Context: an optimization exercise on an open-source flow, tuned for small area. The choices shown serve that exercise and are no tape-out recipe.
At most, simulation tests tie the RTL to the original design; equivalence was not proved.
The series may have gaps, and a smaller design here may also do less where the tests do not look.
The RTL of runs 5 and 6 was laid out without a check of its function.
Power is estimated from default activity; no workload was simulated.

<file path="config.mk">
export PLATFORM = sky130hd
export DESIGN_NAME = stopwatch
export DESIGN_NICKNAME = stopwatch
export VERILOG_FILES = /design/flow/design.v
export SDC_FILE = /design/flow/constraint.sdc
export NUM_CORES = 4
export LEC_CHECK = 0
export CAP_MARGIN = 20
export CORE_MARGIN = 2
export CORE_UTILIZATION = 40
export SLEW_MARGIN = 20
</file>
<file path="constraint.sdc">
create_clock -name core_clock -period 10.0 [get_ports {clk}]
set_input_delay 2.0000 -clock core_clock [delete_from_list [all_inputs] [get_ports {clk}]]
set_output_delay 2.0000 -clock core_clock [all_outputs]
set_load 0.01 [all_outputs]
</file>
<file path="design.v">
module fsm
(
    input clk, reset,
    input start,
    input pfinish,
    input stop,
	output logic enable,
    output logic sresult,
    output logic rview,
    output logic [3:0] num,
    output logic [3:0] cnt
);
	typedef enum int unsigned {IDLE,
							   START,
                               VIEW,
                               NVIEW,
							   XXX} state_e;
	state_e state, next;
    always_ff @(posedge clk, posedge reset)
        if (reset)
            state <= IDLE;
        else
            state <= next;
    always_comb
    begin
        next = XXX;
        case (state)
            IDLE:       if (start)      next = START;
                        else            next = IDLE;
            START:      if ((pfinish && (num == 4'd9)) || stop)
                                        next = VIEW;
                        else            next = START;
            VIEW:       if (pfinish || stop)
                                        next = NVIEW;
                        else            next = VIEW;
            NVIEW:                      next = VIEW;
            default:                    next = XXX;
        endcase
    end
    always_ff @(posedge clk, posedge reset)
        if (reset)
        begin
            enable <= '0;
            sresult <= '0;
            rview <= '0;
            num <= '0;
            cnt <= '0;
        end
        else
        begin
			enable <= '0;
            sresult <= '0;
            rview <= '0;
			case (next)
				IDLE:		if (start)		    enable <= '1;
				START:		if (pfinish && num < 4'd9)
                                            begin
                                                sresult <= '1;
                                                cnt <= num;
								                num <= num + 1'b1;
                                                enable <= '1;
                                            end
                            else                enable <= '1;
                VIEW:       if ((state == START) && ((pfinish && num == 4'd9) || stop))
                                            begin
                                                sresult <= '1;
                                                cnt <= num;
                                                num <= num + 1'b1;
                                                rview <= '1;
                                            end
                            else                rview <= '1;
                NVIEW:      if (pfinish)    begin
                                                if (cnt == num - 1'b1)
                                                    cnt <= '0;
                                                else
                                                    cnt <= cnt + 1'b1;
                                                rview <= '1;
                                            end
                            else if (stop)  begin
                                                if (cnt == '0)
                                                    cnt <= num - 1'b1;
                                                else
                                                    cnt <= cnt - 1'b1;
                                                rview <= '1;
                                            end
			endcase
		end
endmodule
module counter
#(
	parameter MAX_VAL = 4'd9
)
(
	input logic clk,
	input logic inc_cnt,
	input logic reset,
	input logic enable,
	output logic [3:0] cnt,
	output logic cout
);
	assign cout = enable && inc_cnt && (cnt == MAX_VAL);
	always_ff @(posedge clk, posedge reset)
		if (reset)
			cnt <= '0;
		else
			if (enable && inc_cnt)
				if (cnt == MAX_VAL)
					cnt <= '0;
				else
					cnt <= cnt + 1'b1;
endmodule
module counters
(
	input logic clk,
	input logic tick,
	input logic reset,
	input logic enable,
	output logic [23:0] data
);
	logic cout0, cout1, cout2, cout3, cout4, cout5;
	counter dc0 (.clk(clk), .inc_cnt(tick), .reset(reset), .enable(enable), .cnt(data[3:0]), .cout(cout0));
	counter dc1 (.clk(clk), .inc_cnt(cout0), .reset(reset), .enable(enable), .cnt(data[7:4]), .cout(cout1));
	counter dc2 (.clk(clk), .inc_cnt(cout1), .reset(reset), .enable(enable), .cnt(data[11:8]), .cout(cout2));
	counter #(.MAX_VAL(4'd5)) dc3 (.clk(clk), .inc_cnt(cout2), .reset(reset), .enable(enable), .cnt(data[15:12]), .cout(cout3));
    counter dc4 (.clk(clk), .inc_cnt(cout3), .reset(reset), .enable(enable), .cnt(data[19:16]), .cout(cout4));
    counter #(.MAX_VAL(4'd5)) dc5 (.clk(clk), .inc_cnt(cout4), .reset(reset), .enable(enable), .cnt(data[23:20]), .cout(cout5));
endmodule
module clk_div
(
	input logic clk, reset, enable,
	output logic clk_10ms
);
	localparam T10MS = 19'd9;
	logic [18:0] cnt;
	always_ff @(posedge clk, posedge reset)
        if (reset)
            begin
				cnt <= '0;
				clk_10ms <= '0;
			end
        else
            if (enable)
                if (cnt == T10MS)
                    begin
                        cnt <= '0;
                        clk_10ms <= '1;
                    end
                else
                    begin
                        cnt <= cnt + 1'b1;
                        clk_10ms <= '0;
                    end
endmodule
module blinkgen
(
    input clk,
    input reset,
    output logic blink
);
    logic [7:0] cnt;
    always_ff @(posedge clk, posedge reset)
        if (reset)
            cnt <= '0;
        else
            cnt <= cnt + 1'b1;
    assign blink = cnt[7];
endmodule
module res_mem
(
    input clk,
    input [3:0] addr,
    input [23:0] wrdata,
    input we,
    output [23:0] rddata
);
    logic [23:0] data [0:9];
    always_ff @(posedge clk)
        if (we)
            data[addr] <= wrdata;
    assign rddata = we ? wrdata : data[addr];
endmodule
module view_led
(
    input [3:0] num, cnt,
    input blink,
    input rview,
    output logic [9:0] led
);
    genvar i;
    generate
        for (i = 0; i < 10; i++)
        begin: ledassign
            assign led[i] = num > i ? (rview && (cnt == i) ? blink : '1) : '0;
        end
    endgenerate
endmodule
module dig2seg
(
	input logic [3:0] dig,
	output logic [6:0] seg
);
	always_comb
		begin
			case (dig)
				4'd0: seg[6:0] = ~7'b0111111;
				4'd1: seg[6:0] = ~7'b0000110;
				4'd2: seg[6:0] = ~7'b1011011;
				4'd3: seg[6:0] = ~7'b1001111;
				4'd4: seg[6:0] = ~7'b1100110;
				4'd5: seg[6:0] = ~7'b1101101;
				4'd6: seg[6:0] = ~7'b1111101;
				4'd7: seg[6:0] = ~7'b0000111;
				4'd8: seg[6:0] = ~7'b1111111;
				4'd9: seg[6:0] = ~7'b1101111;
				default: seg[6:0] = 7'h7F;
			endcase
		end
endmodule
module display
(
	input logic [23:0] data,
	output logic [6:0] hex0,
    output logic [6:0] hex1,
    output logic [6:0] hex2,
    output logic [6:0] hex3,
    output logic [6:0] hex4,
    output logic [6:0] hex5
);
	dig2seg ds1 (.dig(data[3:0]), .seg(hex0));
    dig2seg ds2 (.dig(data[7:4]), .seg(hex1));
    dig2seg ds3 (.dig(data[11:8]), .seg(hex2));
    dig2seg ds4 (.dig(data[15:12]), .seg(hex3));
    dig2seg ds5 (.dig(data[19:16]), .seg(hex4));
    dig2seg ds6 (.dig(data[23:20]), .seg(hex5));
endmodule
module stopwatch
(
    input clk,
    input reset,
    input start,
    input pfinish,
    input stop,
    output [6:0] hex0,
    output [6:0] hex1,
    output [6:0] hex2,
    output [6:0] hex3,
    output [6:0] hex4,
    output [6:0] hex5,
    output [9:0] led
);
    logic enable, sresult, chview, rview;
    logic pfinish_ff, stop_ff, blink;
    logic [3:0] num, cnt;
    logic clk_10ms;
    logic [23:0] data;
    logic [23:0] res_data;
    logic [23:0] disp_data;
    always_ff @(posedge clk)
    begin
        pfinish_ff <= pfinish;
        stop_ff <= stop;
    end
    fsm fsm
    (
        .clk(clk),
        .reset(reset),
        .start(start),
        .pfinish(pfinish & ~pfinish_ff),
        .stop(stop & ~stop_ff),
        .enable(enable),
        .sresult(sresult),
        .rview(rview),
        .num(num),
        .cnt(cnt)
    );
    blinkgen bl (.clk(clk), .reset(reset), .blink(blink));
    view_led vl (.num(num), .cnt(cnt), .blink(blink), .rview(rview), .led(led));
    clk_div cdiv (.clk(clk), .reset(reset), .enable(enable), .clk_10ms(clk_10ms));
    counters c (.clk(clk), .tick(clk_10ms), .reset(reset), .enable(enable), .data(data));
    display d (.data(disp_data), .hex0(hex0), .hex1(hex1), .hex2(hex2), .hex3(hex3), .hex4(hex4), .hex5(hex5));
    res_mem rm (.clk(clk), .addr(cnt), .wrdata(data), .we(sresult), .rddata(res_data));
    assign disp_data = rview ? res_data : data;
endmodule
</file>
<file path="run.sh">
#!/bin/bash
# synth_recipe.tcl (not shown) runs the flow's synth.tcl, then flattens the netlist and writes it again
# the make line also repeats each setting of config.mk as NAME=value (left out here)
make -C /OpenROAD-flow-scripts/flow DESIGN_CONFIG=/design/flow/config.mk WORK_HOME=/design/flow/orfs CLKGATE_MAP_FILE= SYNTH_SCRIPT=/design/flow/synth_recipe.tcl finish
</file>
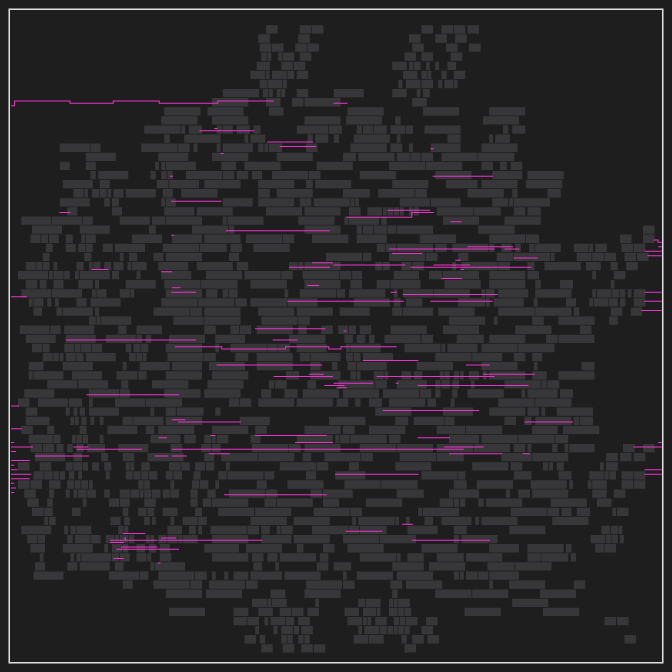
Figure 1: run 1, M3 wires.
Cells faint in the background.
share of all routed wire: 4.3%
main direction: horizontal
longest straight run: 86.9 um

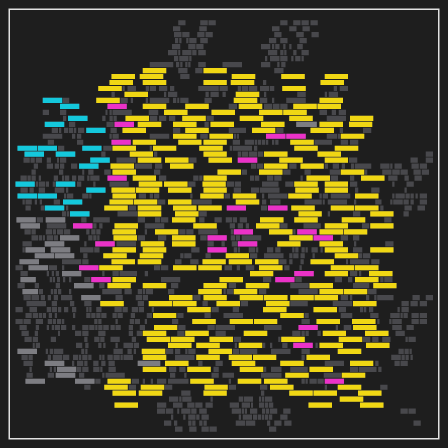
Figure 2: run 1, hierarchy map of the flops.
legend:
  rm:
    colour: yellow
    sequential_cells: 240
  cdiv:
    colour: cyan
    sequential_cells: 20
  c:
    colour: magenta
    sequential_cells: 24
DIE AREA: 37960 um^2
Finished Core Util: 46.61%
non-filler instance count after layout: 1591

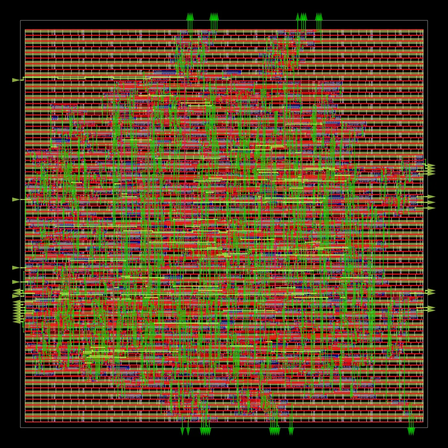
Figure 3: run 1, routing view.
top routing layer in use: met4
via count: 8607
final WL: 31970 um
drt wl/cell: 20.10 um
M1 WL: 14190 um

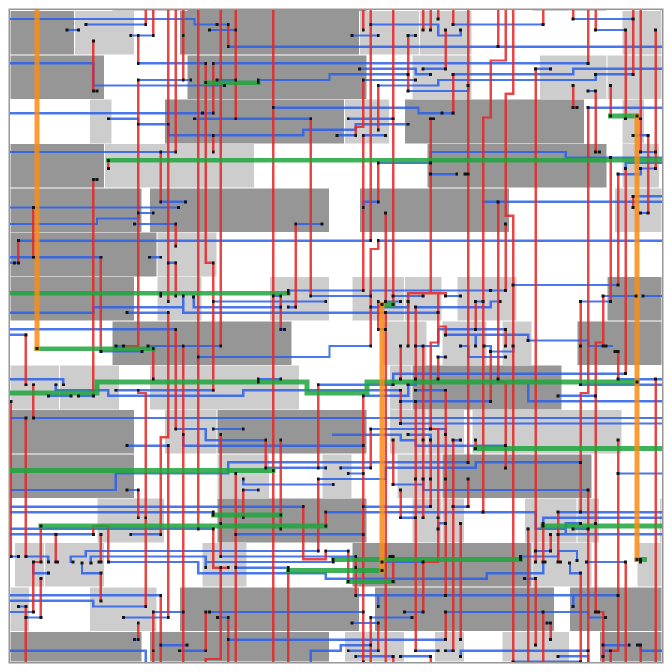
Figure 4: run 1, close-up of the layout.
Window x 77 to 117, y 77 to 117 um. Cells in grey, sequential cells in the stronger grey; small squares are vias.
legend:
  met2:
    colour: red
  met3:
    colour: green
  met4:
    colour: orange
  met1:
    colour: blue
sequential cells in the window: 25
most frequent: edfxtp_1 (20), mux2i_1 (7), dfrtp_1 (5)
cells with their middle in the window: 69
netlist names of flops here include: rm.data (20), c.dc2.cnt (4)

==> run 1: cells in the mapped netlist, drive strengths merged, types with 11 or more instances <==
| cell type | n |
|---|---|
| edfxtp | 240 |
| mux2i | 116 |
| dfrtp | 66 |
| nand2 | 61 |
| nor2 | 48 |
| ha | 42 |
| inv | 42 |
| o21ai | 42 |
| a21oi | 39 |
| mux2 | 34 |
| buf | 31 |
| xnor2 | 31 |
| xor2 | 17 |
| nand2b | 16 |
| a221oi | 15 |
| clkbuf | 14 |
| nand3 | 14 |
| and3 | 12 |
| mux4 | 12 |
| nand4 | 12 |
| nor2b | 12 |
| nor3 | 11 |
==> run 1: power by group through the flow <==
stage | sequential [mW] | clock [mW] | combinational [mW]
after floorplan | 1.46 | 0 | 1.41
after global placement | 1.54 | 0 | 2.01
after detailed placement | 1.54 | 0 | 2.02
after CTS | 1.52 | 1.21 | 2.03
after global routing | 1.53 | 1.27 | 2.21
final | 1.51 | 1.19 | 2.01
==> run 1: stage by stage <==
stage / utilization, % / setup slack [ns]
after floorplan: - / 5.544
after global placement: 43.59 / 3.985
after detailed placement: 43.59 / 3.964
after CTS: 46.59 / 3.421
after global routing: 46.61 / 3.191
final: 46.61 / 3.466
==> impl_metrics.py, run 1 <==
metrics = {
    "cells_and_area": {
        "non_clock_buffer_count": 75,
        "largest_reg_flops": 240,
        "largest_register": "rm.data",
        "drive_above_1_share_pct": 13.27,
        "multi_input_area_um2": 5243,
        "nNonClkInverters": 43,
        "final_cell_mix": "edfxtp_1, mux2i_1, dfrtp_1",
        "clock_area_share_pct": 6.429,
    },
    "sta": {
        "slew_headroom_pct": 38.03,
        "skew_ns": 0.01023,
        "hold_viol": 0,
    },
    "global_route": {
        "overflow": 0,
        "first_global_vias": 8594,
        "use_met3_pct": 2.447,
    },
    "logic_synthesis": {
        "synth-compound-area-share_pct": 8.529,
        "muxShareOfSynthArea_pct": 12.45,
        "ys_seq_area_share_pct": 61.08,
        "yosys.cell_types.count": 79,
        "synth_area_leaders": "edfxtp_1, dfrtp_1, mux2i_1",
        "ys_warn_count": 8,
        "netlist_area_um2": 14570,
    },
    "worst_setup_path": {
        "cp-endpoint": "hex1[4]",
        "cp_slowest_stage_delay_ns": 0.98,
        "rr_worst_depth": 9,
        "end_kind": "output pin",
        "crit_buf_inv": 3,
        "startpoint": "fsm.cnt[1]",
        "required_ns": 8.00,
    },
    "pwr": {
        "p_total_mw": 4.718,
        "clockPowerShare_pct": 25.2,
        "p_int_mw": 3.054,
    },
    "place": {
        "placed_cells": 1530,
        "io_buffers": 56,
    },
    "floorplanning": {
        "die_h_um": 194.8,
        "row_count": 69,
    },
    "outcome": {
        "status": "no timing/DRC/antenna violations",
    },
    "clocking": {
        "clk_pin_slew_ns": 0.06,
    },
    "hold_path": {
        "hp-start": "bl.cnt[0]",
    },
}
Figure 5. Cells by drive strength (run 1).
Bar = 50 um.
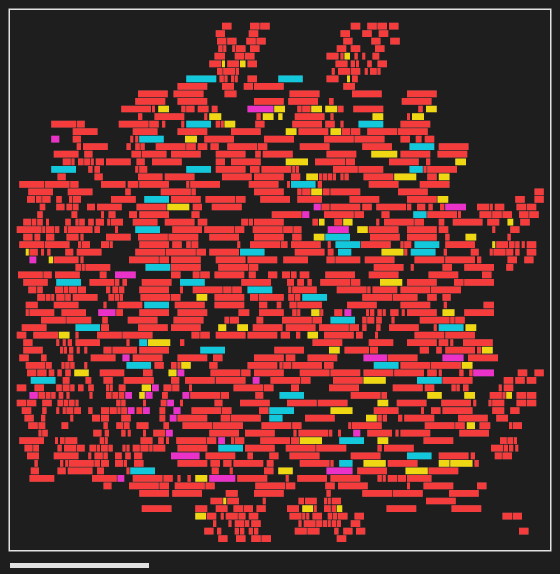

==> run 2: a larger rewrite; changed files in full <==
==> design.v <==
module stopwatch
(
    input clk,
    input reset,
    input start,
    input pfinish,
    input stop,
    output [6:0] hex0,
    output [6:0] hex1,
    output [6:0] hex2,
    output [6:0] hex3,
    output [6:0] hex4,
    output [6:0] hex5,
    output [9:0] led
);
    logic pf_ff, st_ff;
    always_ff @(posedge clk)
    begin
        pf_ff <= pfinish;
        st_ff <= stop;
    end
    wire pe = pfinish & ~pf_ff;
    wire se = stop & ~st_ff;
    logic run, view, wr;
    logic [3:0] num, cnt;
    wire enable = run & ~view;
    wire num9 = (num == 4'd9);
    wire fin = se | (pe & num9);
    wire last = (cnt + 4'd1 == num);
    always_ff @(posedge clk, posedge reset)
        if (reset)
        begin
            run <= 1'b0;
            view <= 1'b0;
            num <= '0;
            cnt <= '0;
        end
        else
        begin
            if (view)
            begin
                run <= ~run & (pe | se);
                if (~run)
                begin
                    if (pe)
                        cnt <= last ? 4'd0 : cnt + 4'd1;
                    else if (se)
                        cnt <= (cnt == 4'd0) ? num - 4'd1 : cnt - 4'd1;
                end
            end
            else if (run)
            begin
                if (fin)
                begin
                    run <= 1'b0;
                    view <= 1'b1;
                end
                if (fin | pe)
                begin
                    cnt <= num;
                    num <= num + 4'd1;
                end
            end
            else if (start)
            begin
                run <= 1'b1;
                if (pe)
                begin
                    cnt <= num;
                    num <= num + 4'd1;
                end
            end
        end
    always_ff @(posedge clk)
        wr <= ~view & (run | start) & pe & ~(run & fin);
    logic [3:0] d;
    wire tick = d[3] & d[1];
    always_ff @(posedge clk, posedge reset)
        if (reset)
            d <= '0;
        else if (enable)
            d <= tick ? 4'd1 : d + 4'd1;
    logic [3:0] h0, h1, s0, m0;
    logic [2:0] s1, m1;
    wire c0 = enable & tick;
    wire c1 = c0 & (h0 == 4'd9);
    wire c2 = c1 & (h1 == 4'd9);
    wire c3 = c2 & (s0 == 4'd9);
    wire c4 = c3 & (s1 == 3'd5);
    wire c5 = c4 & (m0 == 4'd9);
    always_ff @(posedge clk, posedge reset)
        if (reset)
        begin
            h0 <= '0; h1 <= '0; s0 <= '0; s1 <= '0; m0 <= '0; m1 <= '0;
        end
        else
        begin
            if (c0) h0 <= (h0 == 4'd9) ? 4'd0 : h0 + 4'd1;
            if (c1) h1 <= (h1 == 4'd9) ? 4'd0 : h1 + 4'd1;
            if (c2) s0 <= (s0 == 4'd9) ? 4'd0 : s0 + 4'd1;
            if (c3) s1 <= (s1 == 3'd5) ? 3'd0 : s1 + 3'd1;
            if (c4) m0 <= (m0 == 4'd9) ? 4'd0 : m0 + 4'd1;
            if (c5) m1 <= (m1 == 3'd5) ? 3'd0 : m1 + 3'd1;
        end
    logic [7:0] bc;
    always_ff @(posedge clk, posedge reset)
        if (reset)
            bc <= '0;
        else
            bc <= bc + 8'd1;
    wire blink = bc[7];
    function automatic [6:0] enc7(input [3:0] a, input [3:0] b);
        if (~a[3] & ~b[3])
            enc7 = {1'b0, a[2:0], b[2:0]};
        else if (a[3])
            enc7 = {2'b11, a[0], b[3:0]};
        else
            enc7 = {3'b100, a[2:0], b[0]};
    endfunction
    function automatic [7:0] dec7(input [6:0] c);
        if (~c[6])
            dec7 = {1'b0, c[5:3], 1'b0, c[2:0]};
        else if (c[5])
            dec7 = {3'b100, c[4], c[3:0]};
        else
            dec7 = {1'b0, c[3:1], 3'b100, c[0]};
    endfunction
    function automatic [5:0] enc6(input [2:0] t, input [3:0] u);
        enc6 = u[3] ? {2'b11, t, u[0]} : {t, u[2:0]};
    endfunction
    function automatic [6:0] dec6(input [5:0] c);
        dec6 = (c[5] & c[4]) ? {c[3:1], 3'b100, c[0]} : {c[5:3], 1'b0, c[2:0]};
    endfunction
    wire [18:0] wdata = {enc6(m1, m0), enc6(s1, s0), enc7(h1, h0)};
    logic [18:0] mem [0:8];
    always_ff @(posedge clk)
        for (int i = 0; i < 9; i++)
            if (wr && cnt == i)
                mem[i] <= wdata;
    wire [18:0] rdata = cnt[3] ? mem[8] : mem[cnt[2:0]];
    wire [7:0] rh = dec7(rdata[6:0]);
    wire [6:0] rs = dec6(rdata[12:7]);
    wire [6:0] rm = dec6(rdata[18:13]);
    wire selm = view & ~last;
    wire [3:0] dh0 = selm ? rh[3:0] : h0;
    wire [3:0] dh1 = selm ? rh[7:4] : h1;
    wire [3:0] ds0 = selm ? rs[3:0] : s0;
    wire [2:0] ds1 = selm ? rs[6:4] : s1;
    wire [3:0] dm0 = selm ? rm[3:0] : m0;
    wire [2:0] dm1 = selm ? rm[6:4] : m1;
    function automatic [6:0] seg(input [3:0] dig);
        case (dig)
            4'd0: seg = 7'b1000000;
            4'd1: seg = 7'b1111001;
            4'd2: seg = 7'b0100100;
            4'd3: seg = 7'b0110000;
            4'd4: seg = 7'b0011001;
            4'd5: seg = 7'b0010010;
            4'd6: seg = 7'b0000010;
            4'd7: seg = 7'b1111000;
            4'd8: seg = 7'b0000000;
            4'd9: seg = 7'b0010000;
            default: seg = 7'h7F;
        endcase
    endfunction
    assign hex0 = seg(dh0);
    assign hex1 = seg(dh1);
    assign hex2 = seg(ds0);
    assign hex3 = seg({1'b0, ds1});
    assign hex4 = seg(dm0);
    assign hex5 = seg({1'b0, dm1});
    genvar i;
    generate
        for (i = 0; i < 10; i++)
        begin: ledassign
            assign led[i] = (num > i) & ~(view & (cnt == i) & ~blink);
        end
    endgenerate
endmodule
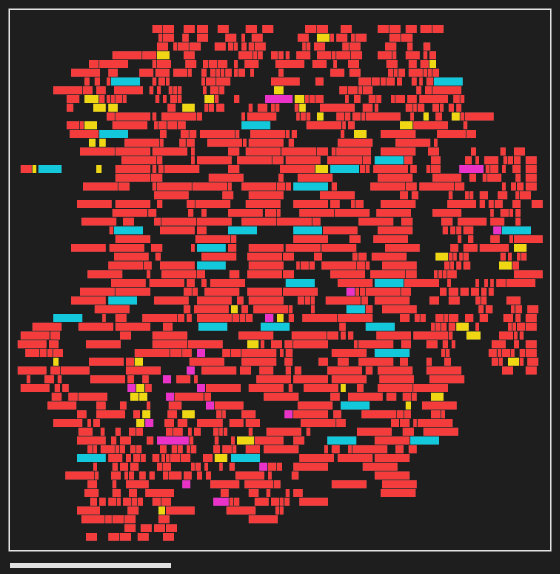
Figure 6: run 2, cells by drive strength.
Bar = 50 um.
legend:
  drive 6 and up:
    colour: cyan
    cells: 28
    share: 2.9%
    most_used: clkbuf_16
  drive 1 or less:
    colour: red
    cells: 867
    share: 91%
    most_used: edfxtp_1
  drive 2:
    colour: yellow
    cells: 45
    share: 4.7%
    most_used: mux2_2
  drive 3 to 4:
    colour: magenta
    cells: 18
    share: 1.9%
    most_used: buf_4

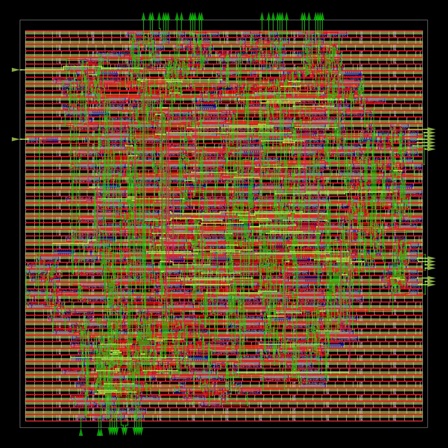
Figure 7: run 2, routing view.
final WL: 25280 um
met2 routed WL: 11740 um
met3 wire len: 1495 um

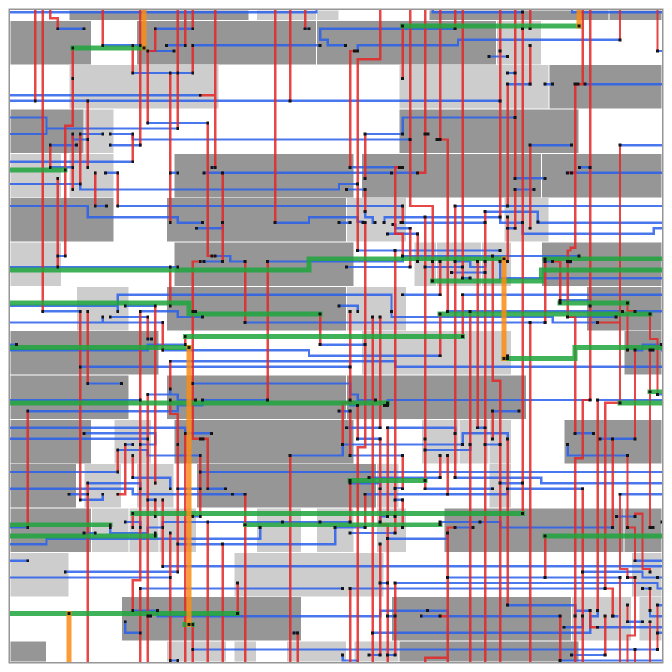
Figure 8: run 2, close-up of the layout.
Window x 64 to 104, y 64 to 104 um. Cells in grey, sequential cells in the stronger grey; small squares are vias.
legend:
  met3:
    colour: green
  met2:
    colour: red
  met1:
    colour: blue
  met4:
    colour: orange
sequential cells in the window: 22
netlist names of flops here include: mem (22)
most frequent: edfxtp_1 (22), clkbuf_16 (4), o21ai_0 (3)
cells with their middle in the window: 53

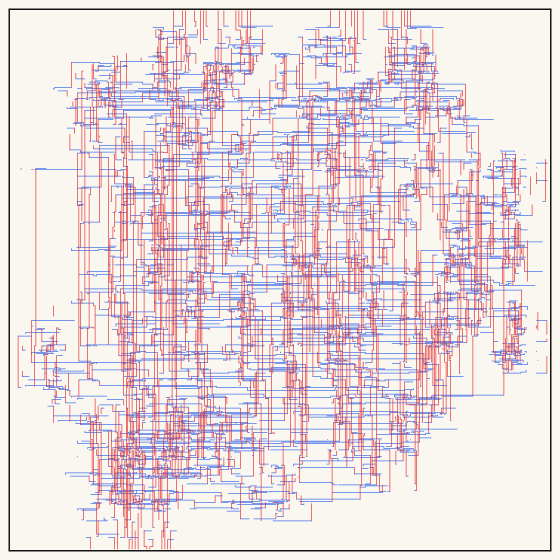
Figure 9: run 2, routed metal, one colour a layer.
Only two layers are drawn.
legend:
  met1:
    colour: blue
    wire_length: 11400 um
  met2:
    colour: red
    wire_length: 11700 um

==> run 2 against run 1 <==
Compared with the run above:
- combinational power grew 36%
- non-clock buffer count shrank 5
- clock skew grew 0.0057 ns
- critical path depth grew 3
- global-route usage grew 1.2 points
- area after synthesis shrank 26%
- sequential share of layout area shrank 2.4 points
- synthesized cell count shrank 13%
- register-to-register slack gained 0.49 ns
- die area shrank 26%
- wire length shrank 21%
- critical path type unchanged
==> impl_metrics.py, run 2 <==
metrics = {
    "logic_synthesis": {
        "yosys.cell_types.count": 74,
        "synth_top_area_cell": "edfxtp_1",
        "synth_area_leaders": "edfxtp_1, dfrtp_1, ha_1",
        "ys_warn_count": 2,
        "synth_edf_count": 171,
        "netlist_area_um2": 10720,
        "synthTopCellsByCount": "edfxtp_1, nand2_1, nor2_1",
        "ys.flop_type": "edfxtp_1",
        "yosysMostFrequentCell": "edfxtp_1",
        "ys_seq_area_share_pct": 58.72,
    },
    "worst_setup_path": {
        "path_class": "reg -> out",
        "end_kind": "output pin",
        "startpoint": "cnt[1]",
        "rr_worst_depth": 7,
        "crit_buf_inv": 4,
        "cp-endpoint": "hex1[1]",
        "required_ns": 8.00,
        "cp_slowest_stage_delay_ns": 0.66,
    },
    "cells_and_area": {
        "clock_area_share_pct": 6.054,
        "multi_input_area_um2": 4053,
        "drive_above_1_share_pct": 9.499,
        "nNonClkInverters": 39,
        "buffer_area_share_pct": 5.496,
        "sh_seq_area_pct": 51.02,
        "largest_register": "mem",
        "final_cell_mix": "edfxtp_1, nand2_1, clkdlybuf4s50_1",
        "antenna_cells": 0,
        "largest_cell_class": "sequential cells",
        "seq_cell_count": 218,
        "non_clock_buffer_count": 70,
        "largest_reg_flops": 171,
    },
    "floorplanning": {
        "num_tap_cells": 335,
        "row_count": 59,
        "die_w_um": 167.7,
        "core_area_um2": 26210,
        "dieArea_um2": 28130,
        "die_h_um": 167.7,
    },
    "sta": {
        "finalCriticalPeriod_ns": 7.449,
        "skew_ns": 0.01591,
        "hold_viol": 0,
        "slew_headroom_pct": 29.16,
    },
    "pwr": {
        "p_total_mw": 4.633,
    },
    "clocking": {
        "clk_pin_slew_ns": 0.06,
        "postCtsSetupRepairBufs": 0,
        "cts.path.max_buffers": 3,
        "cts_hold_buf": 0,
    },
    "routing": {
        "num_vias": 7389,
        "drtIter0Drc": 622,
        "wire_per_inst_um": 19.55,
    },
    "global_route": {
        "grt_pass1_wl_um": 40250,
        "first_global_vias": 7136,
        "overflow": 0,
    },
    "outcome": {
        "status": "no timing/DRC/antenna violations",
    },
    "place": {
        "io_buffers": 56,
        "hpwl_um": 16130,
    },
    "hold_path": {
        "holdPathStages": 1,
        "hp-start": "bc[0]",
    },
    "run": {
        "drv_cap": 0,
    },
}
==> run 2: kinds of logic after synthesis <==
group	after synthesis	synth area share [%]
buffers and inverters	94	3.582
adder cells (fa/ha/maj)	35	4.084
multiplexers	29	2.882
AND/OR/NAND/NOR	249	11.72
XOR/XNOR	27	2.334
AO/OA/AOI/OAI	248	16.69
flip-flops	218	58.72
==> run 2: per-layer routing <==
layer	part of all wire, %	track usage, %	up-vias
li1	-	-	3496
met1	45	25.39	3615
met2	46	29.62	234
met3	5.9	2.789	44
met4	2.7	5.217	0
met5	0	0	-
==> run 2: through the flow <==
step | setup WS (ns) | hold slack, ns | cells | utilization, %
floorplan | 4.634 | 0.4351 | 900 | -
global placement | 3.219 | 0.4591 | 1249 | 44.13
detailed placement | 3.101 | 0.4680 | 1250 | 44.21
CTS | 2.532 | 0.4768 | 1293 | 47.06
global route | 2.137 | 0.4990 | 1293 | 47.09
finish | 2.551 | 0.4699 | 1293 | 47.09
==> run 2: where the power goes <==
part	internal [mW]	leakage, nW	switching [mW]
registers	0.996	1.84	0.0575
logic	1.31	2.08	1.44
clock network	0.492	0.364	0.346
total	2.79	4.29	1.84
Figure 10. M3 wires (run 2).
Cells faint in the background.
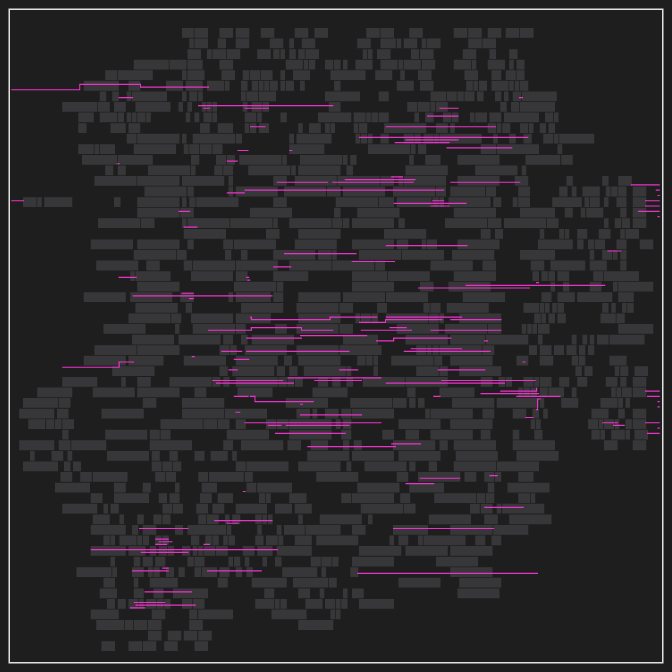

## Run 3: files that changed since run 2, shown whole
removed: run.sh
==> design.v <==
module fsm
(
    input clk, reset,
    input start,
    input pfinish,
    input stop,
    output logic enable,
    output logic wr,
    output logic view,
    output logic last,
    output logic [3:0] nint,
    output logic [9:0] sel
);
    logic pf_ff, st_ff;
    always_ff @(posedge clk)
    begin
        pf_ff <= pfinish;
        st_ff <= stop;
    end
    wire pe = pfinish & ~pf_ff;
    wire se = stop & ~st_ff;
    logic run;
    logic [3:0] cnt;
    assign enable = run & ~view;
    wire fin = se | (pe & (nint == 4'd9));
    assign last = (cnt == nint);
    wire go = ~view & (run | start);
    wire inter = go & pe & ~(run & fin);
    always_ff @(posedge clk, posedge reset)
        if (reset)
        begin
            run <= 1'b0;
            view <= 1'b0;
            nint <= '0;
            cnt <= '0;
        end
        else
        begin
            if (view)
            begin
                run <= ~run & (pe | se);
                if (~run)
                begin
                    if (pe)
                        cnt <= last ? 4'd0 : cnt + 4'd1;
                    else if (se)
                        cnt <= (cnt == 4'd0) ? nint : cnt - 4'd1;
                end
            end
            else
            begin
                if (run | start)
                    run <= ~fin | ~run;
                if (run & fin)
                    view <= 1'b1;
                if (inter | (run & fin))
                    cnt <= nint;
                if (inter)
                    nint <= nint + 4'd1;
            end
        end
    always_ff @(posedge clk)
        wr <= inter;
    genvar k;
    generate
        for (k = 0; k < 10; k++)
        begin: seldec
            assign sel[k] = (cnt == k);
        end
    endgenerate
endmodule
module enc7
(
    input [3:0] a, b,
    output logic [6:0] c
);
    always_comb
        if (~a[3] & ~b[3])
            c = {1'b0, a[2:0], b[2:0]};
        else if (a[3])
            c = {2'b11, a[0], b[3:0]};
        else
            c = {3'b100, a[2:0], b[0]};
endmodule
module dec7
(
    input [6:0] c,
    output logic [3:0] a, b
);
    always_comb
        if (~c[6])
            {a, b} = {1'b0, c[5:3], 1'b0, c[2:0]};
        else if (c[5])
            {a, b} = {3'b100, c[4], c[3:0]};
        else
            {a, b} = {1'b0, c[3:1], 3'b100, c[0]};
endmodule
module enc6
(
    input [2:0] t,
    input [3:0] u,
    output [5:0] c
);
    assign c = u[3] ? {2'b11, t, u[0]} : {t, u[2:0]};
endmodule
module dec6
(
    input [5:0] c,
    output [2:0] t,
    output [3:0] u
);
    assign {t, u} = (c[5] & c[4]) ? {c[3:1], 3'b100, c[0]} : {c[5:3], 1'b0, c[2:0]};
endmodule
module counters
(
    input logic clk,
    input logic tick,
    input logic reset,
    input logic enable,
    output logic [18:0] code
);
    logic [3:0] h0, h1, s0, m0;
    logic [2:0] s1, m1;
    wire c0 = enable & tick;
    wire c1 = c0 & (h0 == 4'd9);
    wire c2 = c1 & (h1 == 4'd9);
    wire c3 = c2 & (s0 == 4'd9);
    wire c4 = c3 & (s1 == 3'd5);
    wire c5 = c4 & (m0 == 4'd9);
    always_ff @(posedge clk, posedge reset)
        if (reset)
        begin
            h0 <= '0; h1 <= '0; s0 <= '0; s1 <= '0; m0 <= '0; m1 <= '0;
        end
        else
        begin
            if (c0) h0 <= (h0 == 4'd9) ? 4'd0 : h0 + 4'd1;
            if (c1) h1 <= (h1 == 4'd9) ? 4'd0 : h1 + 4'd1;
            if (c2) s0 <= (s0 == 4'd9) ? 4'd0 : s0 + 4'd1;
            if (c3) s1 <= (s1 == 3'd5) ? 3'd0 : s1 + 3'd1;
            if (c4) m0 <= (m0 == 4'd9) ? 4'd0 : m0 + 4'd1;
            if (c5) m1 <= (m1 == 3'd5) ? 3'd0 : m1 + 3'd1;
        end
    enc7 eh (.a(h1), .b(h0), .c(code[6:0]));
    enc6 es (.t(s1), .u(s0), .c(code[12:7]));
    enc6 em (.t(m1), .u(m0), .c(code[18:13]));
endmodule
module clk_div
(
    input logic clk, reset, enable,
    output logic tick
);
    logic [3:0] d;
    assign tick = d[3] & d[1];
    always_ff @(posedge clk, posedge reset)
        if (reset)
            d <= '0;
        else
            d <= ~enable ? 4'd0 : tick ? 4'd1 : d + 4'd1;
endmodule
module blinkgen
(
    input clk,
    input reset,
    output logic blink
);
    logic [6:0] s;
    wire z = (s[5:0] == 6'd0);
    always_ff @(posedge clk, posedge reset)
        if (reset)
        begin
            s <= '0;
            blink <= 1'b0;
        end
        else
        begin
            s <= {s[5:0], s[6] ^ s[5] ^ z};
            if (z & s[6])
                blink <= ~blink;
        end
endmodule
module res_mem
(
    input clk,
    input [9:0] sel,
    input [18:0] wrdata,
    input we,
    input rdmem,
    output logic [18:0] rddata
);
    logic [18:0] data [0:8];
    always_ff @(posedge clk)
        for (int i = 0; i < 9; i++)
            if (we && sel[i])
                data[i] <= wrdata;
    always_comb
    begin
        rddata = rdmem ? 19'd0 : wrdata;
        for (int j = 0; j < 9; j++)
            rddata = rddata | ({19{rdmem & sel[j]}} & data[j]);
    end
endmodule
module view_led
(
    input [3:0] nint,
    input [9:0] sel,
    input blink,
    input view,
    output logic [9:0] led
);
    genvar i;
    generate
        for (i = 0; i < 10; i++)
        begin: ledassign
            assign led[i] = ((nint > i) | (view & (nint == i))) & ~(view & sel[i] & ~blink);
        end
    endgenerate
endmodule
module dig2seg
(
    input logic [3:0] dig,
    output logic [6:0] seg
);
    always_comb
        case (dig)
            4'd0: seg = 7'b1000000;
            4'd1: seg = 7'b1111001;
            4'd2: seg = 7'b0100100;
            4'd3: seg = 7'b0110000;
            4'd4: seg = 7'b0011001;
            4'd5: seg = 7'b0010010;
            4'd6: seg = 7'b0000010;
            4'd7: seg = 7'b1111000;
            4'd8: seg = 7'b0000000;
            4'd9: seg = 7'b0010000;
            default: seg = 7'h7F;
        endcase
endmodule
module display
(
    input logic [18:0] code,
    output logic [6:0] hex0,
    output logic [6:0] hex1,
    output logic [6:0] hex2,
    output logic [6:0] hex3,
    output logic [6:0] hex4,
    output logic [6:0] hex5
);
    logic [3:0] h0, h1, s0, m0;
    logic [2:0] s1, m1;
    dec7 dh (.c(code[6:0]), .a(h1), .b(h0));
    dec6 ds (.c(code[12:7]), .t(s1), .u(s0));
    dec6 dm (.c(code[18:13]), .t(m1), .u(m0));
    dig2seg ds1 (.dig(h0), .seg(hex0));
    dig2seg ds2 (.dig(h1), .seg(hex1));
    dig2seg ds3 (.dig(s0), .seg(hex2));
    dig2seg ds4 (.dig({1'b0, s1}), .seg(hex3));
    dig2seg ds5 (.dig(m0), .seg(hex4));
    dig2seg ds6 (.dig({1'b0, m1}), .seg(hex5));
endmodule
module stopwatch
(
    input clk,
    input reset,
    input start,
    input pfinish,
    input stop,
    output [6:0] hex0,
    output [6:0] hex1,
    output [6:0] hex2,
    output [6:0] hex3,
    output [6:0] hex4,
    output [6:0] hex5,
    output [9:0] led
);
    logic enable, wr, view, last, blink, tick;
    logic [3:0] nint;
    logic [9:0] sel;
    logic [18:0] code, rcode;
    fsm fsm
    (
        .clk(clk),
        .reset(reset),
        .start(start),
        .pfinish(pfinish),
        .stop(stop),
        .enable(enable),
        .wr(wr),
        .view(view),
        .last(last),
        .nint(nint),
        .sel(sel)
    );
    blinkgen bl (.clk(clk), .reset(reset), .blink(blink));
    view_led vl (.nint(nint), .sel(sel), .blink(blink), .view(view), .led(led));
    clk_div cdiv (.clk(clk), .reset(reset), .enable(enable), .tick(tick));
    counters c (.clk(clk), .tick(tick), .reset(reset), .enable(enable), .code(code));
    res_mem rm (.clk(clk), .sel(sel), .wrdata(code), .we(wr), .rdmem(view & ~last), .rddata(rcode));
    display d (.code(rcode), .hex0(hex0), .hex1(hex1), .hex2(hex2), .hex3(hex3), .hex4(hex4), .hex5(hex5));
endmodule
==> flow/run.sh <==
#!/bin/bash
# Standard ORFS layout with area-oriented knobs: small port buffers, small
# clock buffers without dummy loads, abc buffers removed, power recovery
# (downsizing) after global routing.
set -euo pipefail
bash standard.sh \
  'BUFFER_PORTS_ARGS=-buffer_cell sky130_fd_sc_hd__buf_1' \
  'CTS_ARGS=-sink_clustering_enable -repair_clock_nets -dont_use_dummy_load -buf_list sky130_fd_sc_hd__clkbuf_8 -sink_clustering_size 18 -sink_clustering_max_diameter 60' \
  REMOVE_ABC_BUFFERS=1 \
  RECOVER_POWER=100 \
  finish > flow.log 2>&1
==> standard.sh <==
#!/bin/bash
# synth_recipe.tcl (not shown) runs the flow's synth.tcl, then flattens the netlist and writes it again
# the make line also repeats each setting of config.mk as NAME=value (left out here)
make -C /OpenROAD-flow-scripts/flow DESIGN_CONFIG=/design/flow/config.mk WORK_HOME=/design/flow/orfs CLKGATE_MAP_FILE= SYNTH_SCRIPT=/design/flow/synth_recipe.tcl "${@:-finish}"
==> config.mk <==
export PLATFORM = sky130hd
export DESIGN_NAME = stopwatch
export DESIGN_NICKNAME = stopwatch
export VERILOG_FILES = /design/flow/design.v
export SDC_FILE = /design/flow/constraint.sdc
export NUM_CORES = 4
export LEC_CHECK = 0
export CAP_MARGIN = 20
export CORE_MARGIN = 2
export CORE_UTILIZATION = 65
export SLEW_MARGIN = 20
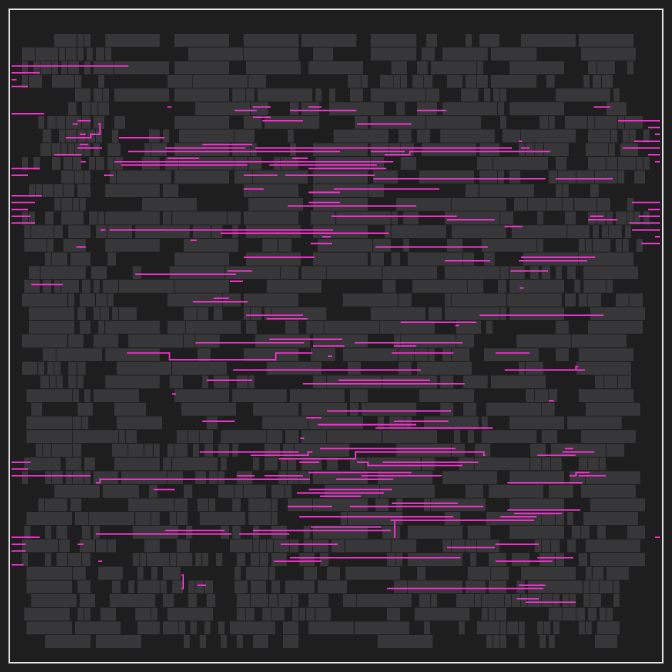
Figure 11: run 3, M3 wires.
Cells faint in the background.
share of all routed wire: 8.1%
longest straight run: 55.2 um
via count: 7102
final WL: 24870 um
GR Layer Usage met3: 3.977%

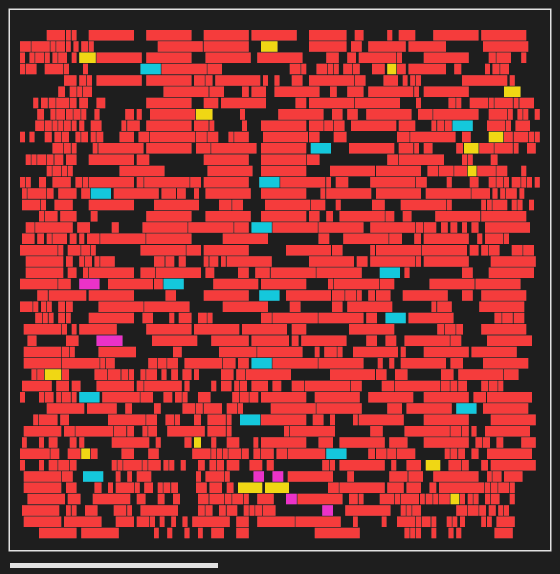
Figure 12: run 3, cells by drive strength.
Bar = 50 um.
legend:
  drive 3 to 4:
    colour: magenta
    cells: 6
    share: 0.68%
    most_used: buf_4
  drive 1 or less:
    colour: red
    cells: 845
    share: 96%
    most_used: edfxtp_1
  drive 2:
    colour: yellow
    cells: 15
    share: 1.7%
    most_used: mux2_2
  drive 6 and up:
    colour: cyan
    cells: 16
    share: 1.8%
    most_used: clkbuf_8

==> run 3 against run 2 <==
Compared with the run above:
- now fails the layout checks on capacitance limit, slew limit
- first-iteration DRC count rose by 53%
- area after synthesis fell by 4.0%
- register-to-register slack got worse by 2.2 ns
- sequential cell count unchanged
- critical path depth increased by 2
- total power decreased by 40%
- non-clock buffer count grew 6
- wire length down 1.6%
- global-route usage grew 12 points
- critical endpoint is now hex0[3]
==> impl_metrics.py, run 3 <==
metrics = {
    "place": {
        "place_ws_ns": 4.217,
        "io_buffers": 56,
    },
    "sta": {
        "skew_ns": 0.03713,
        "hold_viol": 0,
        "report.final.slew_viol_count": 179,
    },
    "global_route": {
        "grt_use_met2_pct": 51.49,
        "grt_pass1_wl_um": 38250,
        "busiest_layer": "met2",
        "first_global_vias": 6905,
    },
    "run": {
        "drv_cap": 9,
    },
    "outcome": {
        "status": "complete, but fails checks",
        "failed_checks": "capacitance limit, slew limit",
    },
    "routing": {
        "routed-wl-met3_um": 2000,
        "wire_per_inst_um": 22.75,
        "drtIter0Drc": 953,
    },
    "cells_and_area": {
        "largest_reg_flops": 171,
    },
    "logic_synthesis": {
        "ys_warn_count": 9,
        "synth_top_area_cell": "edfxtp_1",
        "synth_area_leaders": "edfxtp_1, dfrtp_1, ha_1",
        "netlist_area_um2": 10290,
        "yosys.cell_types.count": 75,
    },
    "clocking": {
        "cts_hold_buf": 0,
    },
    "floorplanning": {
        "row_count": 45,
        "core_area_um2": 15310,
    },
    "worst_setup_path": {
        "crit_buf_inv": 4,
    },
}
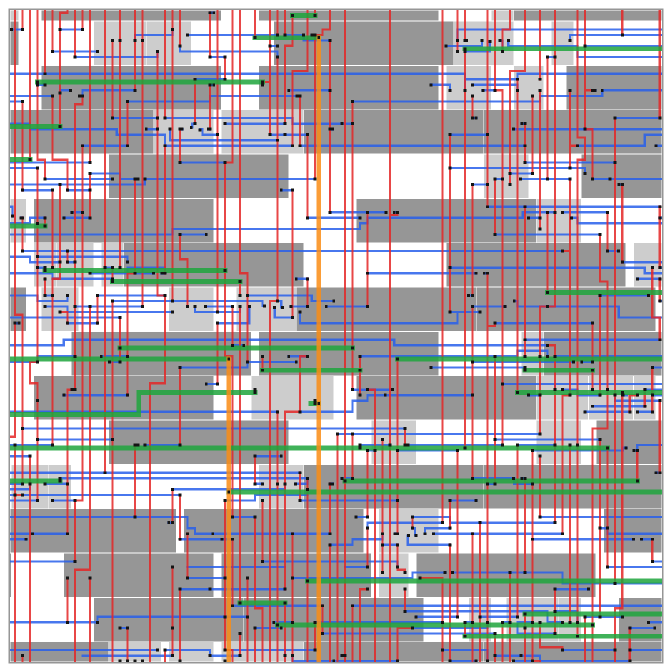
Figure 13: run 3, close-up of the layout.
Window x 45 to 85, y 45 to 85 um. Cells in grey, sequential cells in the stronger grey; small squares are vias.
legend:
  met2:
    colour: red
  met1:
    colour: blue
  met4:
    colour: orange
  met3:
    colour: green
most frequent: edfxtp_1 (26), a22oi_1 (7), a222oi_1 (4)
sequential cells in the window: 29
cells with their middle in the window: 61
netlist names of flops here include: rm.data (26), c.s1 (2)

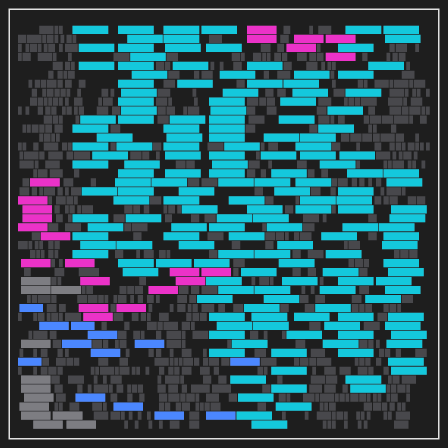
Figure 14: run 3, hierarchy map of the flops.
legend:
  c:
    colour: magenta
    sequential_cells: 22
    where: all over the die
  fsm:
    colour: blue
    sequential_cells: 13
  rm:
    colour: cyan
    sequential_cells: 171
    where: all over the die
not coloured: 12
Finished Core Util: 70.81%
DIE AREA: 16850 um^2
non-filler instance count after layout: 1093

-- run 3: worst max path at each step --
stage	to	slack (ns)	cells after the start
after floorplan	hex3[3]	4.62	9
after detailed placement	hex0[3]	4.22	16
final	hex0[3]	2.17	15
after global placement	hex1[5]	4.33	13
after CTS	hex0[3]	3.68	16
after global routing	hex0[3]	1.81	15
-- run 3: power by group --
part	internal, mW	total [mW]	switching, mW
clock	0.145	0.408	0.263
combinational	0.438	1.34	0.901
sequential	0.984	1.02	0.0399
-- run 3: cell families (layout without fill, tap and decap cells) --
| group | count (synthesis) | after routing | synth area share (%) |
|---|---|---|---|
| fa+ha+maj | 33 | 33 | 4.013 |
| buf+inv | 82 | 134 | 3.308 |
| simple gates | 231 | 231 | 12.04 |
| mux | 24 | 24 | 2.529 |
| flops | 218 | 218 | 61.19 |
| compound gates | 221 | 221 | 15.13 |
| xor+xnor | 21 | 21 | 1.788 |
-- run 3: layout make-up --
type	count	area [um^2]
tap	211	264.0
clock buffer	16	220.2
fill	1135	4471
sequential	218	6296
multi-input combinational	530	3605
timing repair buffer	76	301.5
inverter	42	157.7
Figure 15. Routing view (run 3).
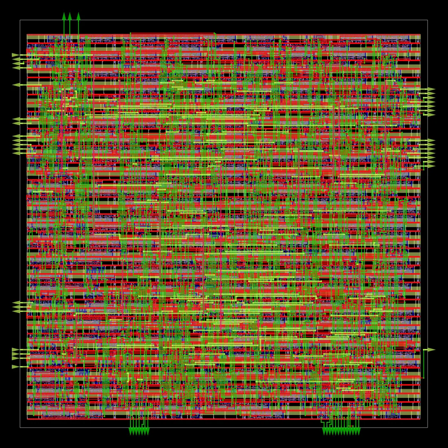

## Run 4: what changed since run 3
==> flow/run.sh (replaced) <==
#!/bin/bash
# Standard ORFS layout with area-oriented knobs:
#  - synthesis: the standard flow's synthesis script with the combinational mapping done by
#    an area-oriented ABC script (flow/area.abc) and no adder extraction;
#    registers are mapped exactly as in the standard synthesis
#  - small port buffers, small clock buffers without dummy loads
# Each tool's output goes to the ORFS logs under orfs/logs; make's output to flow.log.
set -euo pipefail
W=$(pwd)
export AREA_ABC_SCRIPT=$W/flow/area.abc
bash standard.sh \
  SYNTH_SCRIPT=$W/flow/mysynth.tcl \
  ADDER_MAP_FILE= \
  'BUFFER_PORTS_ARGS=-buffer_cell sky130_fd_sc_hd__buf_1' \
  'CTS_ARGS=-sink_clustering_enable -repair_clock_nets -dont_use_dummy_load -buf_list sky130_fd_sc_hd__clkbuf_8 -sink_clustering_size 18 -sink_clustering_max_diameter 60' \
  finish > flow.log 2>&1
==> flow/area.abc (new file) <==
strash
&get -n
&deepsyn -T 30
&dch -f
&nf -R 1000
&put
==> flow/mysynth.tcl (new file) <==
proc synth {args} { yosys synth -nofsm -noshare {*}$args }
# map the combinational logic with an area-oriented ABC script
proc abc {args} {
  set i [lsearch -exact $args -script]
  if {$i >= 0} { lset args [expr {$i + 1}] $::env(AREA_ABC_SCRIPT) }
  set j [lsearch -exact $args -D]
  if {$j >= 0} { set args [lreplace $args $j [expr {$j + 1}]] }
  yosys abc {*}$args
}
source $::env(SCRIPTS_DIR)/synth.tcl
# left out here: clear keep_hierarchy, flatten, clean up, hide names made inside functions, write 1_2_yosys.v
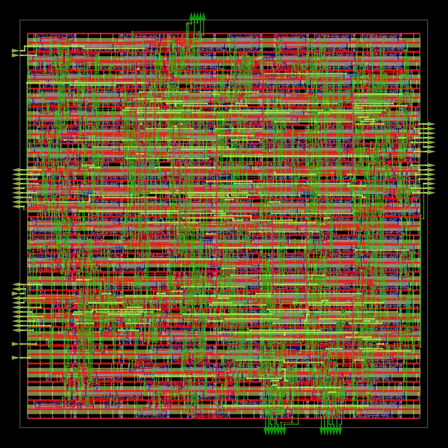
Figure 16: run 4, routing view.
via count: 6013
all-layer global routing usage: 28.89%
drt wl/cell: 22.79 um
M1 WL: 8080 um

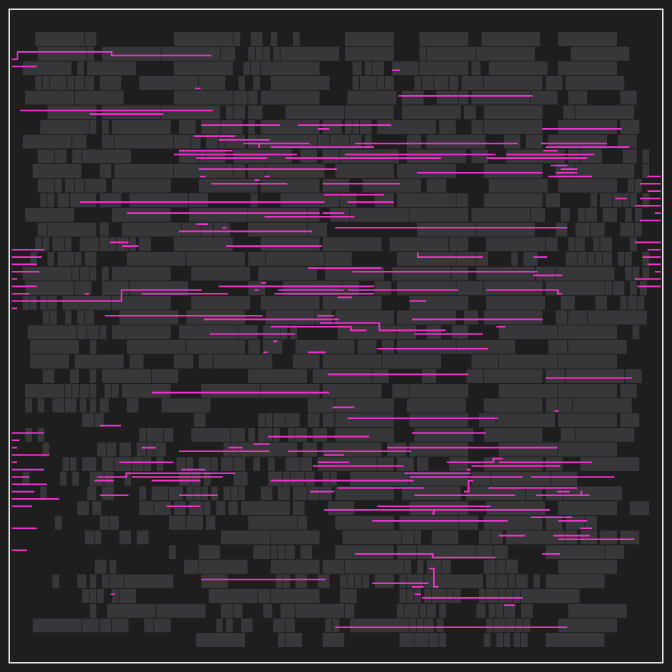
Figure 17: run 4, M3 wires.
Cells faint in the background.
main direction: horizontal
longest straight run: 45.1 um
final WL: 20670 um
GR Layer Usage met3: 4.652%

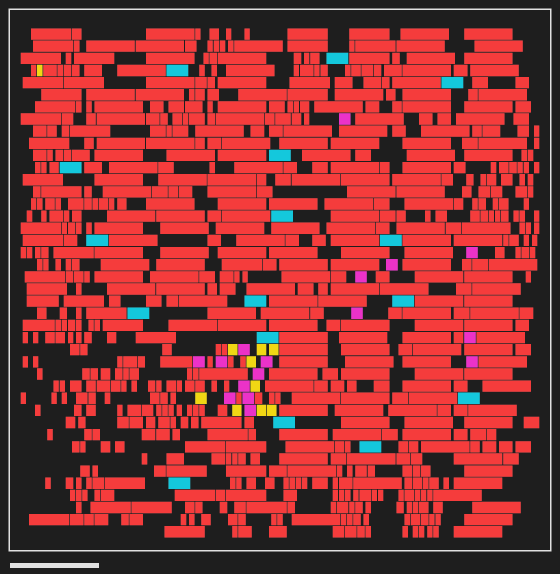
Figure 18: run 4, cells by drive strength.
Bar = 20 um.
legend:
  drive 2:
    colour: yellow
    cells: 10
    share: 1.4%
    most_used: nor2_2
  drive 3 to 4:
    colour: magenta
    cells: 16
    share: 2.2%
    most_used: buf_4
  drive 6 and up:
    colour: cyan
    cells: 16
    share: 2.2%
    most_used: clkbuf_8
  drive 1 or less:
    colour: red
    cells: 689
    share: 94%
    most_used: edfxtp_1
number of non-clock buffers: 72
Layout area overhead: 8.903%
Finished Cell Area: 9688 um^2
final worst slack: 3.474 ns

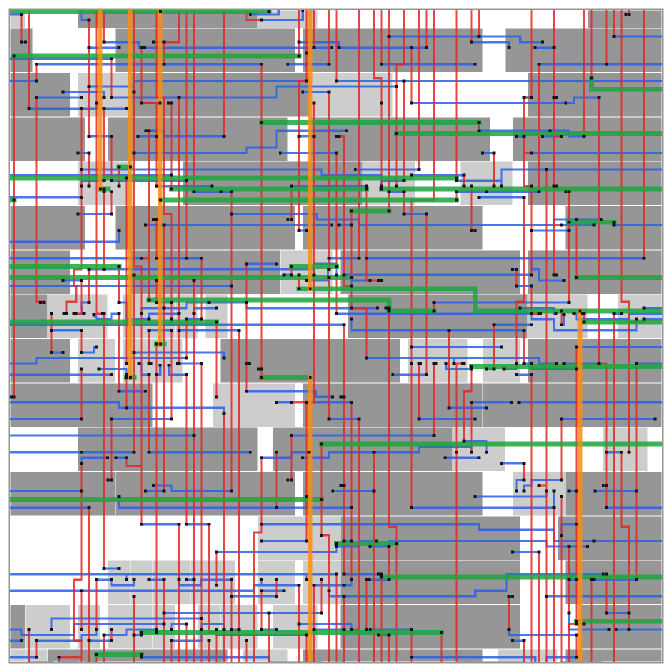
Figure 19: run 4, close-up of the layout.
Window x 40 to 80, y 40 to 80 um. Cells in grey, sequential cells in the stronger grey; small squares are vias.
legend:
  met2:
    colour: red
  met3:
    colour: green
  met4:
    colour: orange
  met1:
    colour: blue
most frequent: edfxtp_1 (32), buf_4 (6), nor2_1 (5)
cells with their middle in the window: 67
netlist names of flops here include: rm.data (32), c.h0 (1)
sequential cells in the window: 33

==> run 4 against run 3 <==
Compared with the run above:
- now clean on timing, DRC and antenna
- die area decreased by 13%
- first-iteration DRC count is 3.3% lower
- core utilization is 2.1 points higher
- sequential power rose by 9%
- clock-buffer cell count unchanged
- maximum frequency rose by 20%
- via count fell by 15%
- total power grew 9.3%
- combinational power increased by 13%
- area after synthesis shrank 14%
- critical path type unchanged
- critical endpoint is now hex3[1]
- largest power group unchanged
==> impl_metrics.py, run 4 <==
metrics = {
    "pwr": {
        "powerComb_mw": 1.52,
        "comb_power_share_pct": 50.3,
        "switching_power_mw": 1.318,
        "pwr-share-seq_pct": 36.6,
        "powerSeq_mw": 1.11,
        "p_clk_mw": 0.395,
        "p_int_mw": 1.711,
        "clockPowerShare_pct": 13.1,
        "maxPowerGroup": "combinational cells",
        "p_sw_share_pct": 43.51,
    },
    "cells_and_area": {
        "largest_reg_flops": 171,
        "num-fill-cells": 842,
    },
    "global_route": {
        "grt_pass1_wl_um": 32060,
        "first_global_vias": 6013,
    },
    "sta": {
        "hold_viol": 0,
        "skew_ns": 0.04218,
    },
    "floorplanning": {
        "dieArea_um2": 14640,
    },
    "worst_setup_path": {
        "worst-path-stages": 15,
        "crit_buf_inv": 2,
        "cp-endpoint": "hex3[1]",
    },
    "logic_synthesis": {
        "ys_warn_count": 9,
        "yosys.cell_types.count": 35,
        "synth_top_area_cell": "edfxtp_1",
    },
    "routing": {
        "drtIter0Drc": 922,
    },
    "outcome": {
        "status": "no timing/DRC/antenna violations",
    },
}
[run 4: cell count changes in the layout (fill, tap and decap cells not counted), moves of 20 or more]
cell / previous run / this run
clkinv_1: 1 / 23
nor2_1: 41 / 61
nand2_1: 73 / 50
inv_1: 41 / 0
ha_1: 33 / 0
[run 4: stage by stage]
stage | setup WS (ns) | area (um^2)
2_1_floorplan | 4.492 | 8896
3_3_place_gp | 4.227 | 9467
3_5_place_dp | 4.062 | 9467
4_1_cts | 3.566 | 9687
5_1_grt | 3.224 | 9688
6_report | 3.474 | 9688
[run 4: layout make-up]
class	instances	area, um^2	share of cell area, %
Clock buffer	16	220.2	2.273
Inverter	24	90.09	0.9299
Multi-Input combinational cell	401	2531	26.13
Sequential cell	218	6296	64.99
Tap cell	176	220.2	2.273
Timing Repair Buffer	72	330.3	3.410
[run 4: cell families (layout without fill, tap and decap cells)]
group	count (synthesis)	in the layout	share of synthesized area [%]
flops	218	218	70.77
simple gates	209	209	11.14
compound gates	162	162	13.80
buf+inv	24	112	1.013
xor+xnor	18	18	1.772
mux	12	12	1.505
[run 4: routing by layer]
layer	wire length (um)	up-vias
li1	-	2709
met1	8080	2935
met3	2015	40
met4	414	0
met5	0	-
met2	10170	329
Figure 20. Hierarchy map of the flops (run 4).
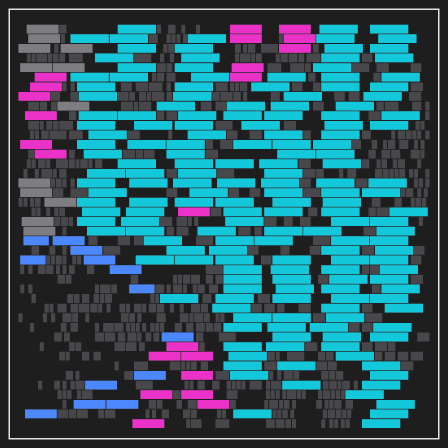

## Run 5: what changed since run 4
--- a/design.v
+++ b/design.v
@@ -121,2 +121,13 @@
 );
+    function automatic [3:0] inc9(input [3:0] d);
+        inc9 = {(d[3] & ~d[0]) | (d[2] & d[1] & d[0]),
+                d[2] ^ (d[1] & d[0]),
+                ~d[3] & (d[1] ^ d[0]),
+                ~d[0]};
+    endfunction
+    function automatic [2:0] inc5(input [2:0] t);
+        inc5 = {(t[1] & t[0]) | (t[2] & ~t[0]),
+                ~t[2] & (t[1] ^ t[0]),
+                ~t[0]};
+    endfunction
     logic [3:0] h0, h1, s0, m0;
@@ -124,7 +135,7 @@
     wire c0 = enable & tick;
-    wire c1 = c0 & (h0 == 4'd9);
-    wire c2 = c1 & (h1 == 4'd9);
-    wire c3 = c2 & (s0 == 4'd9);
-    wire c4 = c3 & (s1 == 3'd5);
-    wire c5 = c4 & (m0 == 4'd9);
+    wire c1 = c0 & h0[3] & h0[0];
+    wire c2 = c1 & h1[3] & h1[0];
+    wire c3 = c2 & s0[3] & s0[0];
+    wire c4 = c3 & s1[2] & s1[0];
+    wire c5 = c4 & m0[3] & m0[0];
     always_ff @(posedge clk, posedge reset)
@@ -136,8 +147,8 @@
         begin
-            if (c0) h0 <= (h0 == 4'd9) ? 4'd0 : h0 + 4'd1;
-            if (c1) h1 <= (h1 == 4'd9) ? 4'd0 : h1 + 4'd1;
-            if (c2) s0 <= (s0 == 4'd9) ? 4'd0 : s0 + 4'd1;
-            if (c3) s1 <= (s1 == 3'd5) ? 3'd0 : s1 + 3'd1;
-            if (c4) m0 <= (m0 == 4'd9) ? 4'd0 : m0 + 4'd1;
-            if (c5) m1 <= (m1 == 3'd5) ? 3'd0 : m1 + 3'd1;
+            if (c0) h0 <= inc9(h0);
+            if (c1) h1 <= inc9(h1);
+            if (c2) s0 <= inc9(s0);
+            if (c3) s1 <= inc5(s1);
+            if (c4) m0 <= inc9(m0);
+            if (c5) m1 <= inc5(m1);
         end
@@ -238,2 +249,75 @@
 endmodule
+module seg60
+(
+    input [5:0] c,
+    output logic [13:0] s
+);
+    always_comb
+        case (c)
+            6'd0: s = 14'd8256;
+            6'd1: s = 14'd8313;
+            6'd2: s = 14'd8228;
+            6'd3: s = 14'd8240;
+            6'd4: s = 14'd8217;
+            6'd5: s = 14'd8210;
+            6'd6: s = 14'd8194;
+            6'd7: s = 14'd8312;
+            6'd8: s = 14'd15552;
+            6'd9: s = 14'd15609;
+            6'd10: s = 14'd15524;
+            6'd11: s = 14'd15536;
+            6'd12: s = 14'd15513;
+            6'd13: s = 14'd15506;
+            6'd14: s = 14'd15490;
+            6'd15: s = 14'd15608;
+            6'd16: s = 14'd4672;
+            6'd17: s = 14'd4729;
+            6'd18: s = 14'd4644;
+            6'd19: s = 14'd4656;
+            6'd20: s = 14'd4633;
+            6'd21: s = 14'd4626;
+            6'd22: s = 14'd4610;
+            6'd23: s = 14'd4728;
+            6'd24: s = 14'd6208;
+            6'd25: s = 14'd6265;
+            6'd26: s = 14'd6180;
+            6'd27: s = 14'd6192;
+            6'd28: s = 14'd6169;
+            6'd29: s = 14'd6162;
+            6'd30: s = 14'd6146;
+            6'd31: s = 14'd6264;
+            6'd32: s = 14'd3264;
+            6'd33: s = 14'd3321;
+            6'd34: s = 14'd3236;
+            6'd35: s = 14'd3248;
+            6'd36: s = 14'd3225;
+            6'd37: s = 14'd3218;
+            6'd38: s = 14'd3202;
+            6'd39: s = 14'd3320;
+            6'd40: s = 14'd2368;
+            6'd41: s = 14'd2425;
+            6'd42: s = 14'd2340;
+            6'd43: s = 14'd2352;
+            6'd44: s = 14'd2329;
+            6'd45: s = 14'd2322;
+            6'd46: s = 14'd2306;
+            6'd47: s = 14'd2424;
+            6'd48: s = 14'd8192;
+            6'd49: s = 14'd8208;
+            6'd50: s = 14'd15488;
+            6'd51: s = 14'd15504;
+            6'd52: s = 14'd4608;
+            6'd53: s = 14'd4624;
+            6'd54: s = 14'd6144;
+            6'd55: s = 14'd6160;
+            6'd56: s = 14'd3200;
+            6'd57: s = 14'd3216;
+            6'd58: s = 14'd2304;
+            6'd59: s = 14'd2320;
+            6'd60: s = 14'd3200;
+            6'd61: s = 14'd3216;
+            6'd62: s = 14'd2304;
+            6'd63: s = 14'd2320;
+        endcase
+endmodule
 module display
@@ -248,13 +332,8 @@
 );
-    logic [3:0] h0, h1, s0, m0;
-    logic [2:0] s1, m1;
+    logic [3:0] h0, h1;
     dec7 dh (.c(code[6:0]), .a(h1), .b(h0));
-    dec6 ds (.c(code[12:7]), .t(s1), .u(s0));
-    dec6 dm (.c(code[18:13]), .t(m1), .u(m0));
     dig2seg ds1 (.dig(h0), .seg(hex0));
     dig2seg ds2 (.dig(h1), .seg(hex1));
-    dig2seg ds3 (.dig(s0), .seg(hex2));
-    dig2seg ds4 (.dig({1'b0, s1}), .seg(hex3));
-    dig2seg ds5 (.dig(m0), .seg(hex4));
-    dig2seg ds6 (.dig({1'b0, m1}), .seg(hex5));
+    seg60 ss (.c(code[12:7]), .s({hex3, hex2}));
+    seg60 sm (.c(code[18:13]), .s({hex5, hex4}));
 endmodule
--- a/config.mk
+++ b/config.mk
@@ -10,2 +10,3 @@
 export CORE_UTILIZATION = 65
+export GPL_TIMING_DRIVEN = 0
 export SLEW_MARGIN = 20
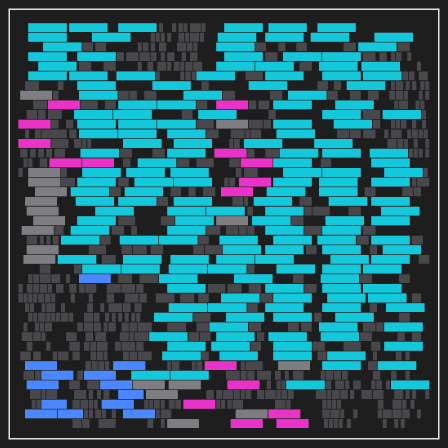
Figure 21: run 5, hierarchy map of the flops.
legend:
  fsm:
    colour: blue
    sequential_cells: 13
    where: bottom left
  c:
    colour: magenta
    sequential_cells: 16
  rm:
    colour: cyan
    sequential_cells: 171
    where: all over the die
not coloured: 18
non-filler instance count after layout: 878
Finished Core Util: 73.14%

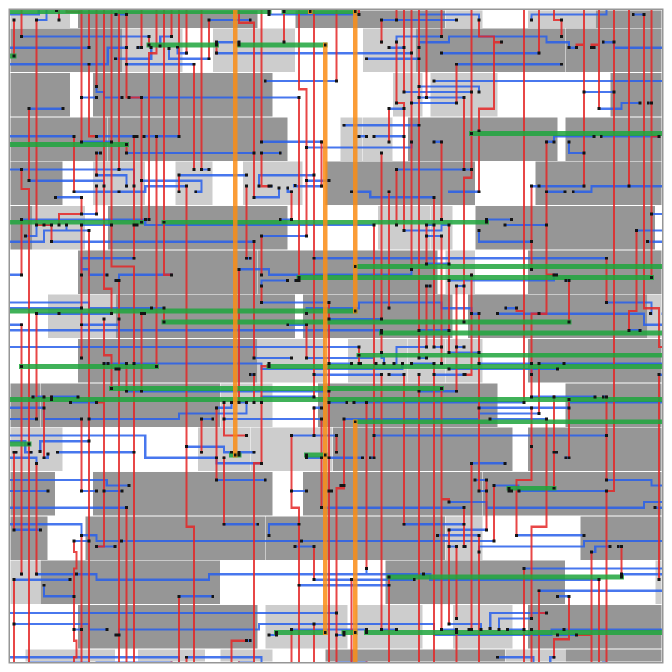
Figure 22: run 5, close-up of the layout.
Window x 40 to 80, y 40 to 80 um. Cells in grey, sequential cells in the stronger grey; small squares are vias.
legend:
  met1:
    colour: blue
  met2:
    colour: red
  met3:
    colour: green
  met4:
    colour: orange
cells with their middle in the window: 61
sequential cells in the window: 34
most frequent: edfxtp_1 (30), a222oi_1 (5), dfrtp_1 (4)
netlist names of flops here include: rm.data (30), c.s0 (3)

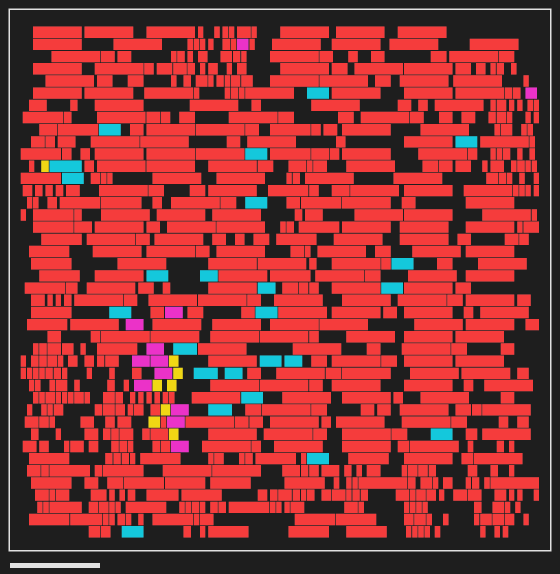
Figure 23: run 5, cells by drive strength.
Bar = 20 um.
legend:
  drive 3 to 4:
    colour: magenta
    cells: 12
    share: 1.7%
    most_used: nor2_4
  drive 6 and up:
    colour: cyan
    cells: 24
    share: 3.4%
    most_used: clkbuf_8
  drive 1 or less:
    colour: red
    cells: 658
    share: 94%
    most_used: edfxtp_1
  drive 2:
    colour: yellow
    cells: 8
    share: 1.1%
    most_used: nor2_2
final worst slack: 3.527 ns
number of non-clock buffers: 66
Layout area overhead: 9.661%
Finished Cell Area: 9686 um^2

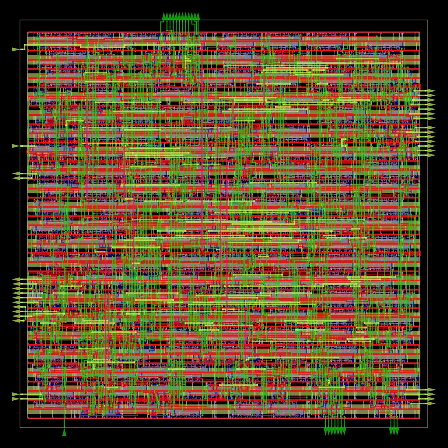
Figure 24: run 5, routing view.
via count: 5796
final WL: 19780 um
all-layer global routing usage: 27.72%
met3 wire len: 1690 um
met2 routed WL: 9698 um

==> run 5 against run 4 <==
Compared with the run above:
- combinational power up 16%
- still clean
- die area shrank 0.70%
- design area about the same
==> impl_metrics.py, run 5 <==
metrics = {
    "outcome": {
        "status": "no timing/DRC/antenna violations",
    },
    "worst_setup_path": {
        "cp_top_family": "simple AND/OR/NAND/NOR gates",
        "crit_top_cell": "and3_1",
        "crit_path_cell_trace": "xnor2_1, nand4_1, and2_0, and3_1, a222oi_1, and3_1, and3_1, o21ai_0, nand2_1, o21ai_0, a21o_1, o31ai_1, nor2_1, buf_1",
        "crit_buf_inv": 1,
        "end_kind": "output pin",
        "required_ns": 8.00,
    },
    "pwr": {
        "p_total_mw": 3.154,
        "leakagePower_nw": 2.911,
    },
    "cells_and_area": {
        "multi_input_area_share_pct": 26.24,
        "largest_cell_class": "sequential cells",
        "nNonClkInverters": 19,
        "num-multi-input-gates": 383,
        "multi_input_area_um2": 2541,
        "sh_seq_area_pct": 65.00,
        "buffer_area_share_pct": 3.462,
        "num-fill-cells": 898,
        "regArea_um2": 6296,
        "layout_commonest_cell": "edfxtp_1",
        "clock_area_share_pct": 2.274,
        "seq_cell_count": 218,
        "clkbuf_count": 16,
        "largest_reg_flops": 171,
    },
    "place": {
        "io_buffers": 56,
        "place_ws_ns": 4.129,
        "placed_cell_area_um2": 9464,
    },
    "sta": {
        "hold_viol": 0,
        "report.final.slew_viol_count": 0,
        "finalSetupTns_ns": 0,
        "hold_slack_ns": 0.3497,
        "skew_ns": 0.04443,
    },
    "logic_synthesis": {
        "yosys.cell_types.count": 44,
        "synth_area_leaders": "edfxtp_1, dfrtp_1, a222oi_1",
        "ys_warn_count": 10,
        "synth_top_area_cell": "edfxtp_1",
        "yosysMostFrequentCell": "edfxtp_1",
        "synth-async-reset-ratio_pct": 20.18,
        "synthCells": 622,
    },
    "routing": {
        "wire_per_inst_um": 22.53,
        "met1_length_um": 8068,
        "maxUsedRoutingLayer": "met4",
        "ant_nets": 0,
        "drtIter0Drc": 707,
    },
    "floorplanning": {
        "die_h_um": 120.6,
        "die_w_um": 120.6,
        "boundaryPins": 57,
        "dieArea_um2": 14540,
        "num_tap_cells": 176,
        "core_area_um2": 13240,
    },
    "hold_path": {
        "min_path_type": "reg -> reg",
    },
    "clocking": {
        "cts_made_buffers": 16,
        "cts.htree.levels": 1,
    },
    "global_route": {
        "busiest_layer": "met2",
        "grt_pass1_wl_um": 30480,
        "first_global_vias": 5599,
        "grt_max_degree": 42,
        "use_met3_pct": 3.585,
    },
}
run 5: cell count changes in the layout (fill, tap and decap cells not counted), moves of 6 or more:
cell	before	now
nand2_1	50	37
a22oi_1	11	3
buf_4	16	2
nand3_1	4	12
nor2_1	61	52
nor2_4	0	10
xnor2_1	14	20
o21ai_0	21	12
run 5: worst paths after layout:
check | end | slack (ns) | cells past startpoint
setup / recovery | hex1[1] | 3.53 | 14
hold / removal | bl.s[1] | 0.35 | 0
setup reg to reg | flop | 6.40 | 10
hold reg to reg | bl.s[1] | 0.35 | 0
max in group asynchronous | fsm.cnt[0] | 8.25 | 3
min in group asynchronous | async pin | 1.31 | 2
run 5: cells by family (layout without fill, tap and decap cells):
family / Yosys count / in the layout / share of synthesized area, %
XOR/XNOR: 22 / 22 / 2.182
buffers and inverters: 21 / 101 / 0.9774
flip-flops: 218 / 218 / 71.28
AO/OA/AOI/OAI: 157 / 157 / 13.76
AND/OR/NAND/NOR: 193 / 193 / 10.40
multiplexers: 11 / 11 / 1.402
run 5: power by group:
group	leakage [nW]	internal [mW]	switching, mW	total (mW)
combinational	1.02	0.659	1.10	1.76
clock	0.115	0.145	0.255	0.400
sequential	1.78	0.972	0.0204	0.992
total	2.91	1.78	1.38	3.15
Figure 25. M3 wires (run 5).
Cells faint in the background.
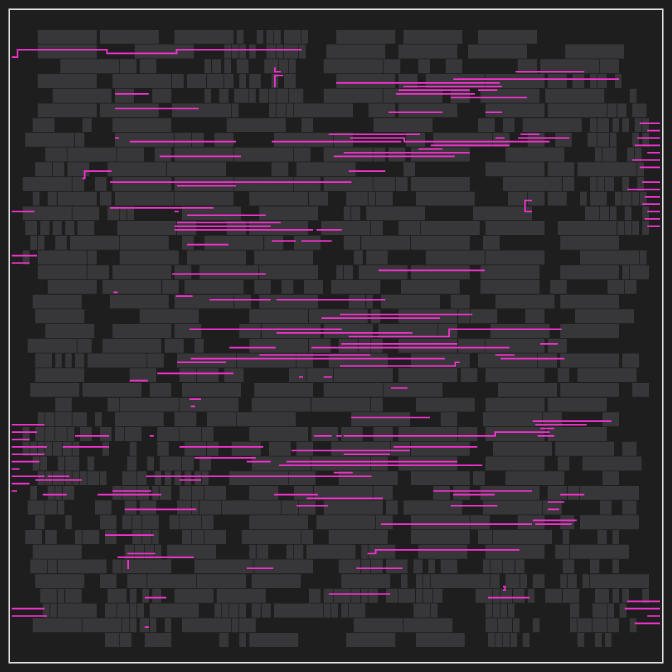

## Run 6: what changed since run 5
--- a/config.mk
+++ b/config.mk
@@ -7,3 +7,3 @@
 export LEC_CHECK = 0
-export CAP_MARGIN = 20
+export CAP_MARGIN = 5
 export CORE_MARGIN = 2
@@ -11,2 +11,2 @@
 export GPL_TIMING_DRIVEN = 0
-export SLEW_MARGIN = 20
+export SLEW_MARGIN = 5
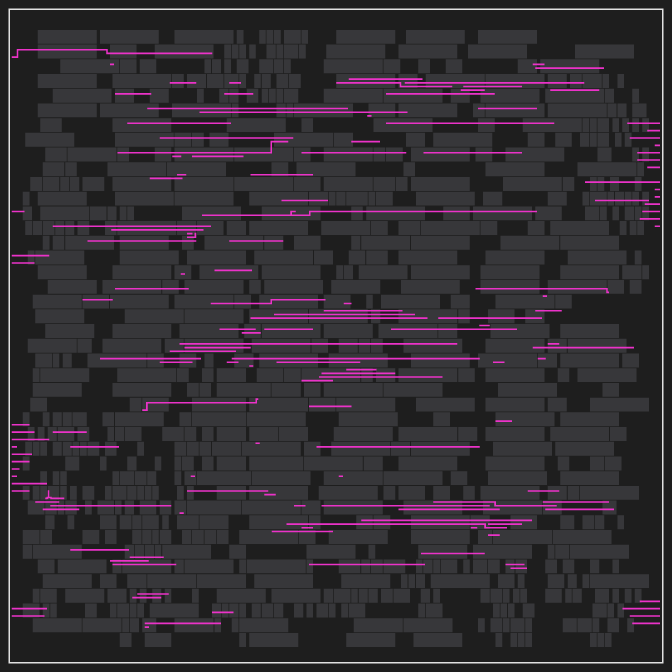
Figure 26: run 6, M3 wires.
Cells faint in the background.
main direction: horizontal
share of all routed wire: 8.2%

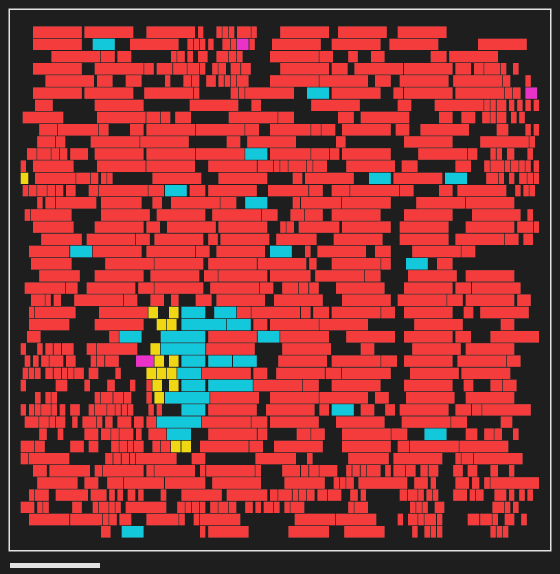
Figure 27: run 6, cells by drive strength.
Bar = 20 um.
legend:
  drive 1 or less:
    colour: red
    cells: 659
    share: 93%
    most_used: edfxtp_1
  drive 3 to 4:
    colour: magenta
    cells: 3
    share: 0.42%
    most_used: buf_4
  drive 2:
    colour: yellow
    cells: 16
    share: 2.3%
    most_used: nor2_2
  drive 6 and up:
    colour: cyan
    cells: 31
    share: 4.4%
    most_used: clkbuf_8
Finished Cell Area: 9829 um^2
final worst slack: 3.565 ns
Layout area overhead: 11.29%
number of non-clock buffers: 73

==> run 6 against run 5 <==
Compared with the run above:
- global-route usage decreased by 0.31 points
- synthesized cell count unchanged
- via count up 1.5%
- sequential share of layout area shrank 0.95 points
- critical path type unchanged
==> impl_metrics.py, run 6 <==
metrics = {
    "outcome": {
        "status": "no timing/DRC/antenna violations",
    },
    "clocking": {
        "cts.htree.levels": 1,
        "cts_made_buffers": 16,
    },
    "routing": {
        "ant_nets": 0,
        "routed-wl-met3_um": 1608,
        "met1_length_um": 7923,
        "num_vias": 5884,
        "wire_per_inst_um": 22.15,
        "dr_wl_met2_um": 9604,
        "drt_wl_total_um": 19600,
        "maxUsedRoutingLayer": "met4",
    },
    "worst_setup_path": {
        "cp_top_family": "simple AND/OR/NAND/NOR gates",
        "required_ns": 8.00,
        "crit_buf_inv": 1,
        "rr_worst_depth": 10,
        "end_kind": "output pin",
        "crit_top_cell": "and3_1",
        "regToRegSetupSlack_ns": 6.39,
    },
    "cells_and_area": {
        "final_core_util_pct": 74.23,
        "layout_commonest_cell": "edfxtp_1",
        "largest_reg_flops": 171,
    },
    "sta": {
        "hold_viol": 0,
        "skew_ns": 0.02584,
        "fmax_mhz": 155.4,
        "hold_slack_ns": 0.3700,
        "finalSetupTns_ns": 0,
        "report.final.slew_viol_count": 0,
    },
    "place": {
        "placed_cell_area_um2": 9609,
        "gp_congestion": 0.8696,
        "place_ws_ns": 4.161,
        "io_buffers": 56,
    },
    "logic_synthesis": {
        "synth_fa_ha_area_share_pct": 0,
        "synthXorXnorAreaFrac_pct": 2.182,
        "synth-compound-area-share_pct": 13.76,
        "yosysMostFrequentCell": "edfxtp_1",
        "synth-async-reset-ratio_pct": 20.18,
        "synth-simple-area-share_pct": 10.40,
        "ys_warn_count": 10,
        "synth_top_area_cell": "edfxtp_1",
        "synth_top_family_by_area": "compound AO/OA/AOI/OAI gates",
        "synthCells": 622,
        "yosys.cell_types.count": 44,
        "synth_area_leaders": "edfxtp_1, dfrtp_1, a222oi_1",
    },
    "floorplanning": {
        "boundaryPins": 57,
        "die_w_um": 120.6,
        "die_h_um": 120.6,
        "core_area_um2": 13240,
    },
    "pwr": {
        "p_total_mw": 3.187,
        "leakagePower_nw": 2.988,
        "power_density_nw_per_um2": 324.2,
    },
    "global_route": {
        "busiest_layer": "met2",
        "grt_max_degree": 45,
        "track_usage_pct": 27.41,
        "grt_pass1_wl_um": 30300,
        "use_met3_pct": 3.349,
        "first_global_vias": 5596,
    },
    "hold_path": {
        "min_path_type": "reg -> reg",
        "holdPathStages": 0,
        "min_to": "bl.s[1]",
    },
}
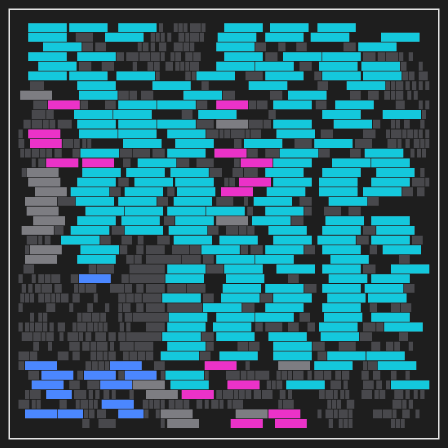
Figure 28: run 6, hierarchy map of the flops.
legend:
  fsm:
    colour: blue
    sequential_cells: 13
    where: bottom left
  c:
    colour: magenta
    sequential_cells: 16
  rm:
    colour: cyan
    sequential_cells: 171
    where: all over the die
not coloured: 18
non-filler instance count after layout: 885
DIE AREA: 14540 um^2

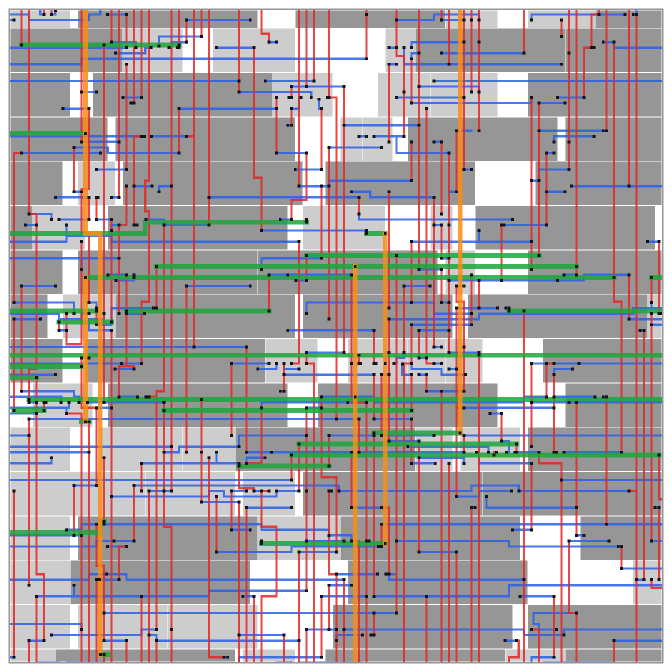
Figure 29: run 6, close-up of the layout.
Window x 40 to 80, y 40 to 80 um. Cells in grey, sequential cells in the stronger grey; small squares are vias.
legend:
  met2:
    colour: red
  met1:
    colour: blue
  met3:
    colour: green
  met4:
    colour: orange
cells with their middle in the window: 67
most frequent: edfxtp_1 (31), a222oi_1 (5), buf_8 (5)
sequential cells in the window: 35
netlist names of flops here include: rm.data (31), c.s0 (3)

[run 6: cell counts after synthesis]
Identical to the previous run, type by type.
[run 6: worst max-delay path by stage]
| stage | cells after the start | to | start | slack, ns |
|---|---|---|---|---|
| 6_report | 14 | hex1[1] | fsm.nint[3] | 3.56 |
| 5_1_grt | 16 | hex1[1] | fsm.nint[3] | 3.26 |
| 4_1_cts | 14 | hex1[1] | fsm.nint[3] | 3.57 |
| 3_5_place_dp | 14 | hex1[1] | fsm.nint[3] | 4.16 |
| 3_3_place_gp | 14 | hex0[2] | fsm.nint[3] | 3.39 |
| 2_1_floorplan | 12 | hex1[1] | fsm.nint[3] | 4.66 |
[run 6: final cells by class]
| class | instances | area [um^2] |
|---|---|---|
| tap | 176 | 220.2 |
| buffer | 2 | 15.01 |
| multi-input combinational | 383 | 2495 |
| clock buffer | 16 | 220.2 |
| inverter | 19 | 72.57 |
| sequential | 218 | 6296 |
| fill | 866 | 3413 |
| timing repair buffer | 71 | 510.5 |
[run 6: where the power goes]
group | internal [mW] | leakage (nW) | switching, mW | total [mW]
clock | 0.145 | 0.115 | 0.252 | 0.397
combinational | 0.689 | 1.09 | 1.11 | 1.80
sequential | 0.972 | 1.78 | 0.0200 | 0.992
Figure 30. Routing view (run 6).
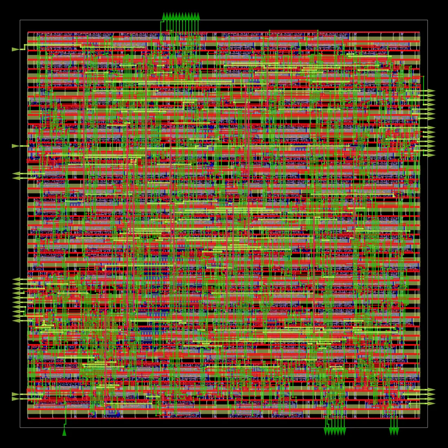

## Run 7: what changed since run 6
--- a/design.v
+++ b/design.v
@@ -55,4 +55,4 @@
                     view <= 1'b1;
-                if (inter | (run & fin))
-                    cnt <= nint;
+                if (wr)
+                    cnt <= cnt + 4'd1;
                 if (inter)
@@ -71,14 +71,68 @@
 endmodule
-module enc7
+module counter100
 (
-    input [3:0] a, b,
+    input logic clk, reset, inc,
     output logic [6:0] c
 );
-    always_comb
-        if (~a[3] & ~b[3])
-            c = {1'b0, a[2:0], b[2:0]};
-        else if (a[3])
-            c = {2'b11, a[0], b[3:0]};
-        else
-            c = {3'b100, a[2:0], b[0]};
+    function automatic [3:0] inc9(input [3:0] d);
+        inc9 = {(d[3] & ~d[0]) | (d[2] & d[1] & d[0]),
+                d[2] ^ (d[1] & d[0]),
+                ~d[3] & (d[1] ^ d[0]),
+                ~d[0]};
+    endfunction
+    always_ff @(posedge clk, posedge reset)
+        if (reset)
+            c <= '0;
+        else if (inc)
+        begin
+            if (~c[6])
+            begin
+                if (c[2:0] == 3'd7)
+                    c <= {3'b100, c[5:3], 1'b0};
+                else
+                    c[2:0] <= c[2:0] + 3'd1;
+            end
+            else if (~c[5])
+            begin
+                if (~c[0])
+                    c[0] <= 1'b1;
+                else if (c[3:1] == 3'd7)
+                    c <= 7'b1100000;
+                else
+                    c <= {1'b0, c[3:1] + 3'd1, 3'b000};
+            end
+            else
+            begin
+                if (~(c[3] & c[0]))
+                    c[3:0] <= inc9(c[3:0]);
+                else if (~c[4])
+                    c <= 7'b1110000;
+                else
+                    c <= 7'b0000000;
+            end
+        end
+endmodule
+module counter60
+(
+    input logic clk, reset, inc,
+    output logic [5:0] c
+);
+    wire [2:0] t = c[3:1];
+    always_ff @(posedge clk, posedge reset)
+        if (reset)
+            c <= '0;
+        else if (inc)
+        begin
+            if (~(c[5] & c[4]))
+            begin
+                if (c[2:0] == 3'd7)
+                    c <= {2'b11, c[5:3], 1'b0};
+                else
+                    c[2:0] <= c[2:0] + 3'd1;
+            end
+            else if (~c[0])
+                c[0] <= 1'b1;
+            else
+                c <= {(t[1] & t[0]) | (t[2] & ~t[0]), ~t[2] & (t[1] ^ t[0]), ~t[0], 3'b000};
+        end
 endmodule
@@ -97,18 +151,2 @@
 endmodule
-module enc6
-(
-    input [2:0] t,
-    input [3:0] u,
-    output [5:0] c
-);
-    assign c = u[3] ? {2'b11, t, u[0]} : {t, u[2:0]};
-endmodule
-module dec6
-(
-    input [5:0] c,
-    output [2:0] t,
-    output [3:0] u
-);
-    assign {t, u} = (c[5] & c[4]) ? {c[3:1], 3'b100, c[0]} : {c[5:3], 1'b0, c[2:0]};
-endmodule
 module counters
@@ -121,38 +159,11 @@
 );
-    function automatic [3:0] inc9(input [3:0] d);
-        inc9 = {(d[3] & ~d[0]) | (d[2] & d[1] & d[0]),
-                d[2] ^ (d[1] & d[0]),
-                ~d[3] & (d[1] ^ d[0]),
-                ~d[0]};
-    endfunction
-    function automatic [2:0] inc5(input [2:0] t);
-        inc5 = {(t[1] & t[0]) | (t[2] & ~t[0]),
-                ~t[2] & (t[1] ^ t[0]),
-                ~t[0]};
-    endfunction
-    logic [3:0] h0, h1, s0, m0;
-    logic [2:0] s1, m1;
+    logic [6:0] h;
+    logic [5:0] s, m;
     wire c0 = enable & tick;
-    wire c1 = c0 & h0[3] & h0[0];
-    wire c2 = c1 & h1[3] & h1[0];
-    wire c3 = c2 & s0[3] & s0[0];
-    wire c4 = c3 & s1[2] & s1[0];
-    wire c5 = c4 & m0[3] & m0[0];
-    always_ff @(posedge clk, posedge reset)
-        if (reset)
-        begin
-            h0 <= '0; h1 <= '0; s0 <= '0; s1 <= '0; m0 <= '0; m1 <= '0;
-        end
-        else
-        begin
-            if (c0) h0 <= inc9(h0);
-            if (c1) h1 <= inc9(h1);
-            if (c2) s0 <= inc9(s0);
-            if (c3) s1 <= inc5(s1);
-            if (c4) m0 <= inc9(m0);
-            if (c5) m1 <= inc5(m1);
-        end
-    enc7 eh (.a(h1), .b(h0), .c(code[6:0]));
-    enc6 es (.t(s1), .u(s0), .c(code[12:7]));
-    enc6 em (.t(m1), .u(m0), .c(code[18:13]));
+    wire c1 = c0 & h[6] & h[5] & h[4] & h[3] & h[0];
+    wire c2 = c1 & s[5] & s[4] & s[3] & s[1] & s[0];
+    counter100 ch (.clk(clk), .reset(reset), .inc(c0), .c(h));
+    counter60 cs (.clk(clk), .reset(reset), .inc(c1), .c(s));
+    counter60 cm (.clk(clk), .reset(reset), .inc(c2), .c(m));
+    assign code = {m, s, h};
 endmodule
@@ -160,3 +171,3 @@
 (
-    input logic clk, reset, enable,
+    input logic clk, enable,
     output logic tick
@@ -165,7 +176,4 @@
     assign tick = d[3] & d[1];
-    always_ff @(posedge clk, posedge reset)
-        if (reset)
-            d <= '0;
-        else
-            d <= ~enable ? 4'd0 : tick ? 4'd1 : d + 4'd1;
+    always_ff @(posedge clk)
+        d <= ~enable ? 4'd0 : tick ? 4'd1 : d + 4'd1;
 endmodule
@@ -374,3 +382,3 @@
     view_led vl (.nint(nint), .sel(sel), .blink(blink), .view(view), .led(led));
-    clk_div cdiv (.clk(clk), .reset(reset), .enable(enable), .tick(tick));
+    clk_div cdiv (.clk(clk), .enable(enable), .tick(tick));
     counters c (.clk(clk), .tick(tick), .reset(reset), .enable(enable), .code(code));
--- a/config.mk
+++ b/config.mk
@@ -7,6 +7,5 @@
 export LEC_CHECK = 0
-export CAP_MARGIN = 5
+export CAP_MARGIN = 20
 export CORE_MARGIN = 2
 export CORE_UTILIZATION = 65
-export GPL_TIMING_DRIVEN = 0
-export SLEW_MARGIN = 5
+export SLEW_MARGIN = 20
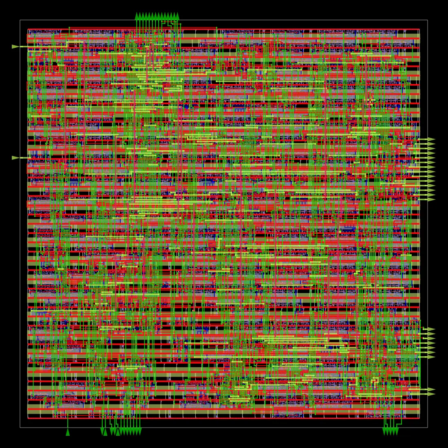
Figure 31: run 7, routing view.
final WL: 20420 um
drt wl/cell: 22.84 um
via count: 6041
all-layer global routing usage: 28.51%
met3 wire len: 1814 um

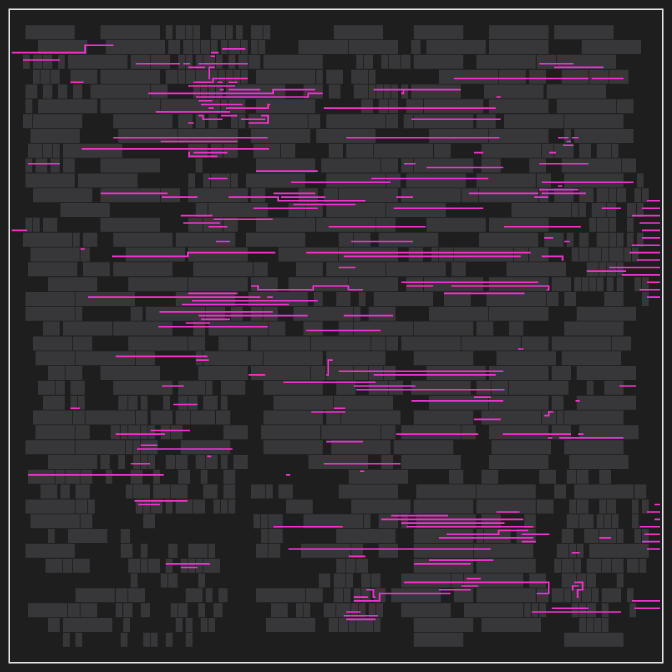
Figure 32: run 7, M3 wires.
Cells faint in the background.
longest straight run: 40.9 um
wire length on this layer: 1810 um
nets with wire on the layer: 128

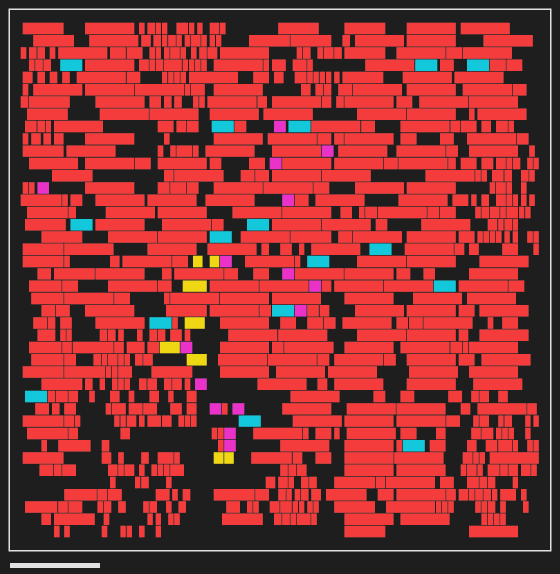
Figure 33: run 7, cells by drive strength.
Bar = 20 um.
legend:
  drive 1 or less:
    colour: red
    cells: 679
    share: 95%
    most_used: edfxtp_1
  drive 6 and up:
    colour: cyan
    cells: 16
    share: 2.2%
    most_used: clkbuf_8
  drive 2:
    colour: yellow
    cells: 8
    share: 1.1%
    most_used: nor2_2
  drive 3 to 4:
    colour: magenta
    cells: 15
    share: 2.1%
    most_used: buf_4

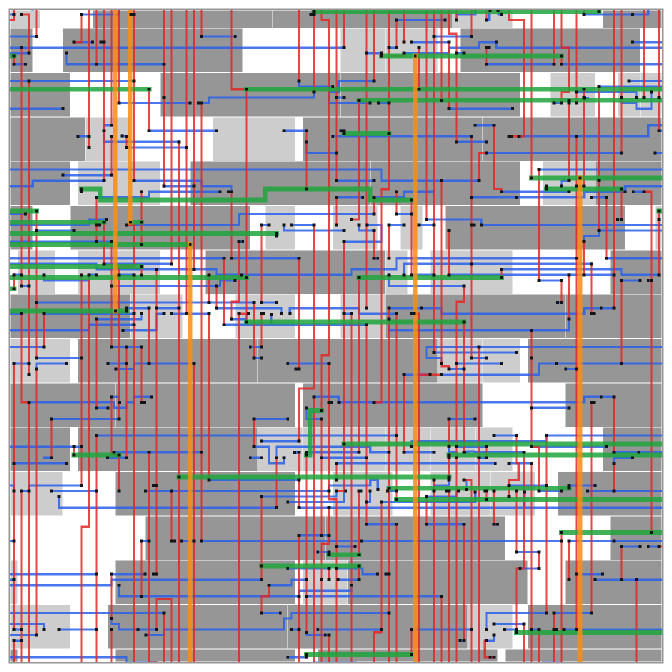
Figure 34: run 7, close-up of the layout.
Window x 40 to 80, y 40 to 80 um. Cells in grey, sequential cells in the stronger grey; small squares are vias.
legend:
  met4:
    colour: orange
  met2:
    colour: red
  met3:
    colour: green
  met1:
    colour: blue
netlist names of flops here include: rm.data (31), c.cs.c (1)
most frequent: edfxtp_1 (31), a22oi_1 (8), buf_4 (5)
sequential cells in the window: 32
cells with their middle in the window: 66

==> run 7 against run 6 <==
Compared with the run above:
- still clean on timing, DRC and antenna
- synthesized cell count grew 1.8%
- hold slack better by 0.016 ns
- register-to-register slack better by 0.03 ns
- total power down 18%
- largest cell class unchanged
==> impl_metrics.py, run 7 <==
metrics = {
    "floorplanning": {
        "core_area_um2": 13140,
        "boundaryPins": 57,
        "dieArea_um2": 14320,
        "num_tap_cells": 176,
        "die_w_um": 119.7,
    },
    "logic_synthesis": {
        "yosysMostFrequentCell": "edfxtp_1",
        "synth-async-reset-ratio_pct": 17.21,
        "synth_top_area_cell": "edfxtp_1",
        "ys_warn_count": 10,
    },
    "sta": {
        "timing.final.ws_setup_ns": 2.716,
        "hold_viol": 0,
        "hold_slack_ns": 0.3860,
        "report.final.slew_viol_count": 0,
    },
    "pwr": {
        "leakagePower_nw": 3.432,
        "power_density_nw_per_um2": 277.3,
        "comb_power_share_pct": 46.6,
        "switching_power_mw": 1.108,
    },
    "routing": {
        "dr_wl_met2_um": 10280,
        "maxUsedRoutingLayer": "met4",
    },
    "cells_and_area": {
        "design_area_um2": 9482,
        "num-fill-cells": 881,
        "final_core_util_pct": 72.17,
        "regArea_um2": 6201,
        "largest_cell_class": "sequential cells",
        "nNonClkInverters": 13,
        "instances_no_fill": 894,
        "layout_commonest_cell": "edfxtp_1",
        "num-multi-input-gates": 403,
        "clkbuf_count": 16,
    },
    "worst_setup_path": {
        "required_ns": 8.00,
        "regToRegSetupSlack_ns": 6.42,
        "crit_top_cell": "and2_0",
    },
    "hold_path": {
        "min_path_type": "reg -> reg",
    },
    "global_route": {
        "busiest_layer": "met2",
        "grt_pass1_wl_um": 31200,
    },
    "place": {
        "gp_congestion": 0.8934,
        "place_ws_ns": 3.347,
    },
    "outcome": {
        "status": "no timing/DRC/antenna violations",
    },
    "clocking": {
        "cts_made_buffers": 16,
    },
}
run 7: changes by cell type in the layout (fill, tap and decap cells not counted), moves of 10 or more:
cell / previous run / this run
nor2_2: 15 / 4
nor2_1: 52 / 62
nand2_1: 37 / 62
buf_4: 2 / 15
a22oi_1: 3 / 27
run 7: kinds of logic (layout without fill, tap and decap cells):
logic type	count (synthesis)	after routing	synth area share [%]
compound gates	152	152	13.32
xor+xnor	13	13	1.309
buf+inv	15	100	0.7336
flops	215	215	71.29
mux	3	3	0.3883
simple gates	235	235	12.96
run 7: worst paths after layout:
path                             from   endpoint  cells past startpoint
setup / recovery           fsm.cnt[3]    hex1[4]                     15
max in group asynchronous       reset  c.ch.c[2]                      3
min in group asynchronous       reset    bl.s[4]                      3
hold / removal                bl.s[4]    bl.s[5]                      0
hold reg to reg               bl.s[4]    bl.s[5]                      0
setup reg to reg             fsm.view  c.cm.c[3]                      9
run 7: power groups by stage:
stage	Sequential, mW	Combinational, mW	Clock (mW)
after floorplan	1.02	0.806	0
after global placement	1.03	1.17	0
after detailed placement	1.03	1.20	0
after CTS	1.01	1.20	0.394
after global routing	1.01	1.33	0.425
final	1.01	1.23	0.394
Figure 35. Hierarchy map of the flops (run 7).
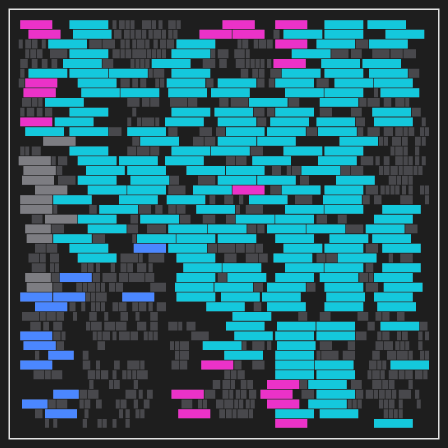

## Run 8: what changed since run 7
--- a/design.v
+++ b/design.v
@@ -61,4 +61,7 @@
         end
-    always_ff @(posedge clk)
-        wr <= inter;
+    always_ff @(posedge clk, posedge reset)
+        if (reset)
+            wr <= 1'b0;
+        else
+            wr <= inter;
     genvar k;
@@ -242,16 +245,10 @@
 );
-    always_comb
-        case (dig)
-            4'd0: seg = 7'b1000000;
-            4'd1: seg = 7'b1111001;
-            4'd2: seg = 7'b0100100;
-            4'd3: seg = 7'b0110000;
-            4'd4: seg = 7'b0011001;
-            4'd5: seg = 7'b0010010;
-            4'd6: seg = 7'b0000010;
-            4'd7: seg = 7'b1111000;
-            4'd8: seg = 7'b0000000;
-            4'd9: seg = 7'b0010000;
-            default: seg = 7'h7F;
-        endcase
+    wire A = dig[3], B = dig[2], C = dig[1], D = dig[0];
+    assign seg[0] = ~(A | C | (B & D) | (~B & ~D));
+    assign seg[1] = ~(~B | (~C & ~D) | (C & D));
+    assign seg[2] = ~(B | ~C | D);
+    assign seg[3] = ~(A | (~B & ~D) | (~B & C) | (C & ~D) | (B & ~C & D));
+    assign seg[4] = ~((~B & ~D) | (C & ~D));
+    assign seg[5] = ~(A | (~C & ~D) | (B & ~C) | (B & ~D));
+    assign seg[6] = ~(A | (~B & C) | (B & ~C) | (C & ~D));
 endmodule
--- a/config.mk
+++ b/config.mk
@@ -9,3 +9,4 @@
 export CORE_MARGIN = 2
-export CORE_UTILIZATION = 65
+export CORE_UTILIZATION = 70
+export PLACE_DENSITY = 0.85
 export SLEW_MARGIN = 20
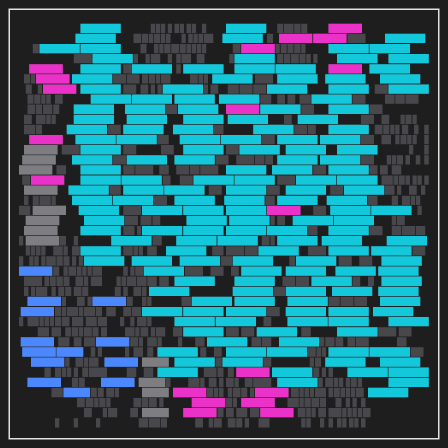
Figure 36: run 8, hierarchy map of the flops.
legend:
  fsm:
    colour: blue
    sequential_cells: 13
    where: bottom left
  rm:
    colour: cyan
    sequential_cells: 171
    where: all over the die
  c:
    colour: magenta
    sequential_cells: 19
    where: all over the die
not coloured: 12
Finished Core Util: 78.15%
DIE AREA: 13250 um^2
non-filler instance count after layout: 860

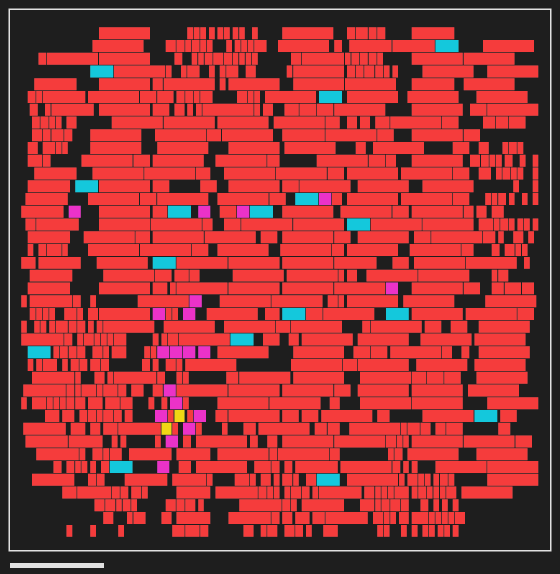
Figure 37: run 8, cells by drive strength.
Bar = 20 um.
legend:
  drive 2:
    colour: yellow
    cells: 2
    share: 0.28%
    most_used: nor2_2
  drive 1 or less:
    colour: red
    cells: 676
    share: 95%
    most_used: edfxtp_1
  drive 6 and up:
    colour: cyan
    cells: 16
    share: 2.2%
    most_used: clkbuf_8
  drive 3 to 4:
    colour: magenta
    cells: 19
    share: 2.7%
    most_used: buf_4
Finished Cell Area: 9387 um^2
Layout area overhead: 8.646%
number of non-clock buffers: 75
final worst slack: 2.605 ns

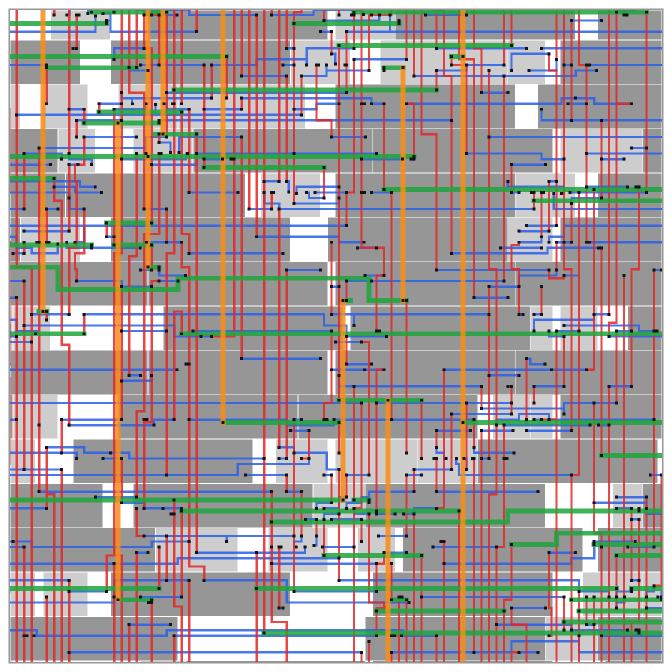
Figure 38: run 8, close-up of the layout.
Window x 38 to 78, y 38 to 78 um. Cells in grey, sequential cells in the stronger grey; small squares are vias.
legend:
  met1:
    colour: blue
  met3:
    colour: green
  met2:
    colour: red
  met4:
    colour: orange
sequential cells in the window: 37
cells with their middle in the window: 73
netlist names of flops here include: rm.data (36), c.cs.c (1)
most frequent: edfxtp_1 (36), a222oi_1 (10), buf_4 (7)

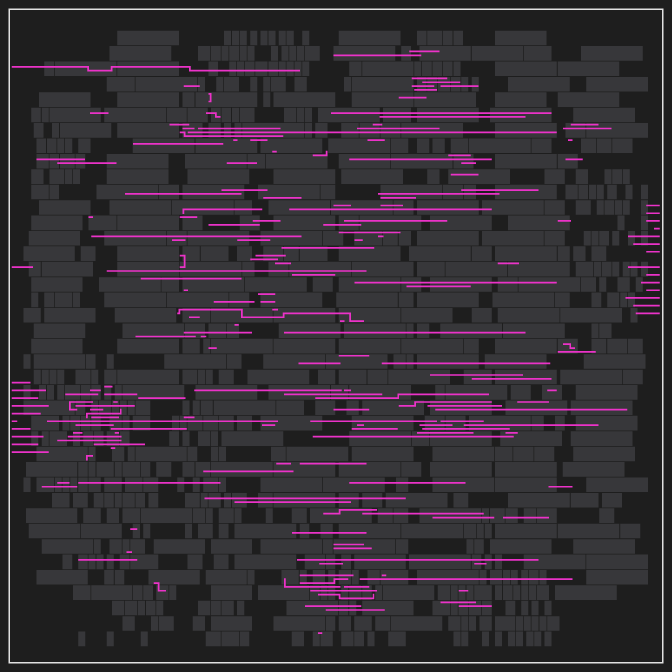
Figure 39: run 8, M3 wires.
Cells faint in the background.
share of all routed wire: 9.6%
nets with wire on the layer: 115
via count: 5991
final WL: 19800 um
GR Layer Usage met3: 4.428%

==> run 8 against run 7 <==
Compared with the run above:
- core utilization grew 6.0 points
- synthesized cell count shrank 1.4%
- clock skew grew 0.017 ns
- first-iteration DRC count grew 17%
- wire length shrank 3.0%
==> impl_metrics.py, run 8 <==
metrics = {
    "outcome": {
        "status": "no timing/DRC/antenna violations",
    },
    "hold_path": {
        "holdPathStages": 0,
        "min_to": "bl.s[6]",
        "min_path_type": "reg -> reg",
    },
    "logic_synthesis": {
        "ys_warn_count": 9,
        "synth_top_area_cell": "edfxtp_1",
        "yosysMostFrequentCell": "edfxtp_1",
        "synth-async-reset-ratio_pct": 17.67,
    },
    "sta": {
        "hold_slack_ns": 0.3339,
        "hold_viol": 0,
        "report.final.slew_viol_count": 0,
    },
    "pwr": {
        "maxPowerGroup": "sequential cells",
        "powerComb_mw": 0.695,
        "p_clk_mw": 0.396,
        "comb_power_share_pct": 33.2,
    },
    "routing": {
        "wire_per_inst_um": 23.02,
    },
    "global_route": {
        "track_usage_pct": 30.43,
    },
    "worst_setup_path": {
        "rr_endpoint": "c.cm.c[3]",
        "worst-path-stages": 15,
        "rr_worst_depth": 10,
        "startpoint": "fsm.cnt[1]",
        "regToRegSetupSlack_ns": 6.76,
        "cp-endpoint": "hex1[6]",
    },
    "cells_and_area": {
        "regArea_um2": 6206,
        "layout_commonest_cell": "edfxtp_1",
        "num-fill-cells": 715,
        "largest_cell_class": "sequential cells",
        "clkbuf_count": 16,
        "nNonClkInverters": 17,
    },
    "clocking": {
        "cts_made_buffers": 16,
    },
}
## run 8: cell count changes after synthesis, sizes merged, moves of 6 or more
| cell | change |
|---|---|
| nand2 | -24 |
| a22oi | -21 |
| nor2 | +15 |
| o21ai | +12 |
| a222oi | +11 |
| a21boi | +9 |
| nand4 | -6 |
## run 8: metrics by stage
step,utilization (%),setup WS [ns]
finish,78.15,2.605
global route,78.15,2.298
CTS,78.15,2.743
detailed placement,76.31,3.218
global placement,76.31,3.557
floorplan,-,4.138
## run 8: kinds of logic after synthesis
kind of cell | after synthesis | share of synthesized area, %
and+or+nand+nor | 220 | 12.05
DFF | 215 | 71.83
AOI/OAI and AO/OA | 156 | 13.77
buffers and inverters | 19 | 0.9123
xor gates and xnor gates | 13 | 1.318
muxes | 1 | 0.1159
## run 8: routing by layer
metal / global-route usage [%] / vias up / wire (um)
met5: 0 / - / 0
met4: 11.73 / 0 / 589
met3: 4.428 / 56 / 1901
met2: 50.75 / 377 / 10020
met1: 41.47 / 2908 / 7291
li1: - / 2650 / -
## run 8: worst register-to-register path, delay by kind of cell (launching register included)
family             cells  cell delay, ns
DFF                    1            0.53
AOI/OAI and AO/OA      1            0.24
and+or+nand+nor        9            2.38
Figure 40. Routing view (run 8).
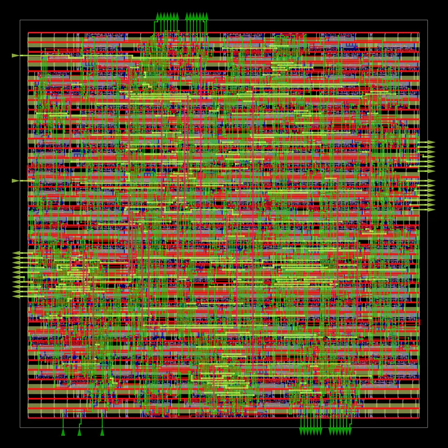

## Run 9: what changed since run 8
--- a/config.mk
+++ b/config.mk
@@ -9,4 +9,3 @@
 export CORE_MARGIN = 2
-export CORE_UTILIZATION = 70
-export PLACE_DENSITY = 0.85
+export CORE_UTILIZATION = 65
 export SLEW_MARGIN = 20
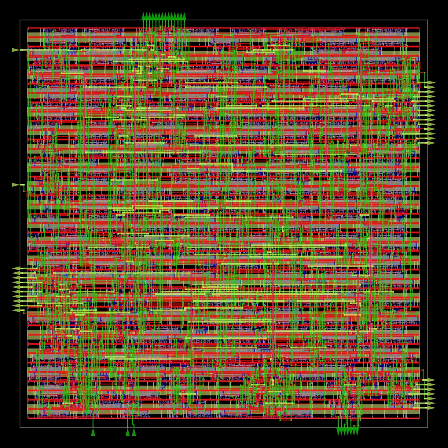
Figure 41: run 9, routing view.
M1 WL: 7832 um
via count: 5877
drt wl/cell: 21.72 um

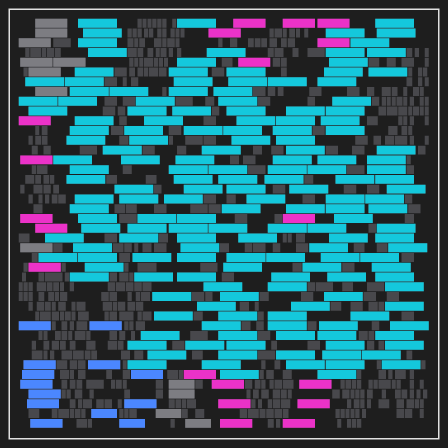
Figure 42: run 9, hierarchy map of the flops.
legend:
  c:
    colour: magenta
    sequential_cells: 19
    where: all over the die
  fsm:
    colour: blue
    sequential_cells: 13
    where: bottom left
  rm:
    colour: cyan
    sequential_cells: 171
    where: all over the die
DIE AREA: 14230 um^2
Finished Core Util: 72.18%
non-filler instance count after layout: 888

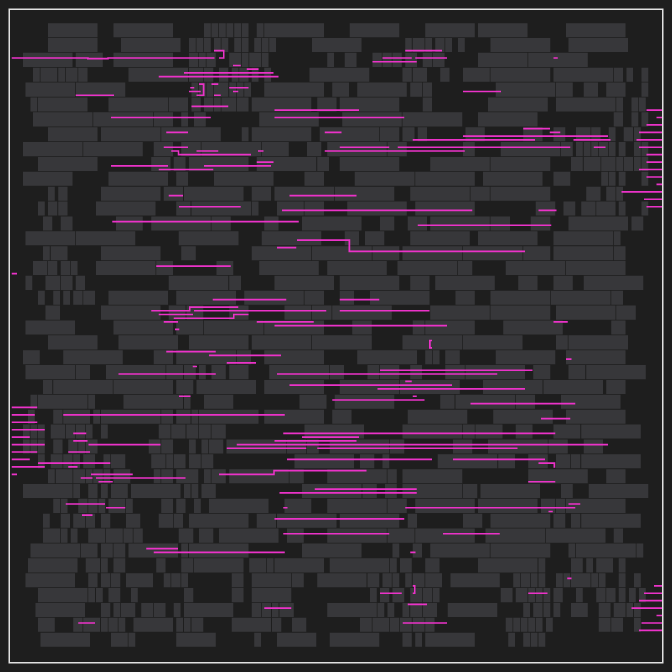
Figure 43: run 9, M3 wires.
Cells faint in the background.
share of all routed wire: 8.3%
wire length on this layer: 1600 um
main direction: horizontal
nets with wire on the layer: 114

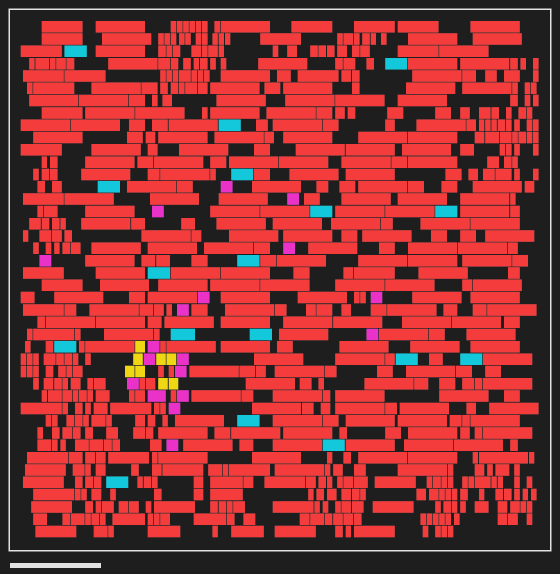
Figure 44: run 9, cells by drive strength.
Bar = 20 um.
legend:
  drive 3 to 4:
    colour: magenta
    cells: 18
    share: 2.5%
    most_used: buf_4
  drive 2:
    colour: yellow
    cells: 8
    share: 1.1%
    most_used: nor2_2
  drive 6 and up:
    colour: cyan
    cells: 17
    share: 2.4%
    most_used: clkbuf_8
  drive 1 or less:
    colour: red
    cells: 669
    share: 94%
    most_used: edfxtp_1

==> run 9 against run 8 <==
Compared with the run above:
- still clean on timing, DRC and antenna
- area after synthesis unchanged
- clock-buffer cell count did not move
- global-route usage is 2.4 points lower
- synthesized cell count unchanged
- hold slack better by 0.045 ns
- total power fell by 0.16%
- maximum frequency fell by 0.26%
- register-to-register slack gained 0.05 ns
- core utilization down 6.0 points
- via count decreased by 1.9%
- sequential share of layout area down 0.41 points
- clock power fell by 2%
- largest cell class unchanged
==> impl_metrics.py, run 9 <==
metrics = {
    "sta": {
        "timing.final.ws_setup_ns": 2.586,
        "hold_slack_ns": 0.3788,
        "hold_viol": 0,
        "report.final.slew_viol_count": 0,
    },
    "worst_setup_path": {
        "worst-path-stages": 16,
        "rr_endpoint": "c.cm.c[3]",
        "cp-endpoint": "hex1[6]",
        "regToRegSetupSlack_ns": 6.81,
        "rr_worst_depth": 10,
        "startpoint": "fsm.cnt[1]",
    },
    "logic_synthesis": {
        "ys.flop_type": "edfxtp_1",
        "ys_warn_count": 9,
        "synth_top_area_cell": "edfxtp_1",
        "ys_ff_latch": 215,
        "yosysMostFrequentCell": "edfxtp_1",
        "netlist_area_um2": 8640,
    },
    "cells_and_area": {
        "layout_commonest_cell": "edfxtp_1",
        "final_cell_mix": "edfxtp_1, nor2_1, buf_1",
        "drive_above_1_share_pct": 6.039,
        "num-fill-cells": 882,
        "design_area_um2": 9445,
    },
    "routing": {
        "drt_wl_total_um": 19280,
    },
    "place": {
        "hpwl_um": 11940,
        "place_ws_ns": 3.150,
    },
    "outcome": {
        "status": "no timing/DRC/antenna violations",
    },
    "hold_path": {
        "holdPathStages": 0,
        "min_to": "bl.s[1]",
    },
    "floorplanning": {
        "die_w_um": 119.3,
    },
    "pwr": {
        "power_density_nw_per_um2": 221.4,
    },
    "clocking": {
        "cts_made_buffers": 16,
    },
}
-- run 9: cell counts after synthesis --
Identical to the previous run, type by type.
-- run 9: kinds of logic (layout without fill, tap and decap cells) --
family	after synthesis	after routing	share of synthesized area [%]
and+or+nand+nor	220	220	12.05
DFF	215	215	71.83
AOI/OAI and AO/OA	156	156	13.77
buffers and inverters	19	107	0.9123
xor gates and xnor gates	13	13	1.318
muxes	1	1	0.1159
-- run 9: routing by layer --
| layer | global-route usage (%) | share of wire [%] |
|---|---|---|
| met4 | 8.309 | 1.8 |
| met2 | 46.34 | 49 |
| met1 | 39.58 | 41 |
| met3 | 3.879 | 8.3 |
| met5 | 0 | 0 |
-- run 9: final cells by class --
class	count	area [um^2]	share of cell area [%]
tap	176	220.2	2.331
timing repair buffer	74	352.8	3.736
sequential	215	6206	65.70
clock buffer	16	220.2	2.331
multi-input combinational	390	2382	25.22
inverter	17	63.81	0.6756
-- run 9: power by group --
part           internal [mW]  switching (mW)
registers              0.969          0.0349
logic                  0.225           0.472
clock network          0.145           0.246
total                   1.34           0.753
Figure 45. Close-up of the layout (run 9).
Window x 40 to 80, y 40 to 80 um. Cells in grey, sequential cells in the stronger grey; small squares are vias.
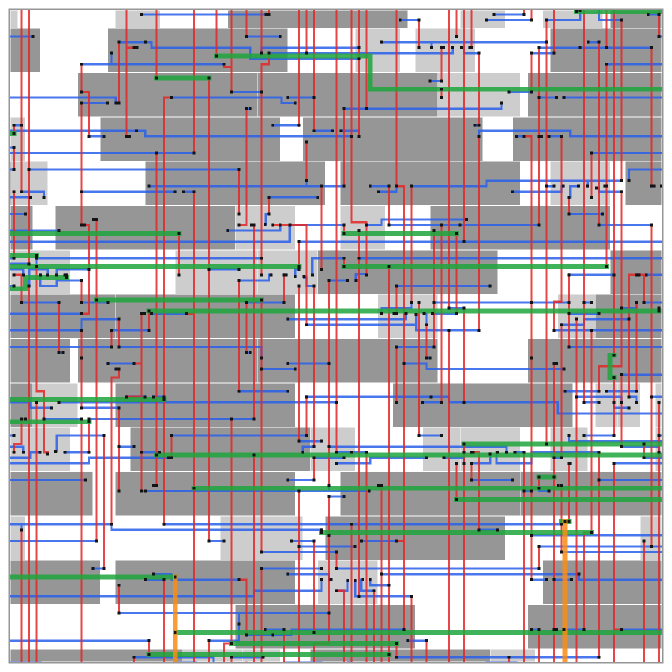

## Run 10: what changed since run 9
--- a/config.mk
+++ b/config.mk
@@ -7,5 +7,6 @@
 export LEC_CHECK = 0
-export CAP_MARGIN = 20
+export CAP_MARGIN = 0
 export CORE_MARGIN = 2
 export CORE_UTILIZATION = 65
-export SLEW_MARGIN = 20
+export GPL_TIMING_DRIVEN = 0
+export SLEW_MARGIN = 0
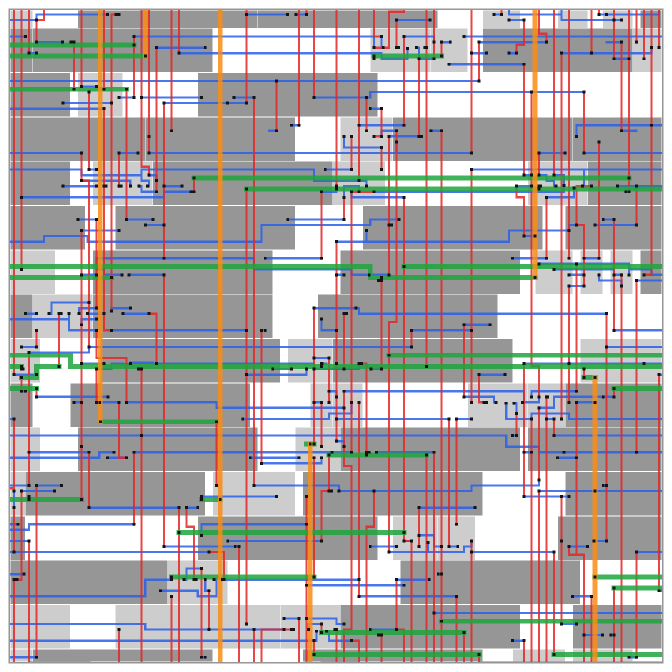
Figure 46: run 10, close-up of the layout.
Window x 40 to 80, y 40 to 80 um. Cells in grey, sequential cells in the stronger grey; small squares are vias.
legend:
  met1:
    colour: blue
  met4:
    colour: orange
  met3:
    colour: green
  met2:
    colour: red
sequential cells in the window: 30
most frequent: edfxtp_1 (27), a222oi_1 (7), and3_1 (4)
cells with their middle in the window: 56
netlist names of flops here include: rm.data (27), c.cs.c (2)

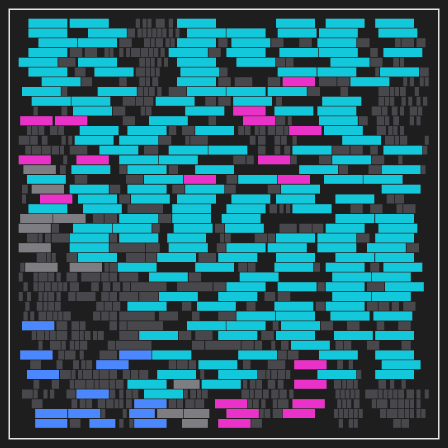
Figure 47: run 10, hierarchy map of the flops.
legend:
  fsm:
    colour: blue
    sequential_cells: 13
    where: bottom left
  rm:
    colour: cyan
    sequential_cells: 171
    where: all over the die
  c:
    colour: magenta
    sequential_cells: 19
not coloured: 12
Finished Core Util: 74.13%
non-filler instance count after layout: 890

==> run 10 against run 9 <==
Compared with the run above:
- still clean on timing, DRC and antenna
- sequential cell count stayed put
- via count is 1.9% higher
- clock power is 1% higher
- combinational power is 7.6% higher
- critical path type unchanged
- largest cell class unchanged
- largest power group unchanged
==> impl_metrics.py, run 10 <==
metrics = {
    "outcome": {
        "status": "no timing/DRC/antenna violations",
    },
    "logic_synthesis": {
        "netlist_area_um2": 8640,
        "ys.flop_type": "edfxtp_1",
        "synth_top_area_cell": "edfxtp_1",
        "yosysMostFrequentCell": "edfxtp_1",
        "ys_ff_latch": 215,
    },
    "hold_path": {
        "holdPathStages": 0,
    },
    "sta": {
        "hold_viol": 0,
        "report.final.slew_viol_count": 0,
    },
    "routing": {
        "drt_wl_total_um": 20060,
    },
    "worst_setup_path": {
        "worst-path-stages": 16,
        "cp-endpoint": "hex1[1]",
        "regToRegSetupSlack_ns": 6.78,
        "rr_worst_depth": 10,
        "startpoint": "fsm.nint[3]",
    },
    "cells_and_area": {
        "design_area_um2": 9699,
        "drive_above_1_share_pct": 7.703,
        "regArea_um2": 6206,
    },
    "place": {
        "hpwl_um": 13110,
    },
    "floorplanning": {
        "dieArea_um2": 14230,
    },
}
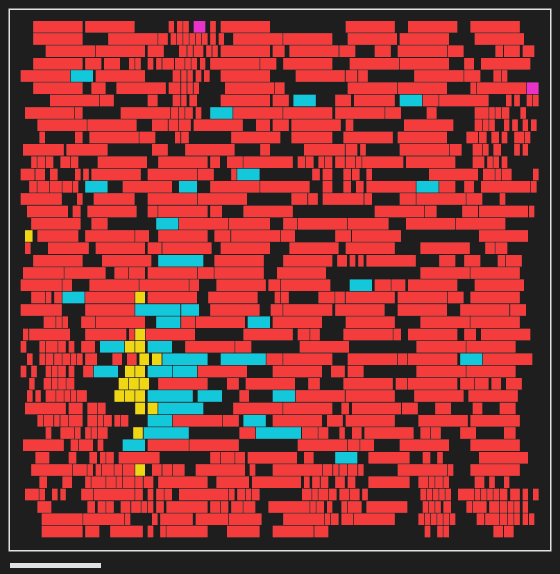
Figure 48: run 10, cells by drive strength.
Bar = 20 um.
legend:
  drive 1 or less:
    colour: red
    cells: 659
    share: 92%
    most_used: edfxtp_1
  drive 3 to 4:
    colour: magenta
    cells: 2
    share: 0.28%
    most_used: buf_4
  drive 2:
    colour: yellow
    cells: 19
    share: 2.7%
    most_used: nor2_2
  drive 6 and up:
    colour: cyan
    cells: 34
    share: 4.8%
    most_used: clkbuf_8

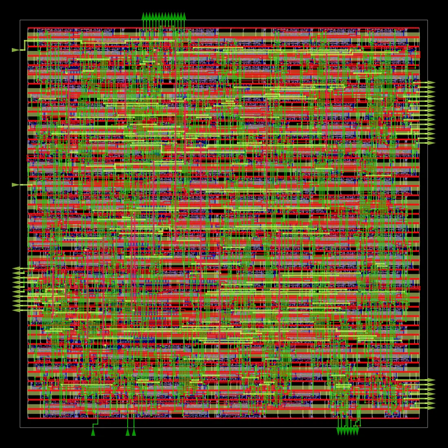
Figure 49: run 10, routing view.
drt wl/cell: 22.53 um
met3 wire len: 1964 um
met2 routed WL: 9722 um
via count: 5991
M1 WL: 7913 um

==> run 10: cell counts after synthesis <==
No cell type changed its count.
==> run 10: routing by layer <==
metal / GRT usage, % / up-vias / routed length, um
met5: 0 / - / 0
met4: 7.868 / 0 / 454
met3: 4.502 / 39 / 1964
met2: 46.88 / 329 / 9722
met1: 40.91 / 2960 / 7913
li1: - / 2663 / -
==> run 10: cell type report <==
cell class              instances  share of cell area, %
well taps                     176                  2.270
flip-flops and latches        215                  63.98
multi-input cells             390                  24.74
inverters                      17                 0.6708
clock buffers                  16                  2.270
repair buffers                 74                  5.908
plain buffers                   2                 0.1548
==> run 10: power by group <==
part,internal (mW),leakage (nW),switching [mW]
clock,0.145,0.115,0.249
sequential,0.969,2.36,0.0375
combinational,0.254,1.02,0.495
total,1.37,3.50,0.782
==> run 10: cells by family after synthesis <==
| family | share of synthesized area [%] |
|---|---|
| XOR/XNOR | 1.318 |
| buffers and inverters | 0.9123 |
| AO/OA/AOI/OAI | 13.77 |
| flip-flops | 71.83 |
| AND/OR/NAND/NOR | 12.05 |
| multiplexers | 0.1159 |

-- re-timing with driven ports --
How much do the figures lean on ideal ports? The routed layouts below were timed once more, with nothing changed but the port constraints. Step 1 (the two cells are an assumption about what drives the block):
set clk [get_ports {clk}]
set_driving_cell -lib_cell sky130_fd_sc_hd__clkbuf_16 $clk
set_driving_cell -lib_cell sky130_fd_sc_hd__buf_2 [delete_from_list [all_inputs] $clk]
Step 2 also shifts input and output timing later by t, the mid clock arrival at the registers, as if the neighbouring blocks saw the same clock. Three values: no drivers, after step 1, after step 2; two values: the first two.
run	shift t [ns]	slack for setup (ns)	latest minus earliest clock arrival (ns)	worst register clock-pin slew, ns	worst data-port slew with drivers (ns)
run 1	0.537	3.466 / 3.420 / 3.957	0.012 / 0.012	0.06 / 0.06	0.03
run 2	0.562	2.551 / 2.502 / 3.064	0.016 / 0.016	0.06 / 0.06	0.03
run 3	0.547	2.171 / 2.131 / 2.678	0.038 / 0.038	0.11 / 0.11	0.03
run 4	0.512	3.474 / 3.437 / 3.948	0.045 / 0.045	0.11 / 0.11	0.04
run 5	0.530	3.527 / 3.489 / 4.019	0.045 / 0.045	0.11 / 0.11	0.03
run 6	0.519	3.565 / 3.527 / 4.046	0.025 / 0.026	0.11 / 0.11	0.03
run 7	0.512	2.716 / 2.681 / 3.193	0.046 / 0.046	0.11 / 0.11	0.03
run 8	0.514	2.605 / 2.567 / 3.081	0.063 / 0.063	0.11 / 0.11	0.03
run 9	0.508	2.586 / 2.551 / 3.060	0.043 / 0.043	0.11 / 0.11	0.03
run 10	0.522	2.303 / 2.263 / 2.785	0.051 / 0.050	0.12 / 0.12	0.03
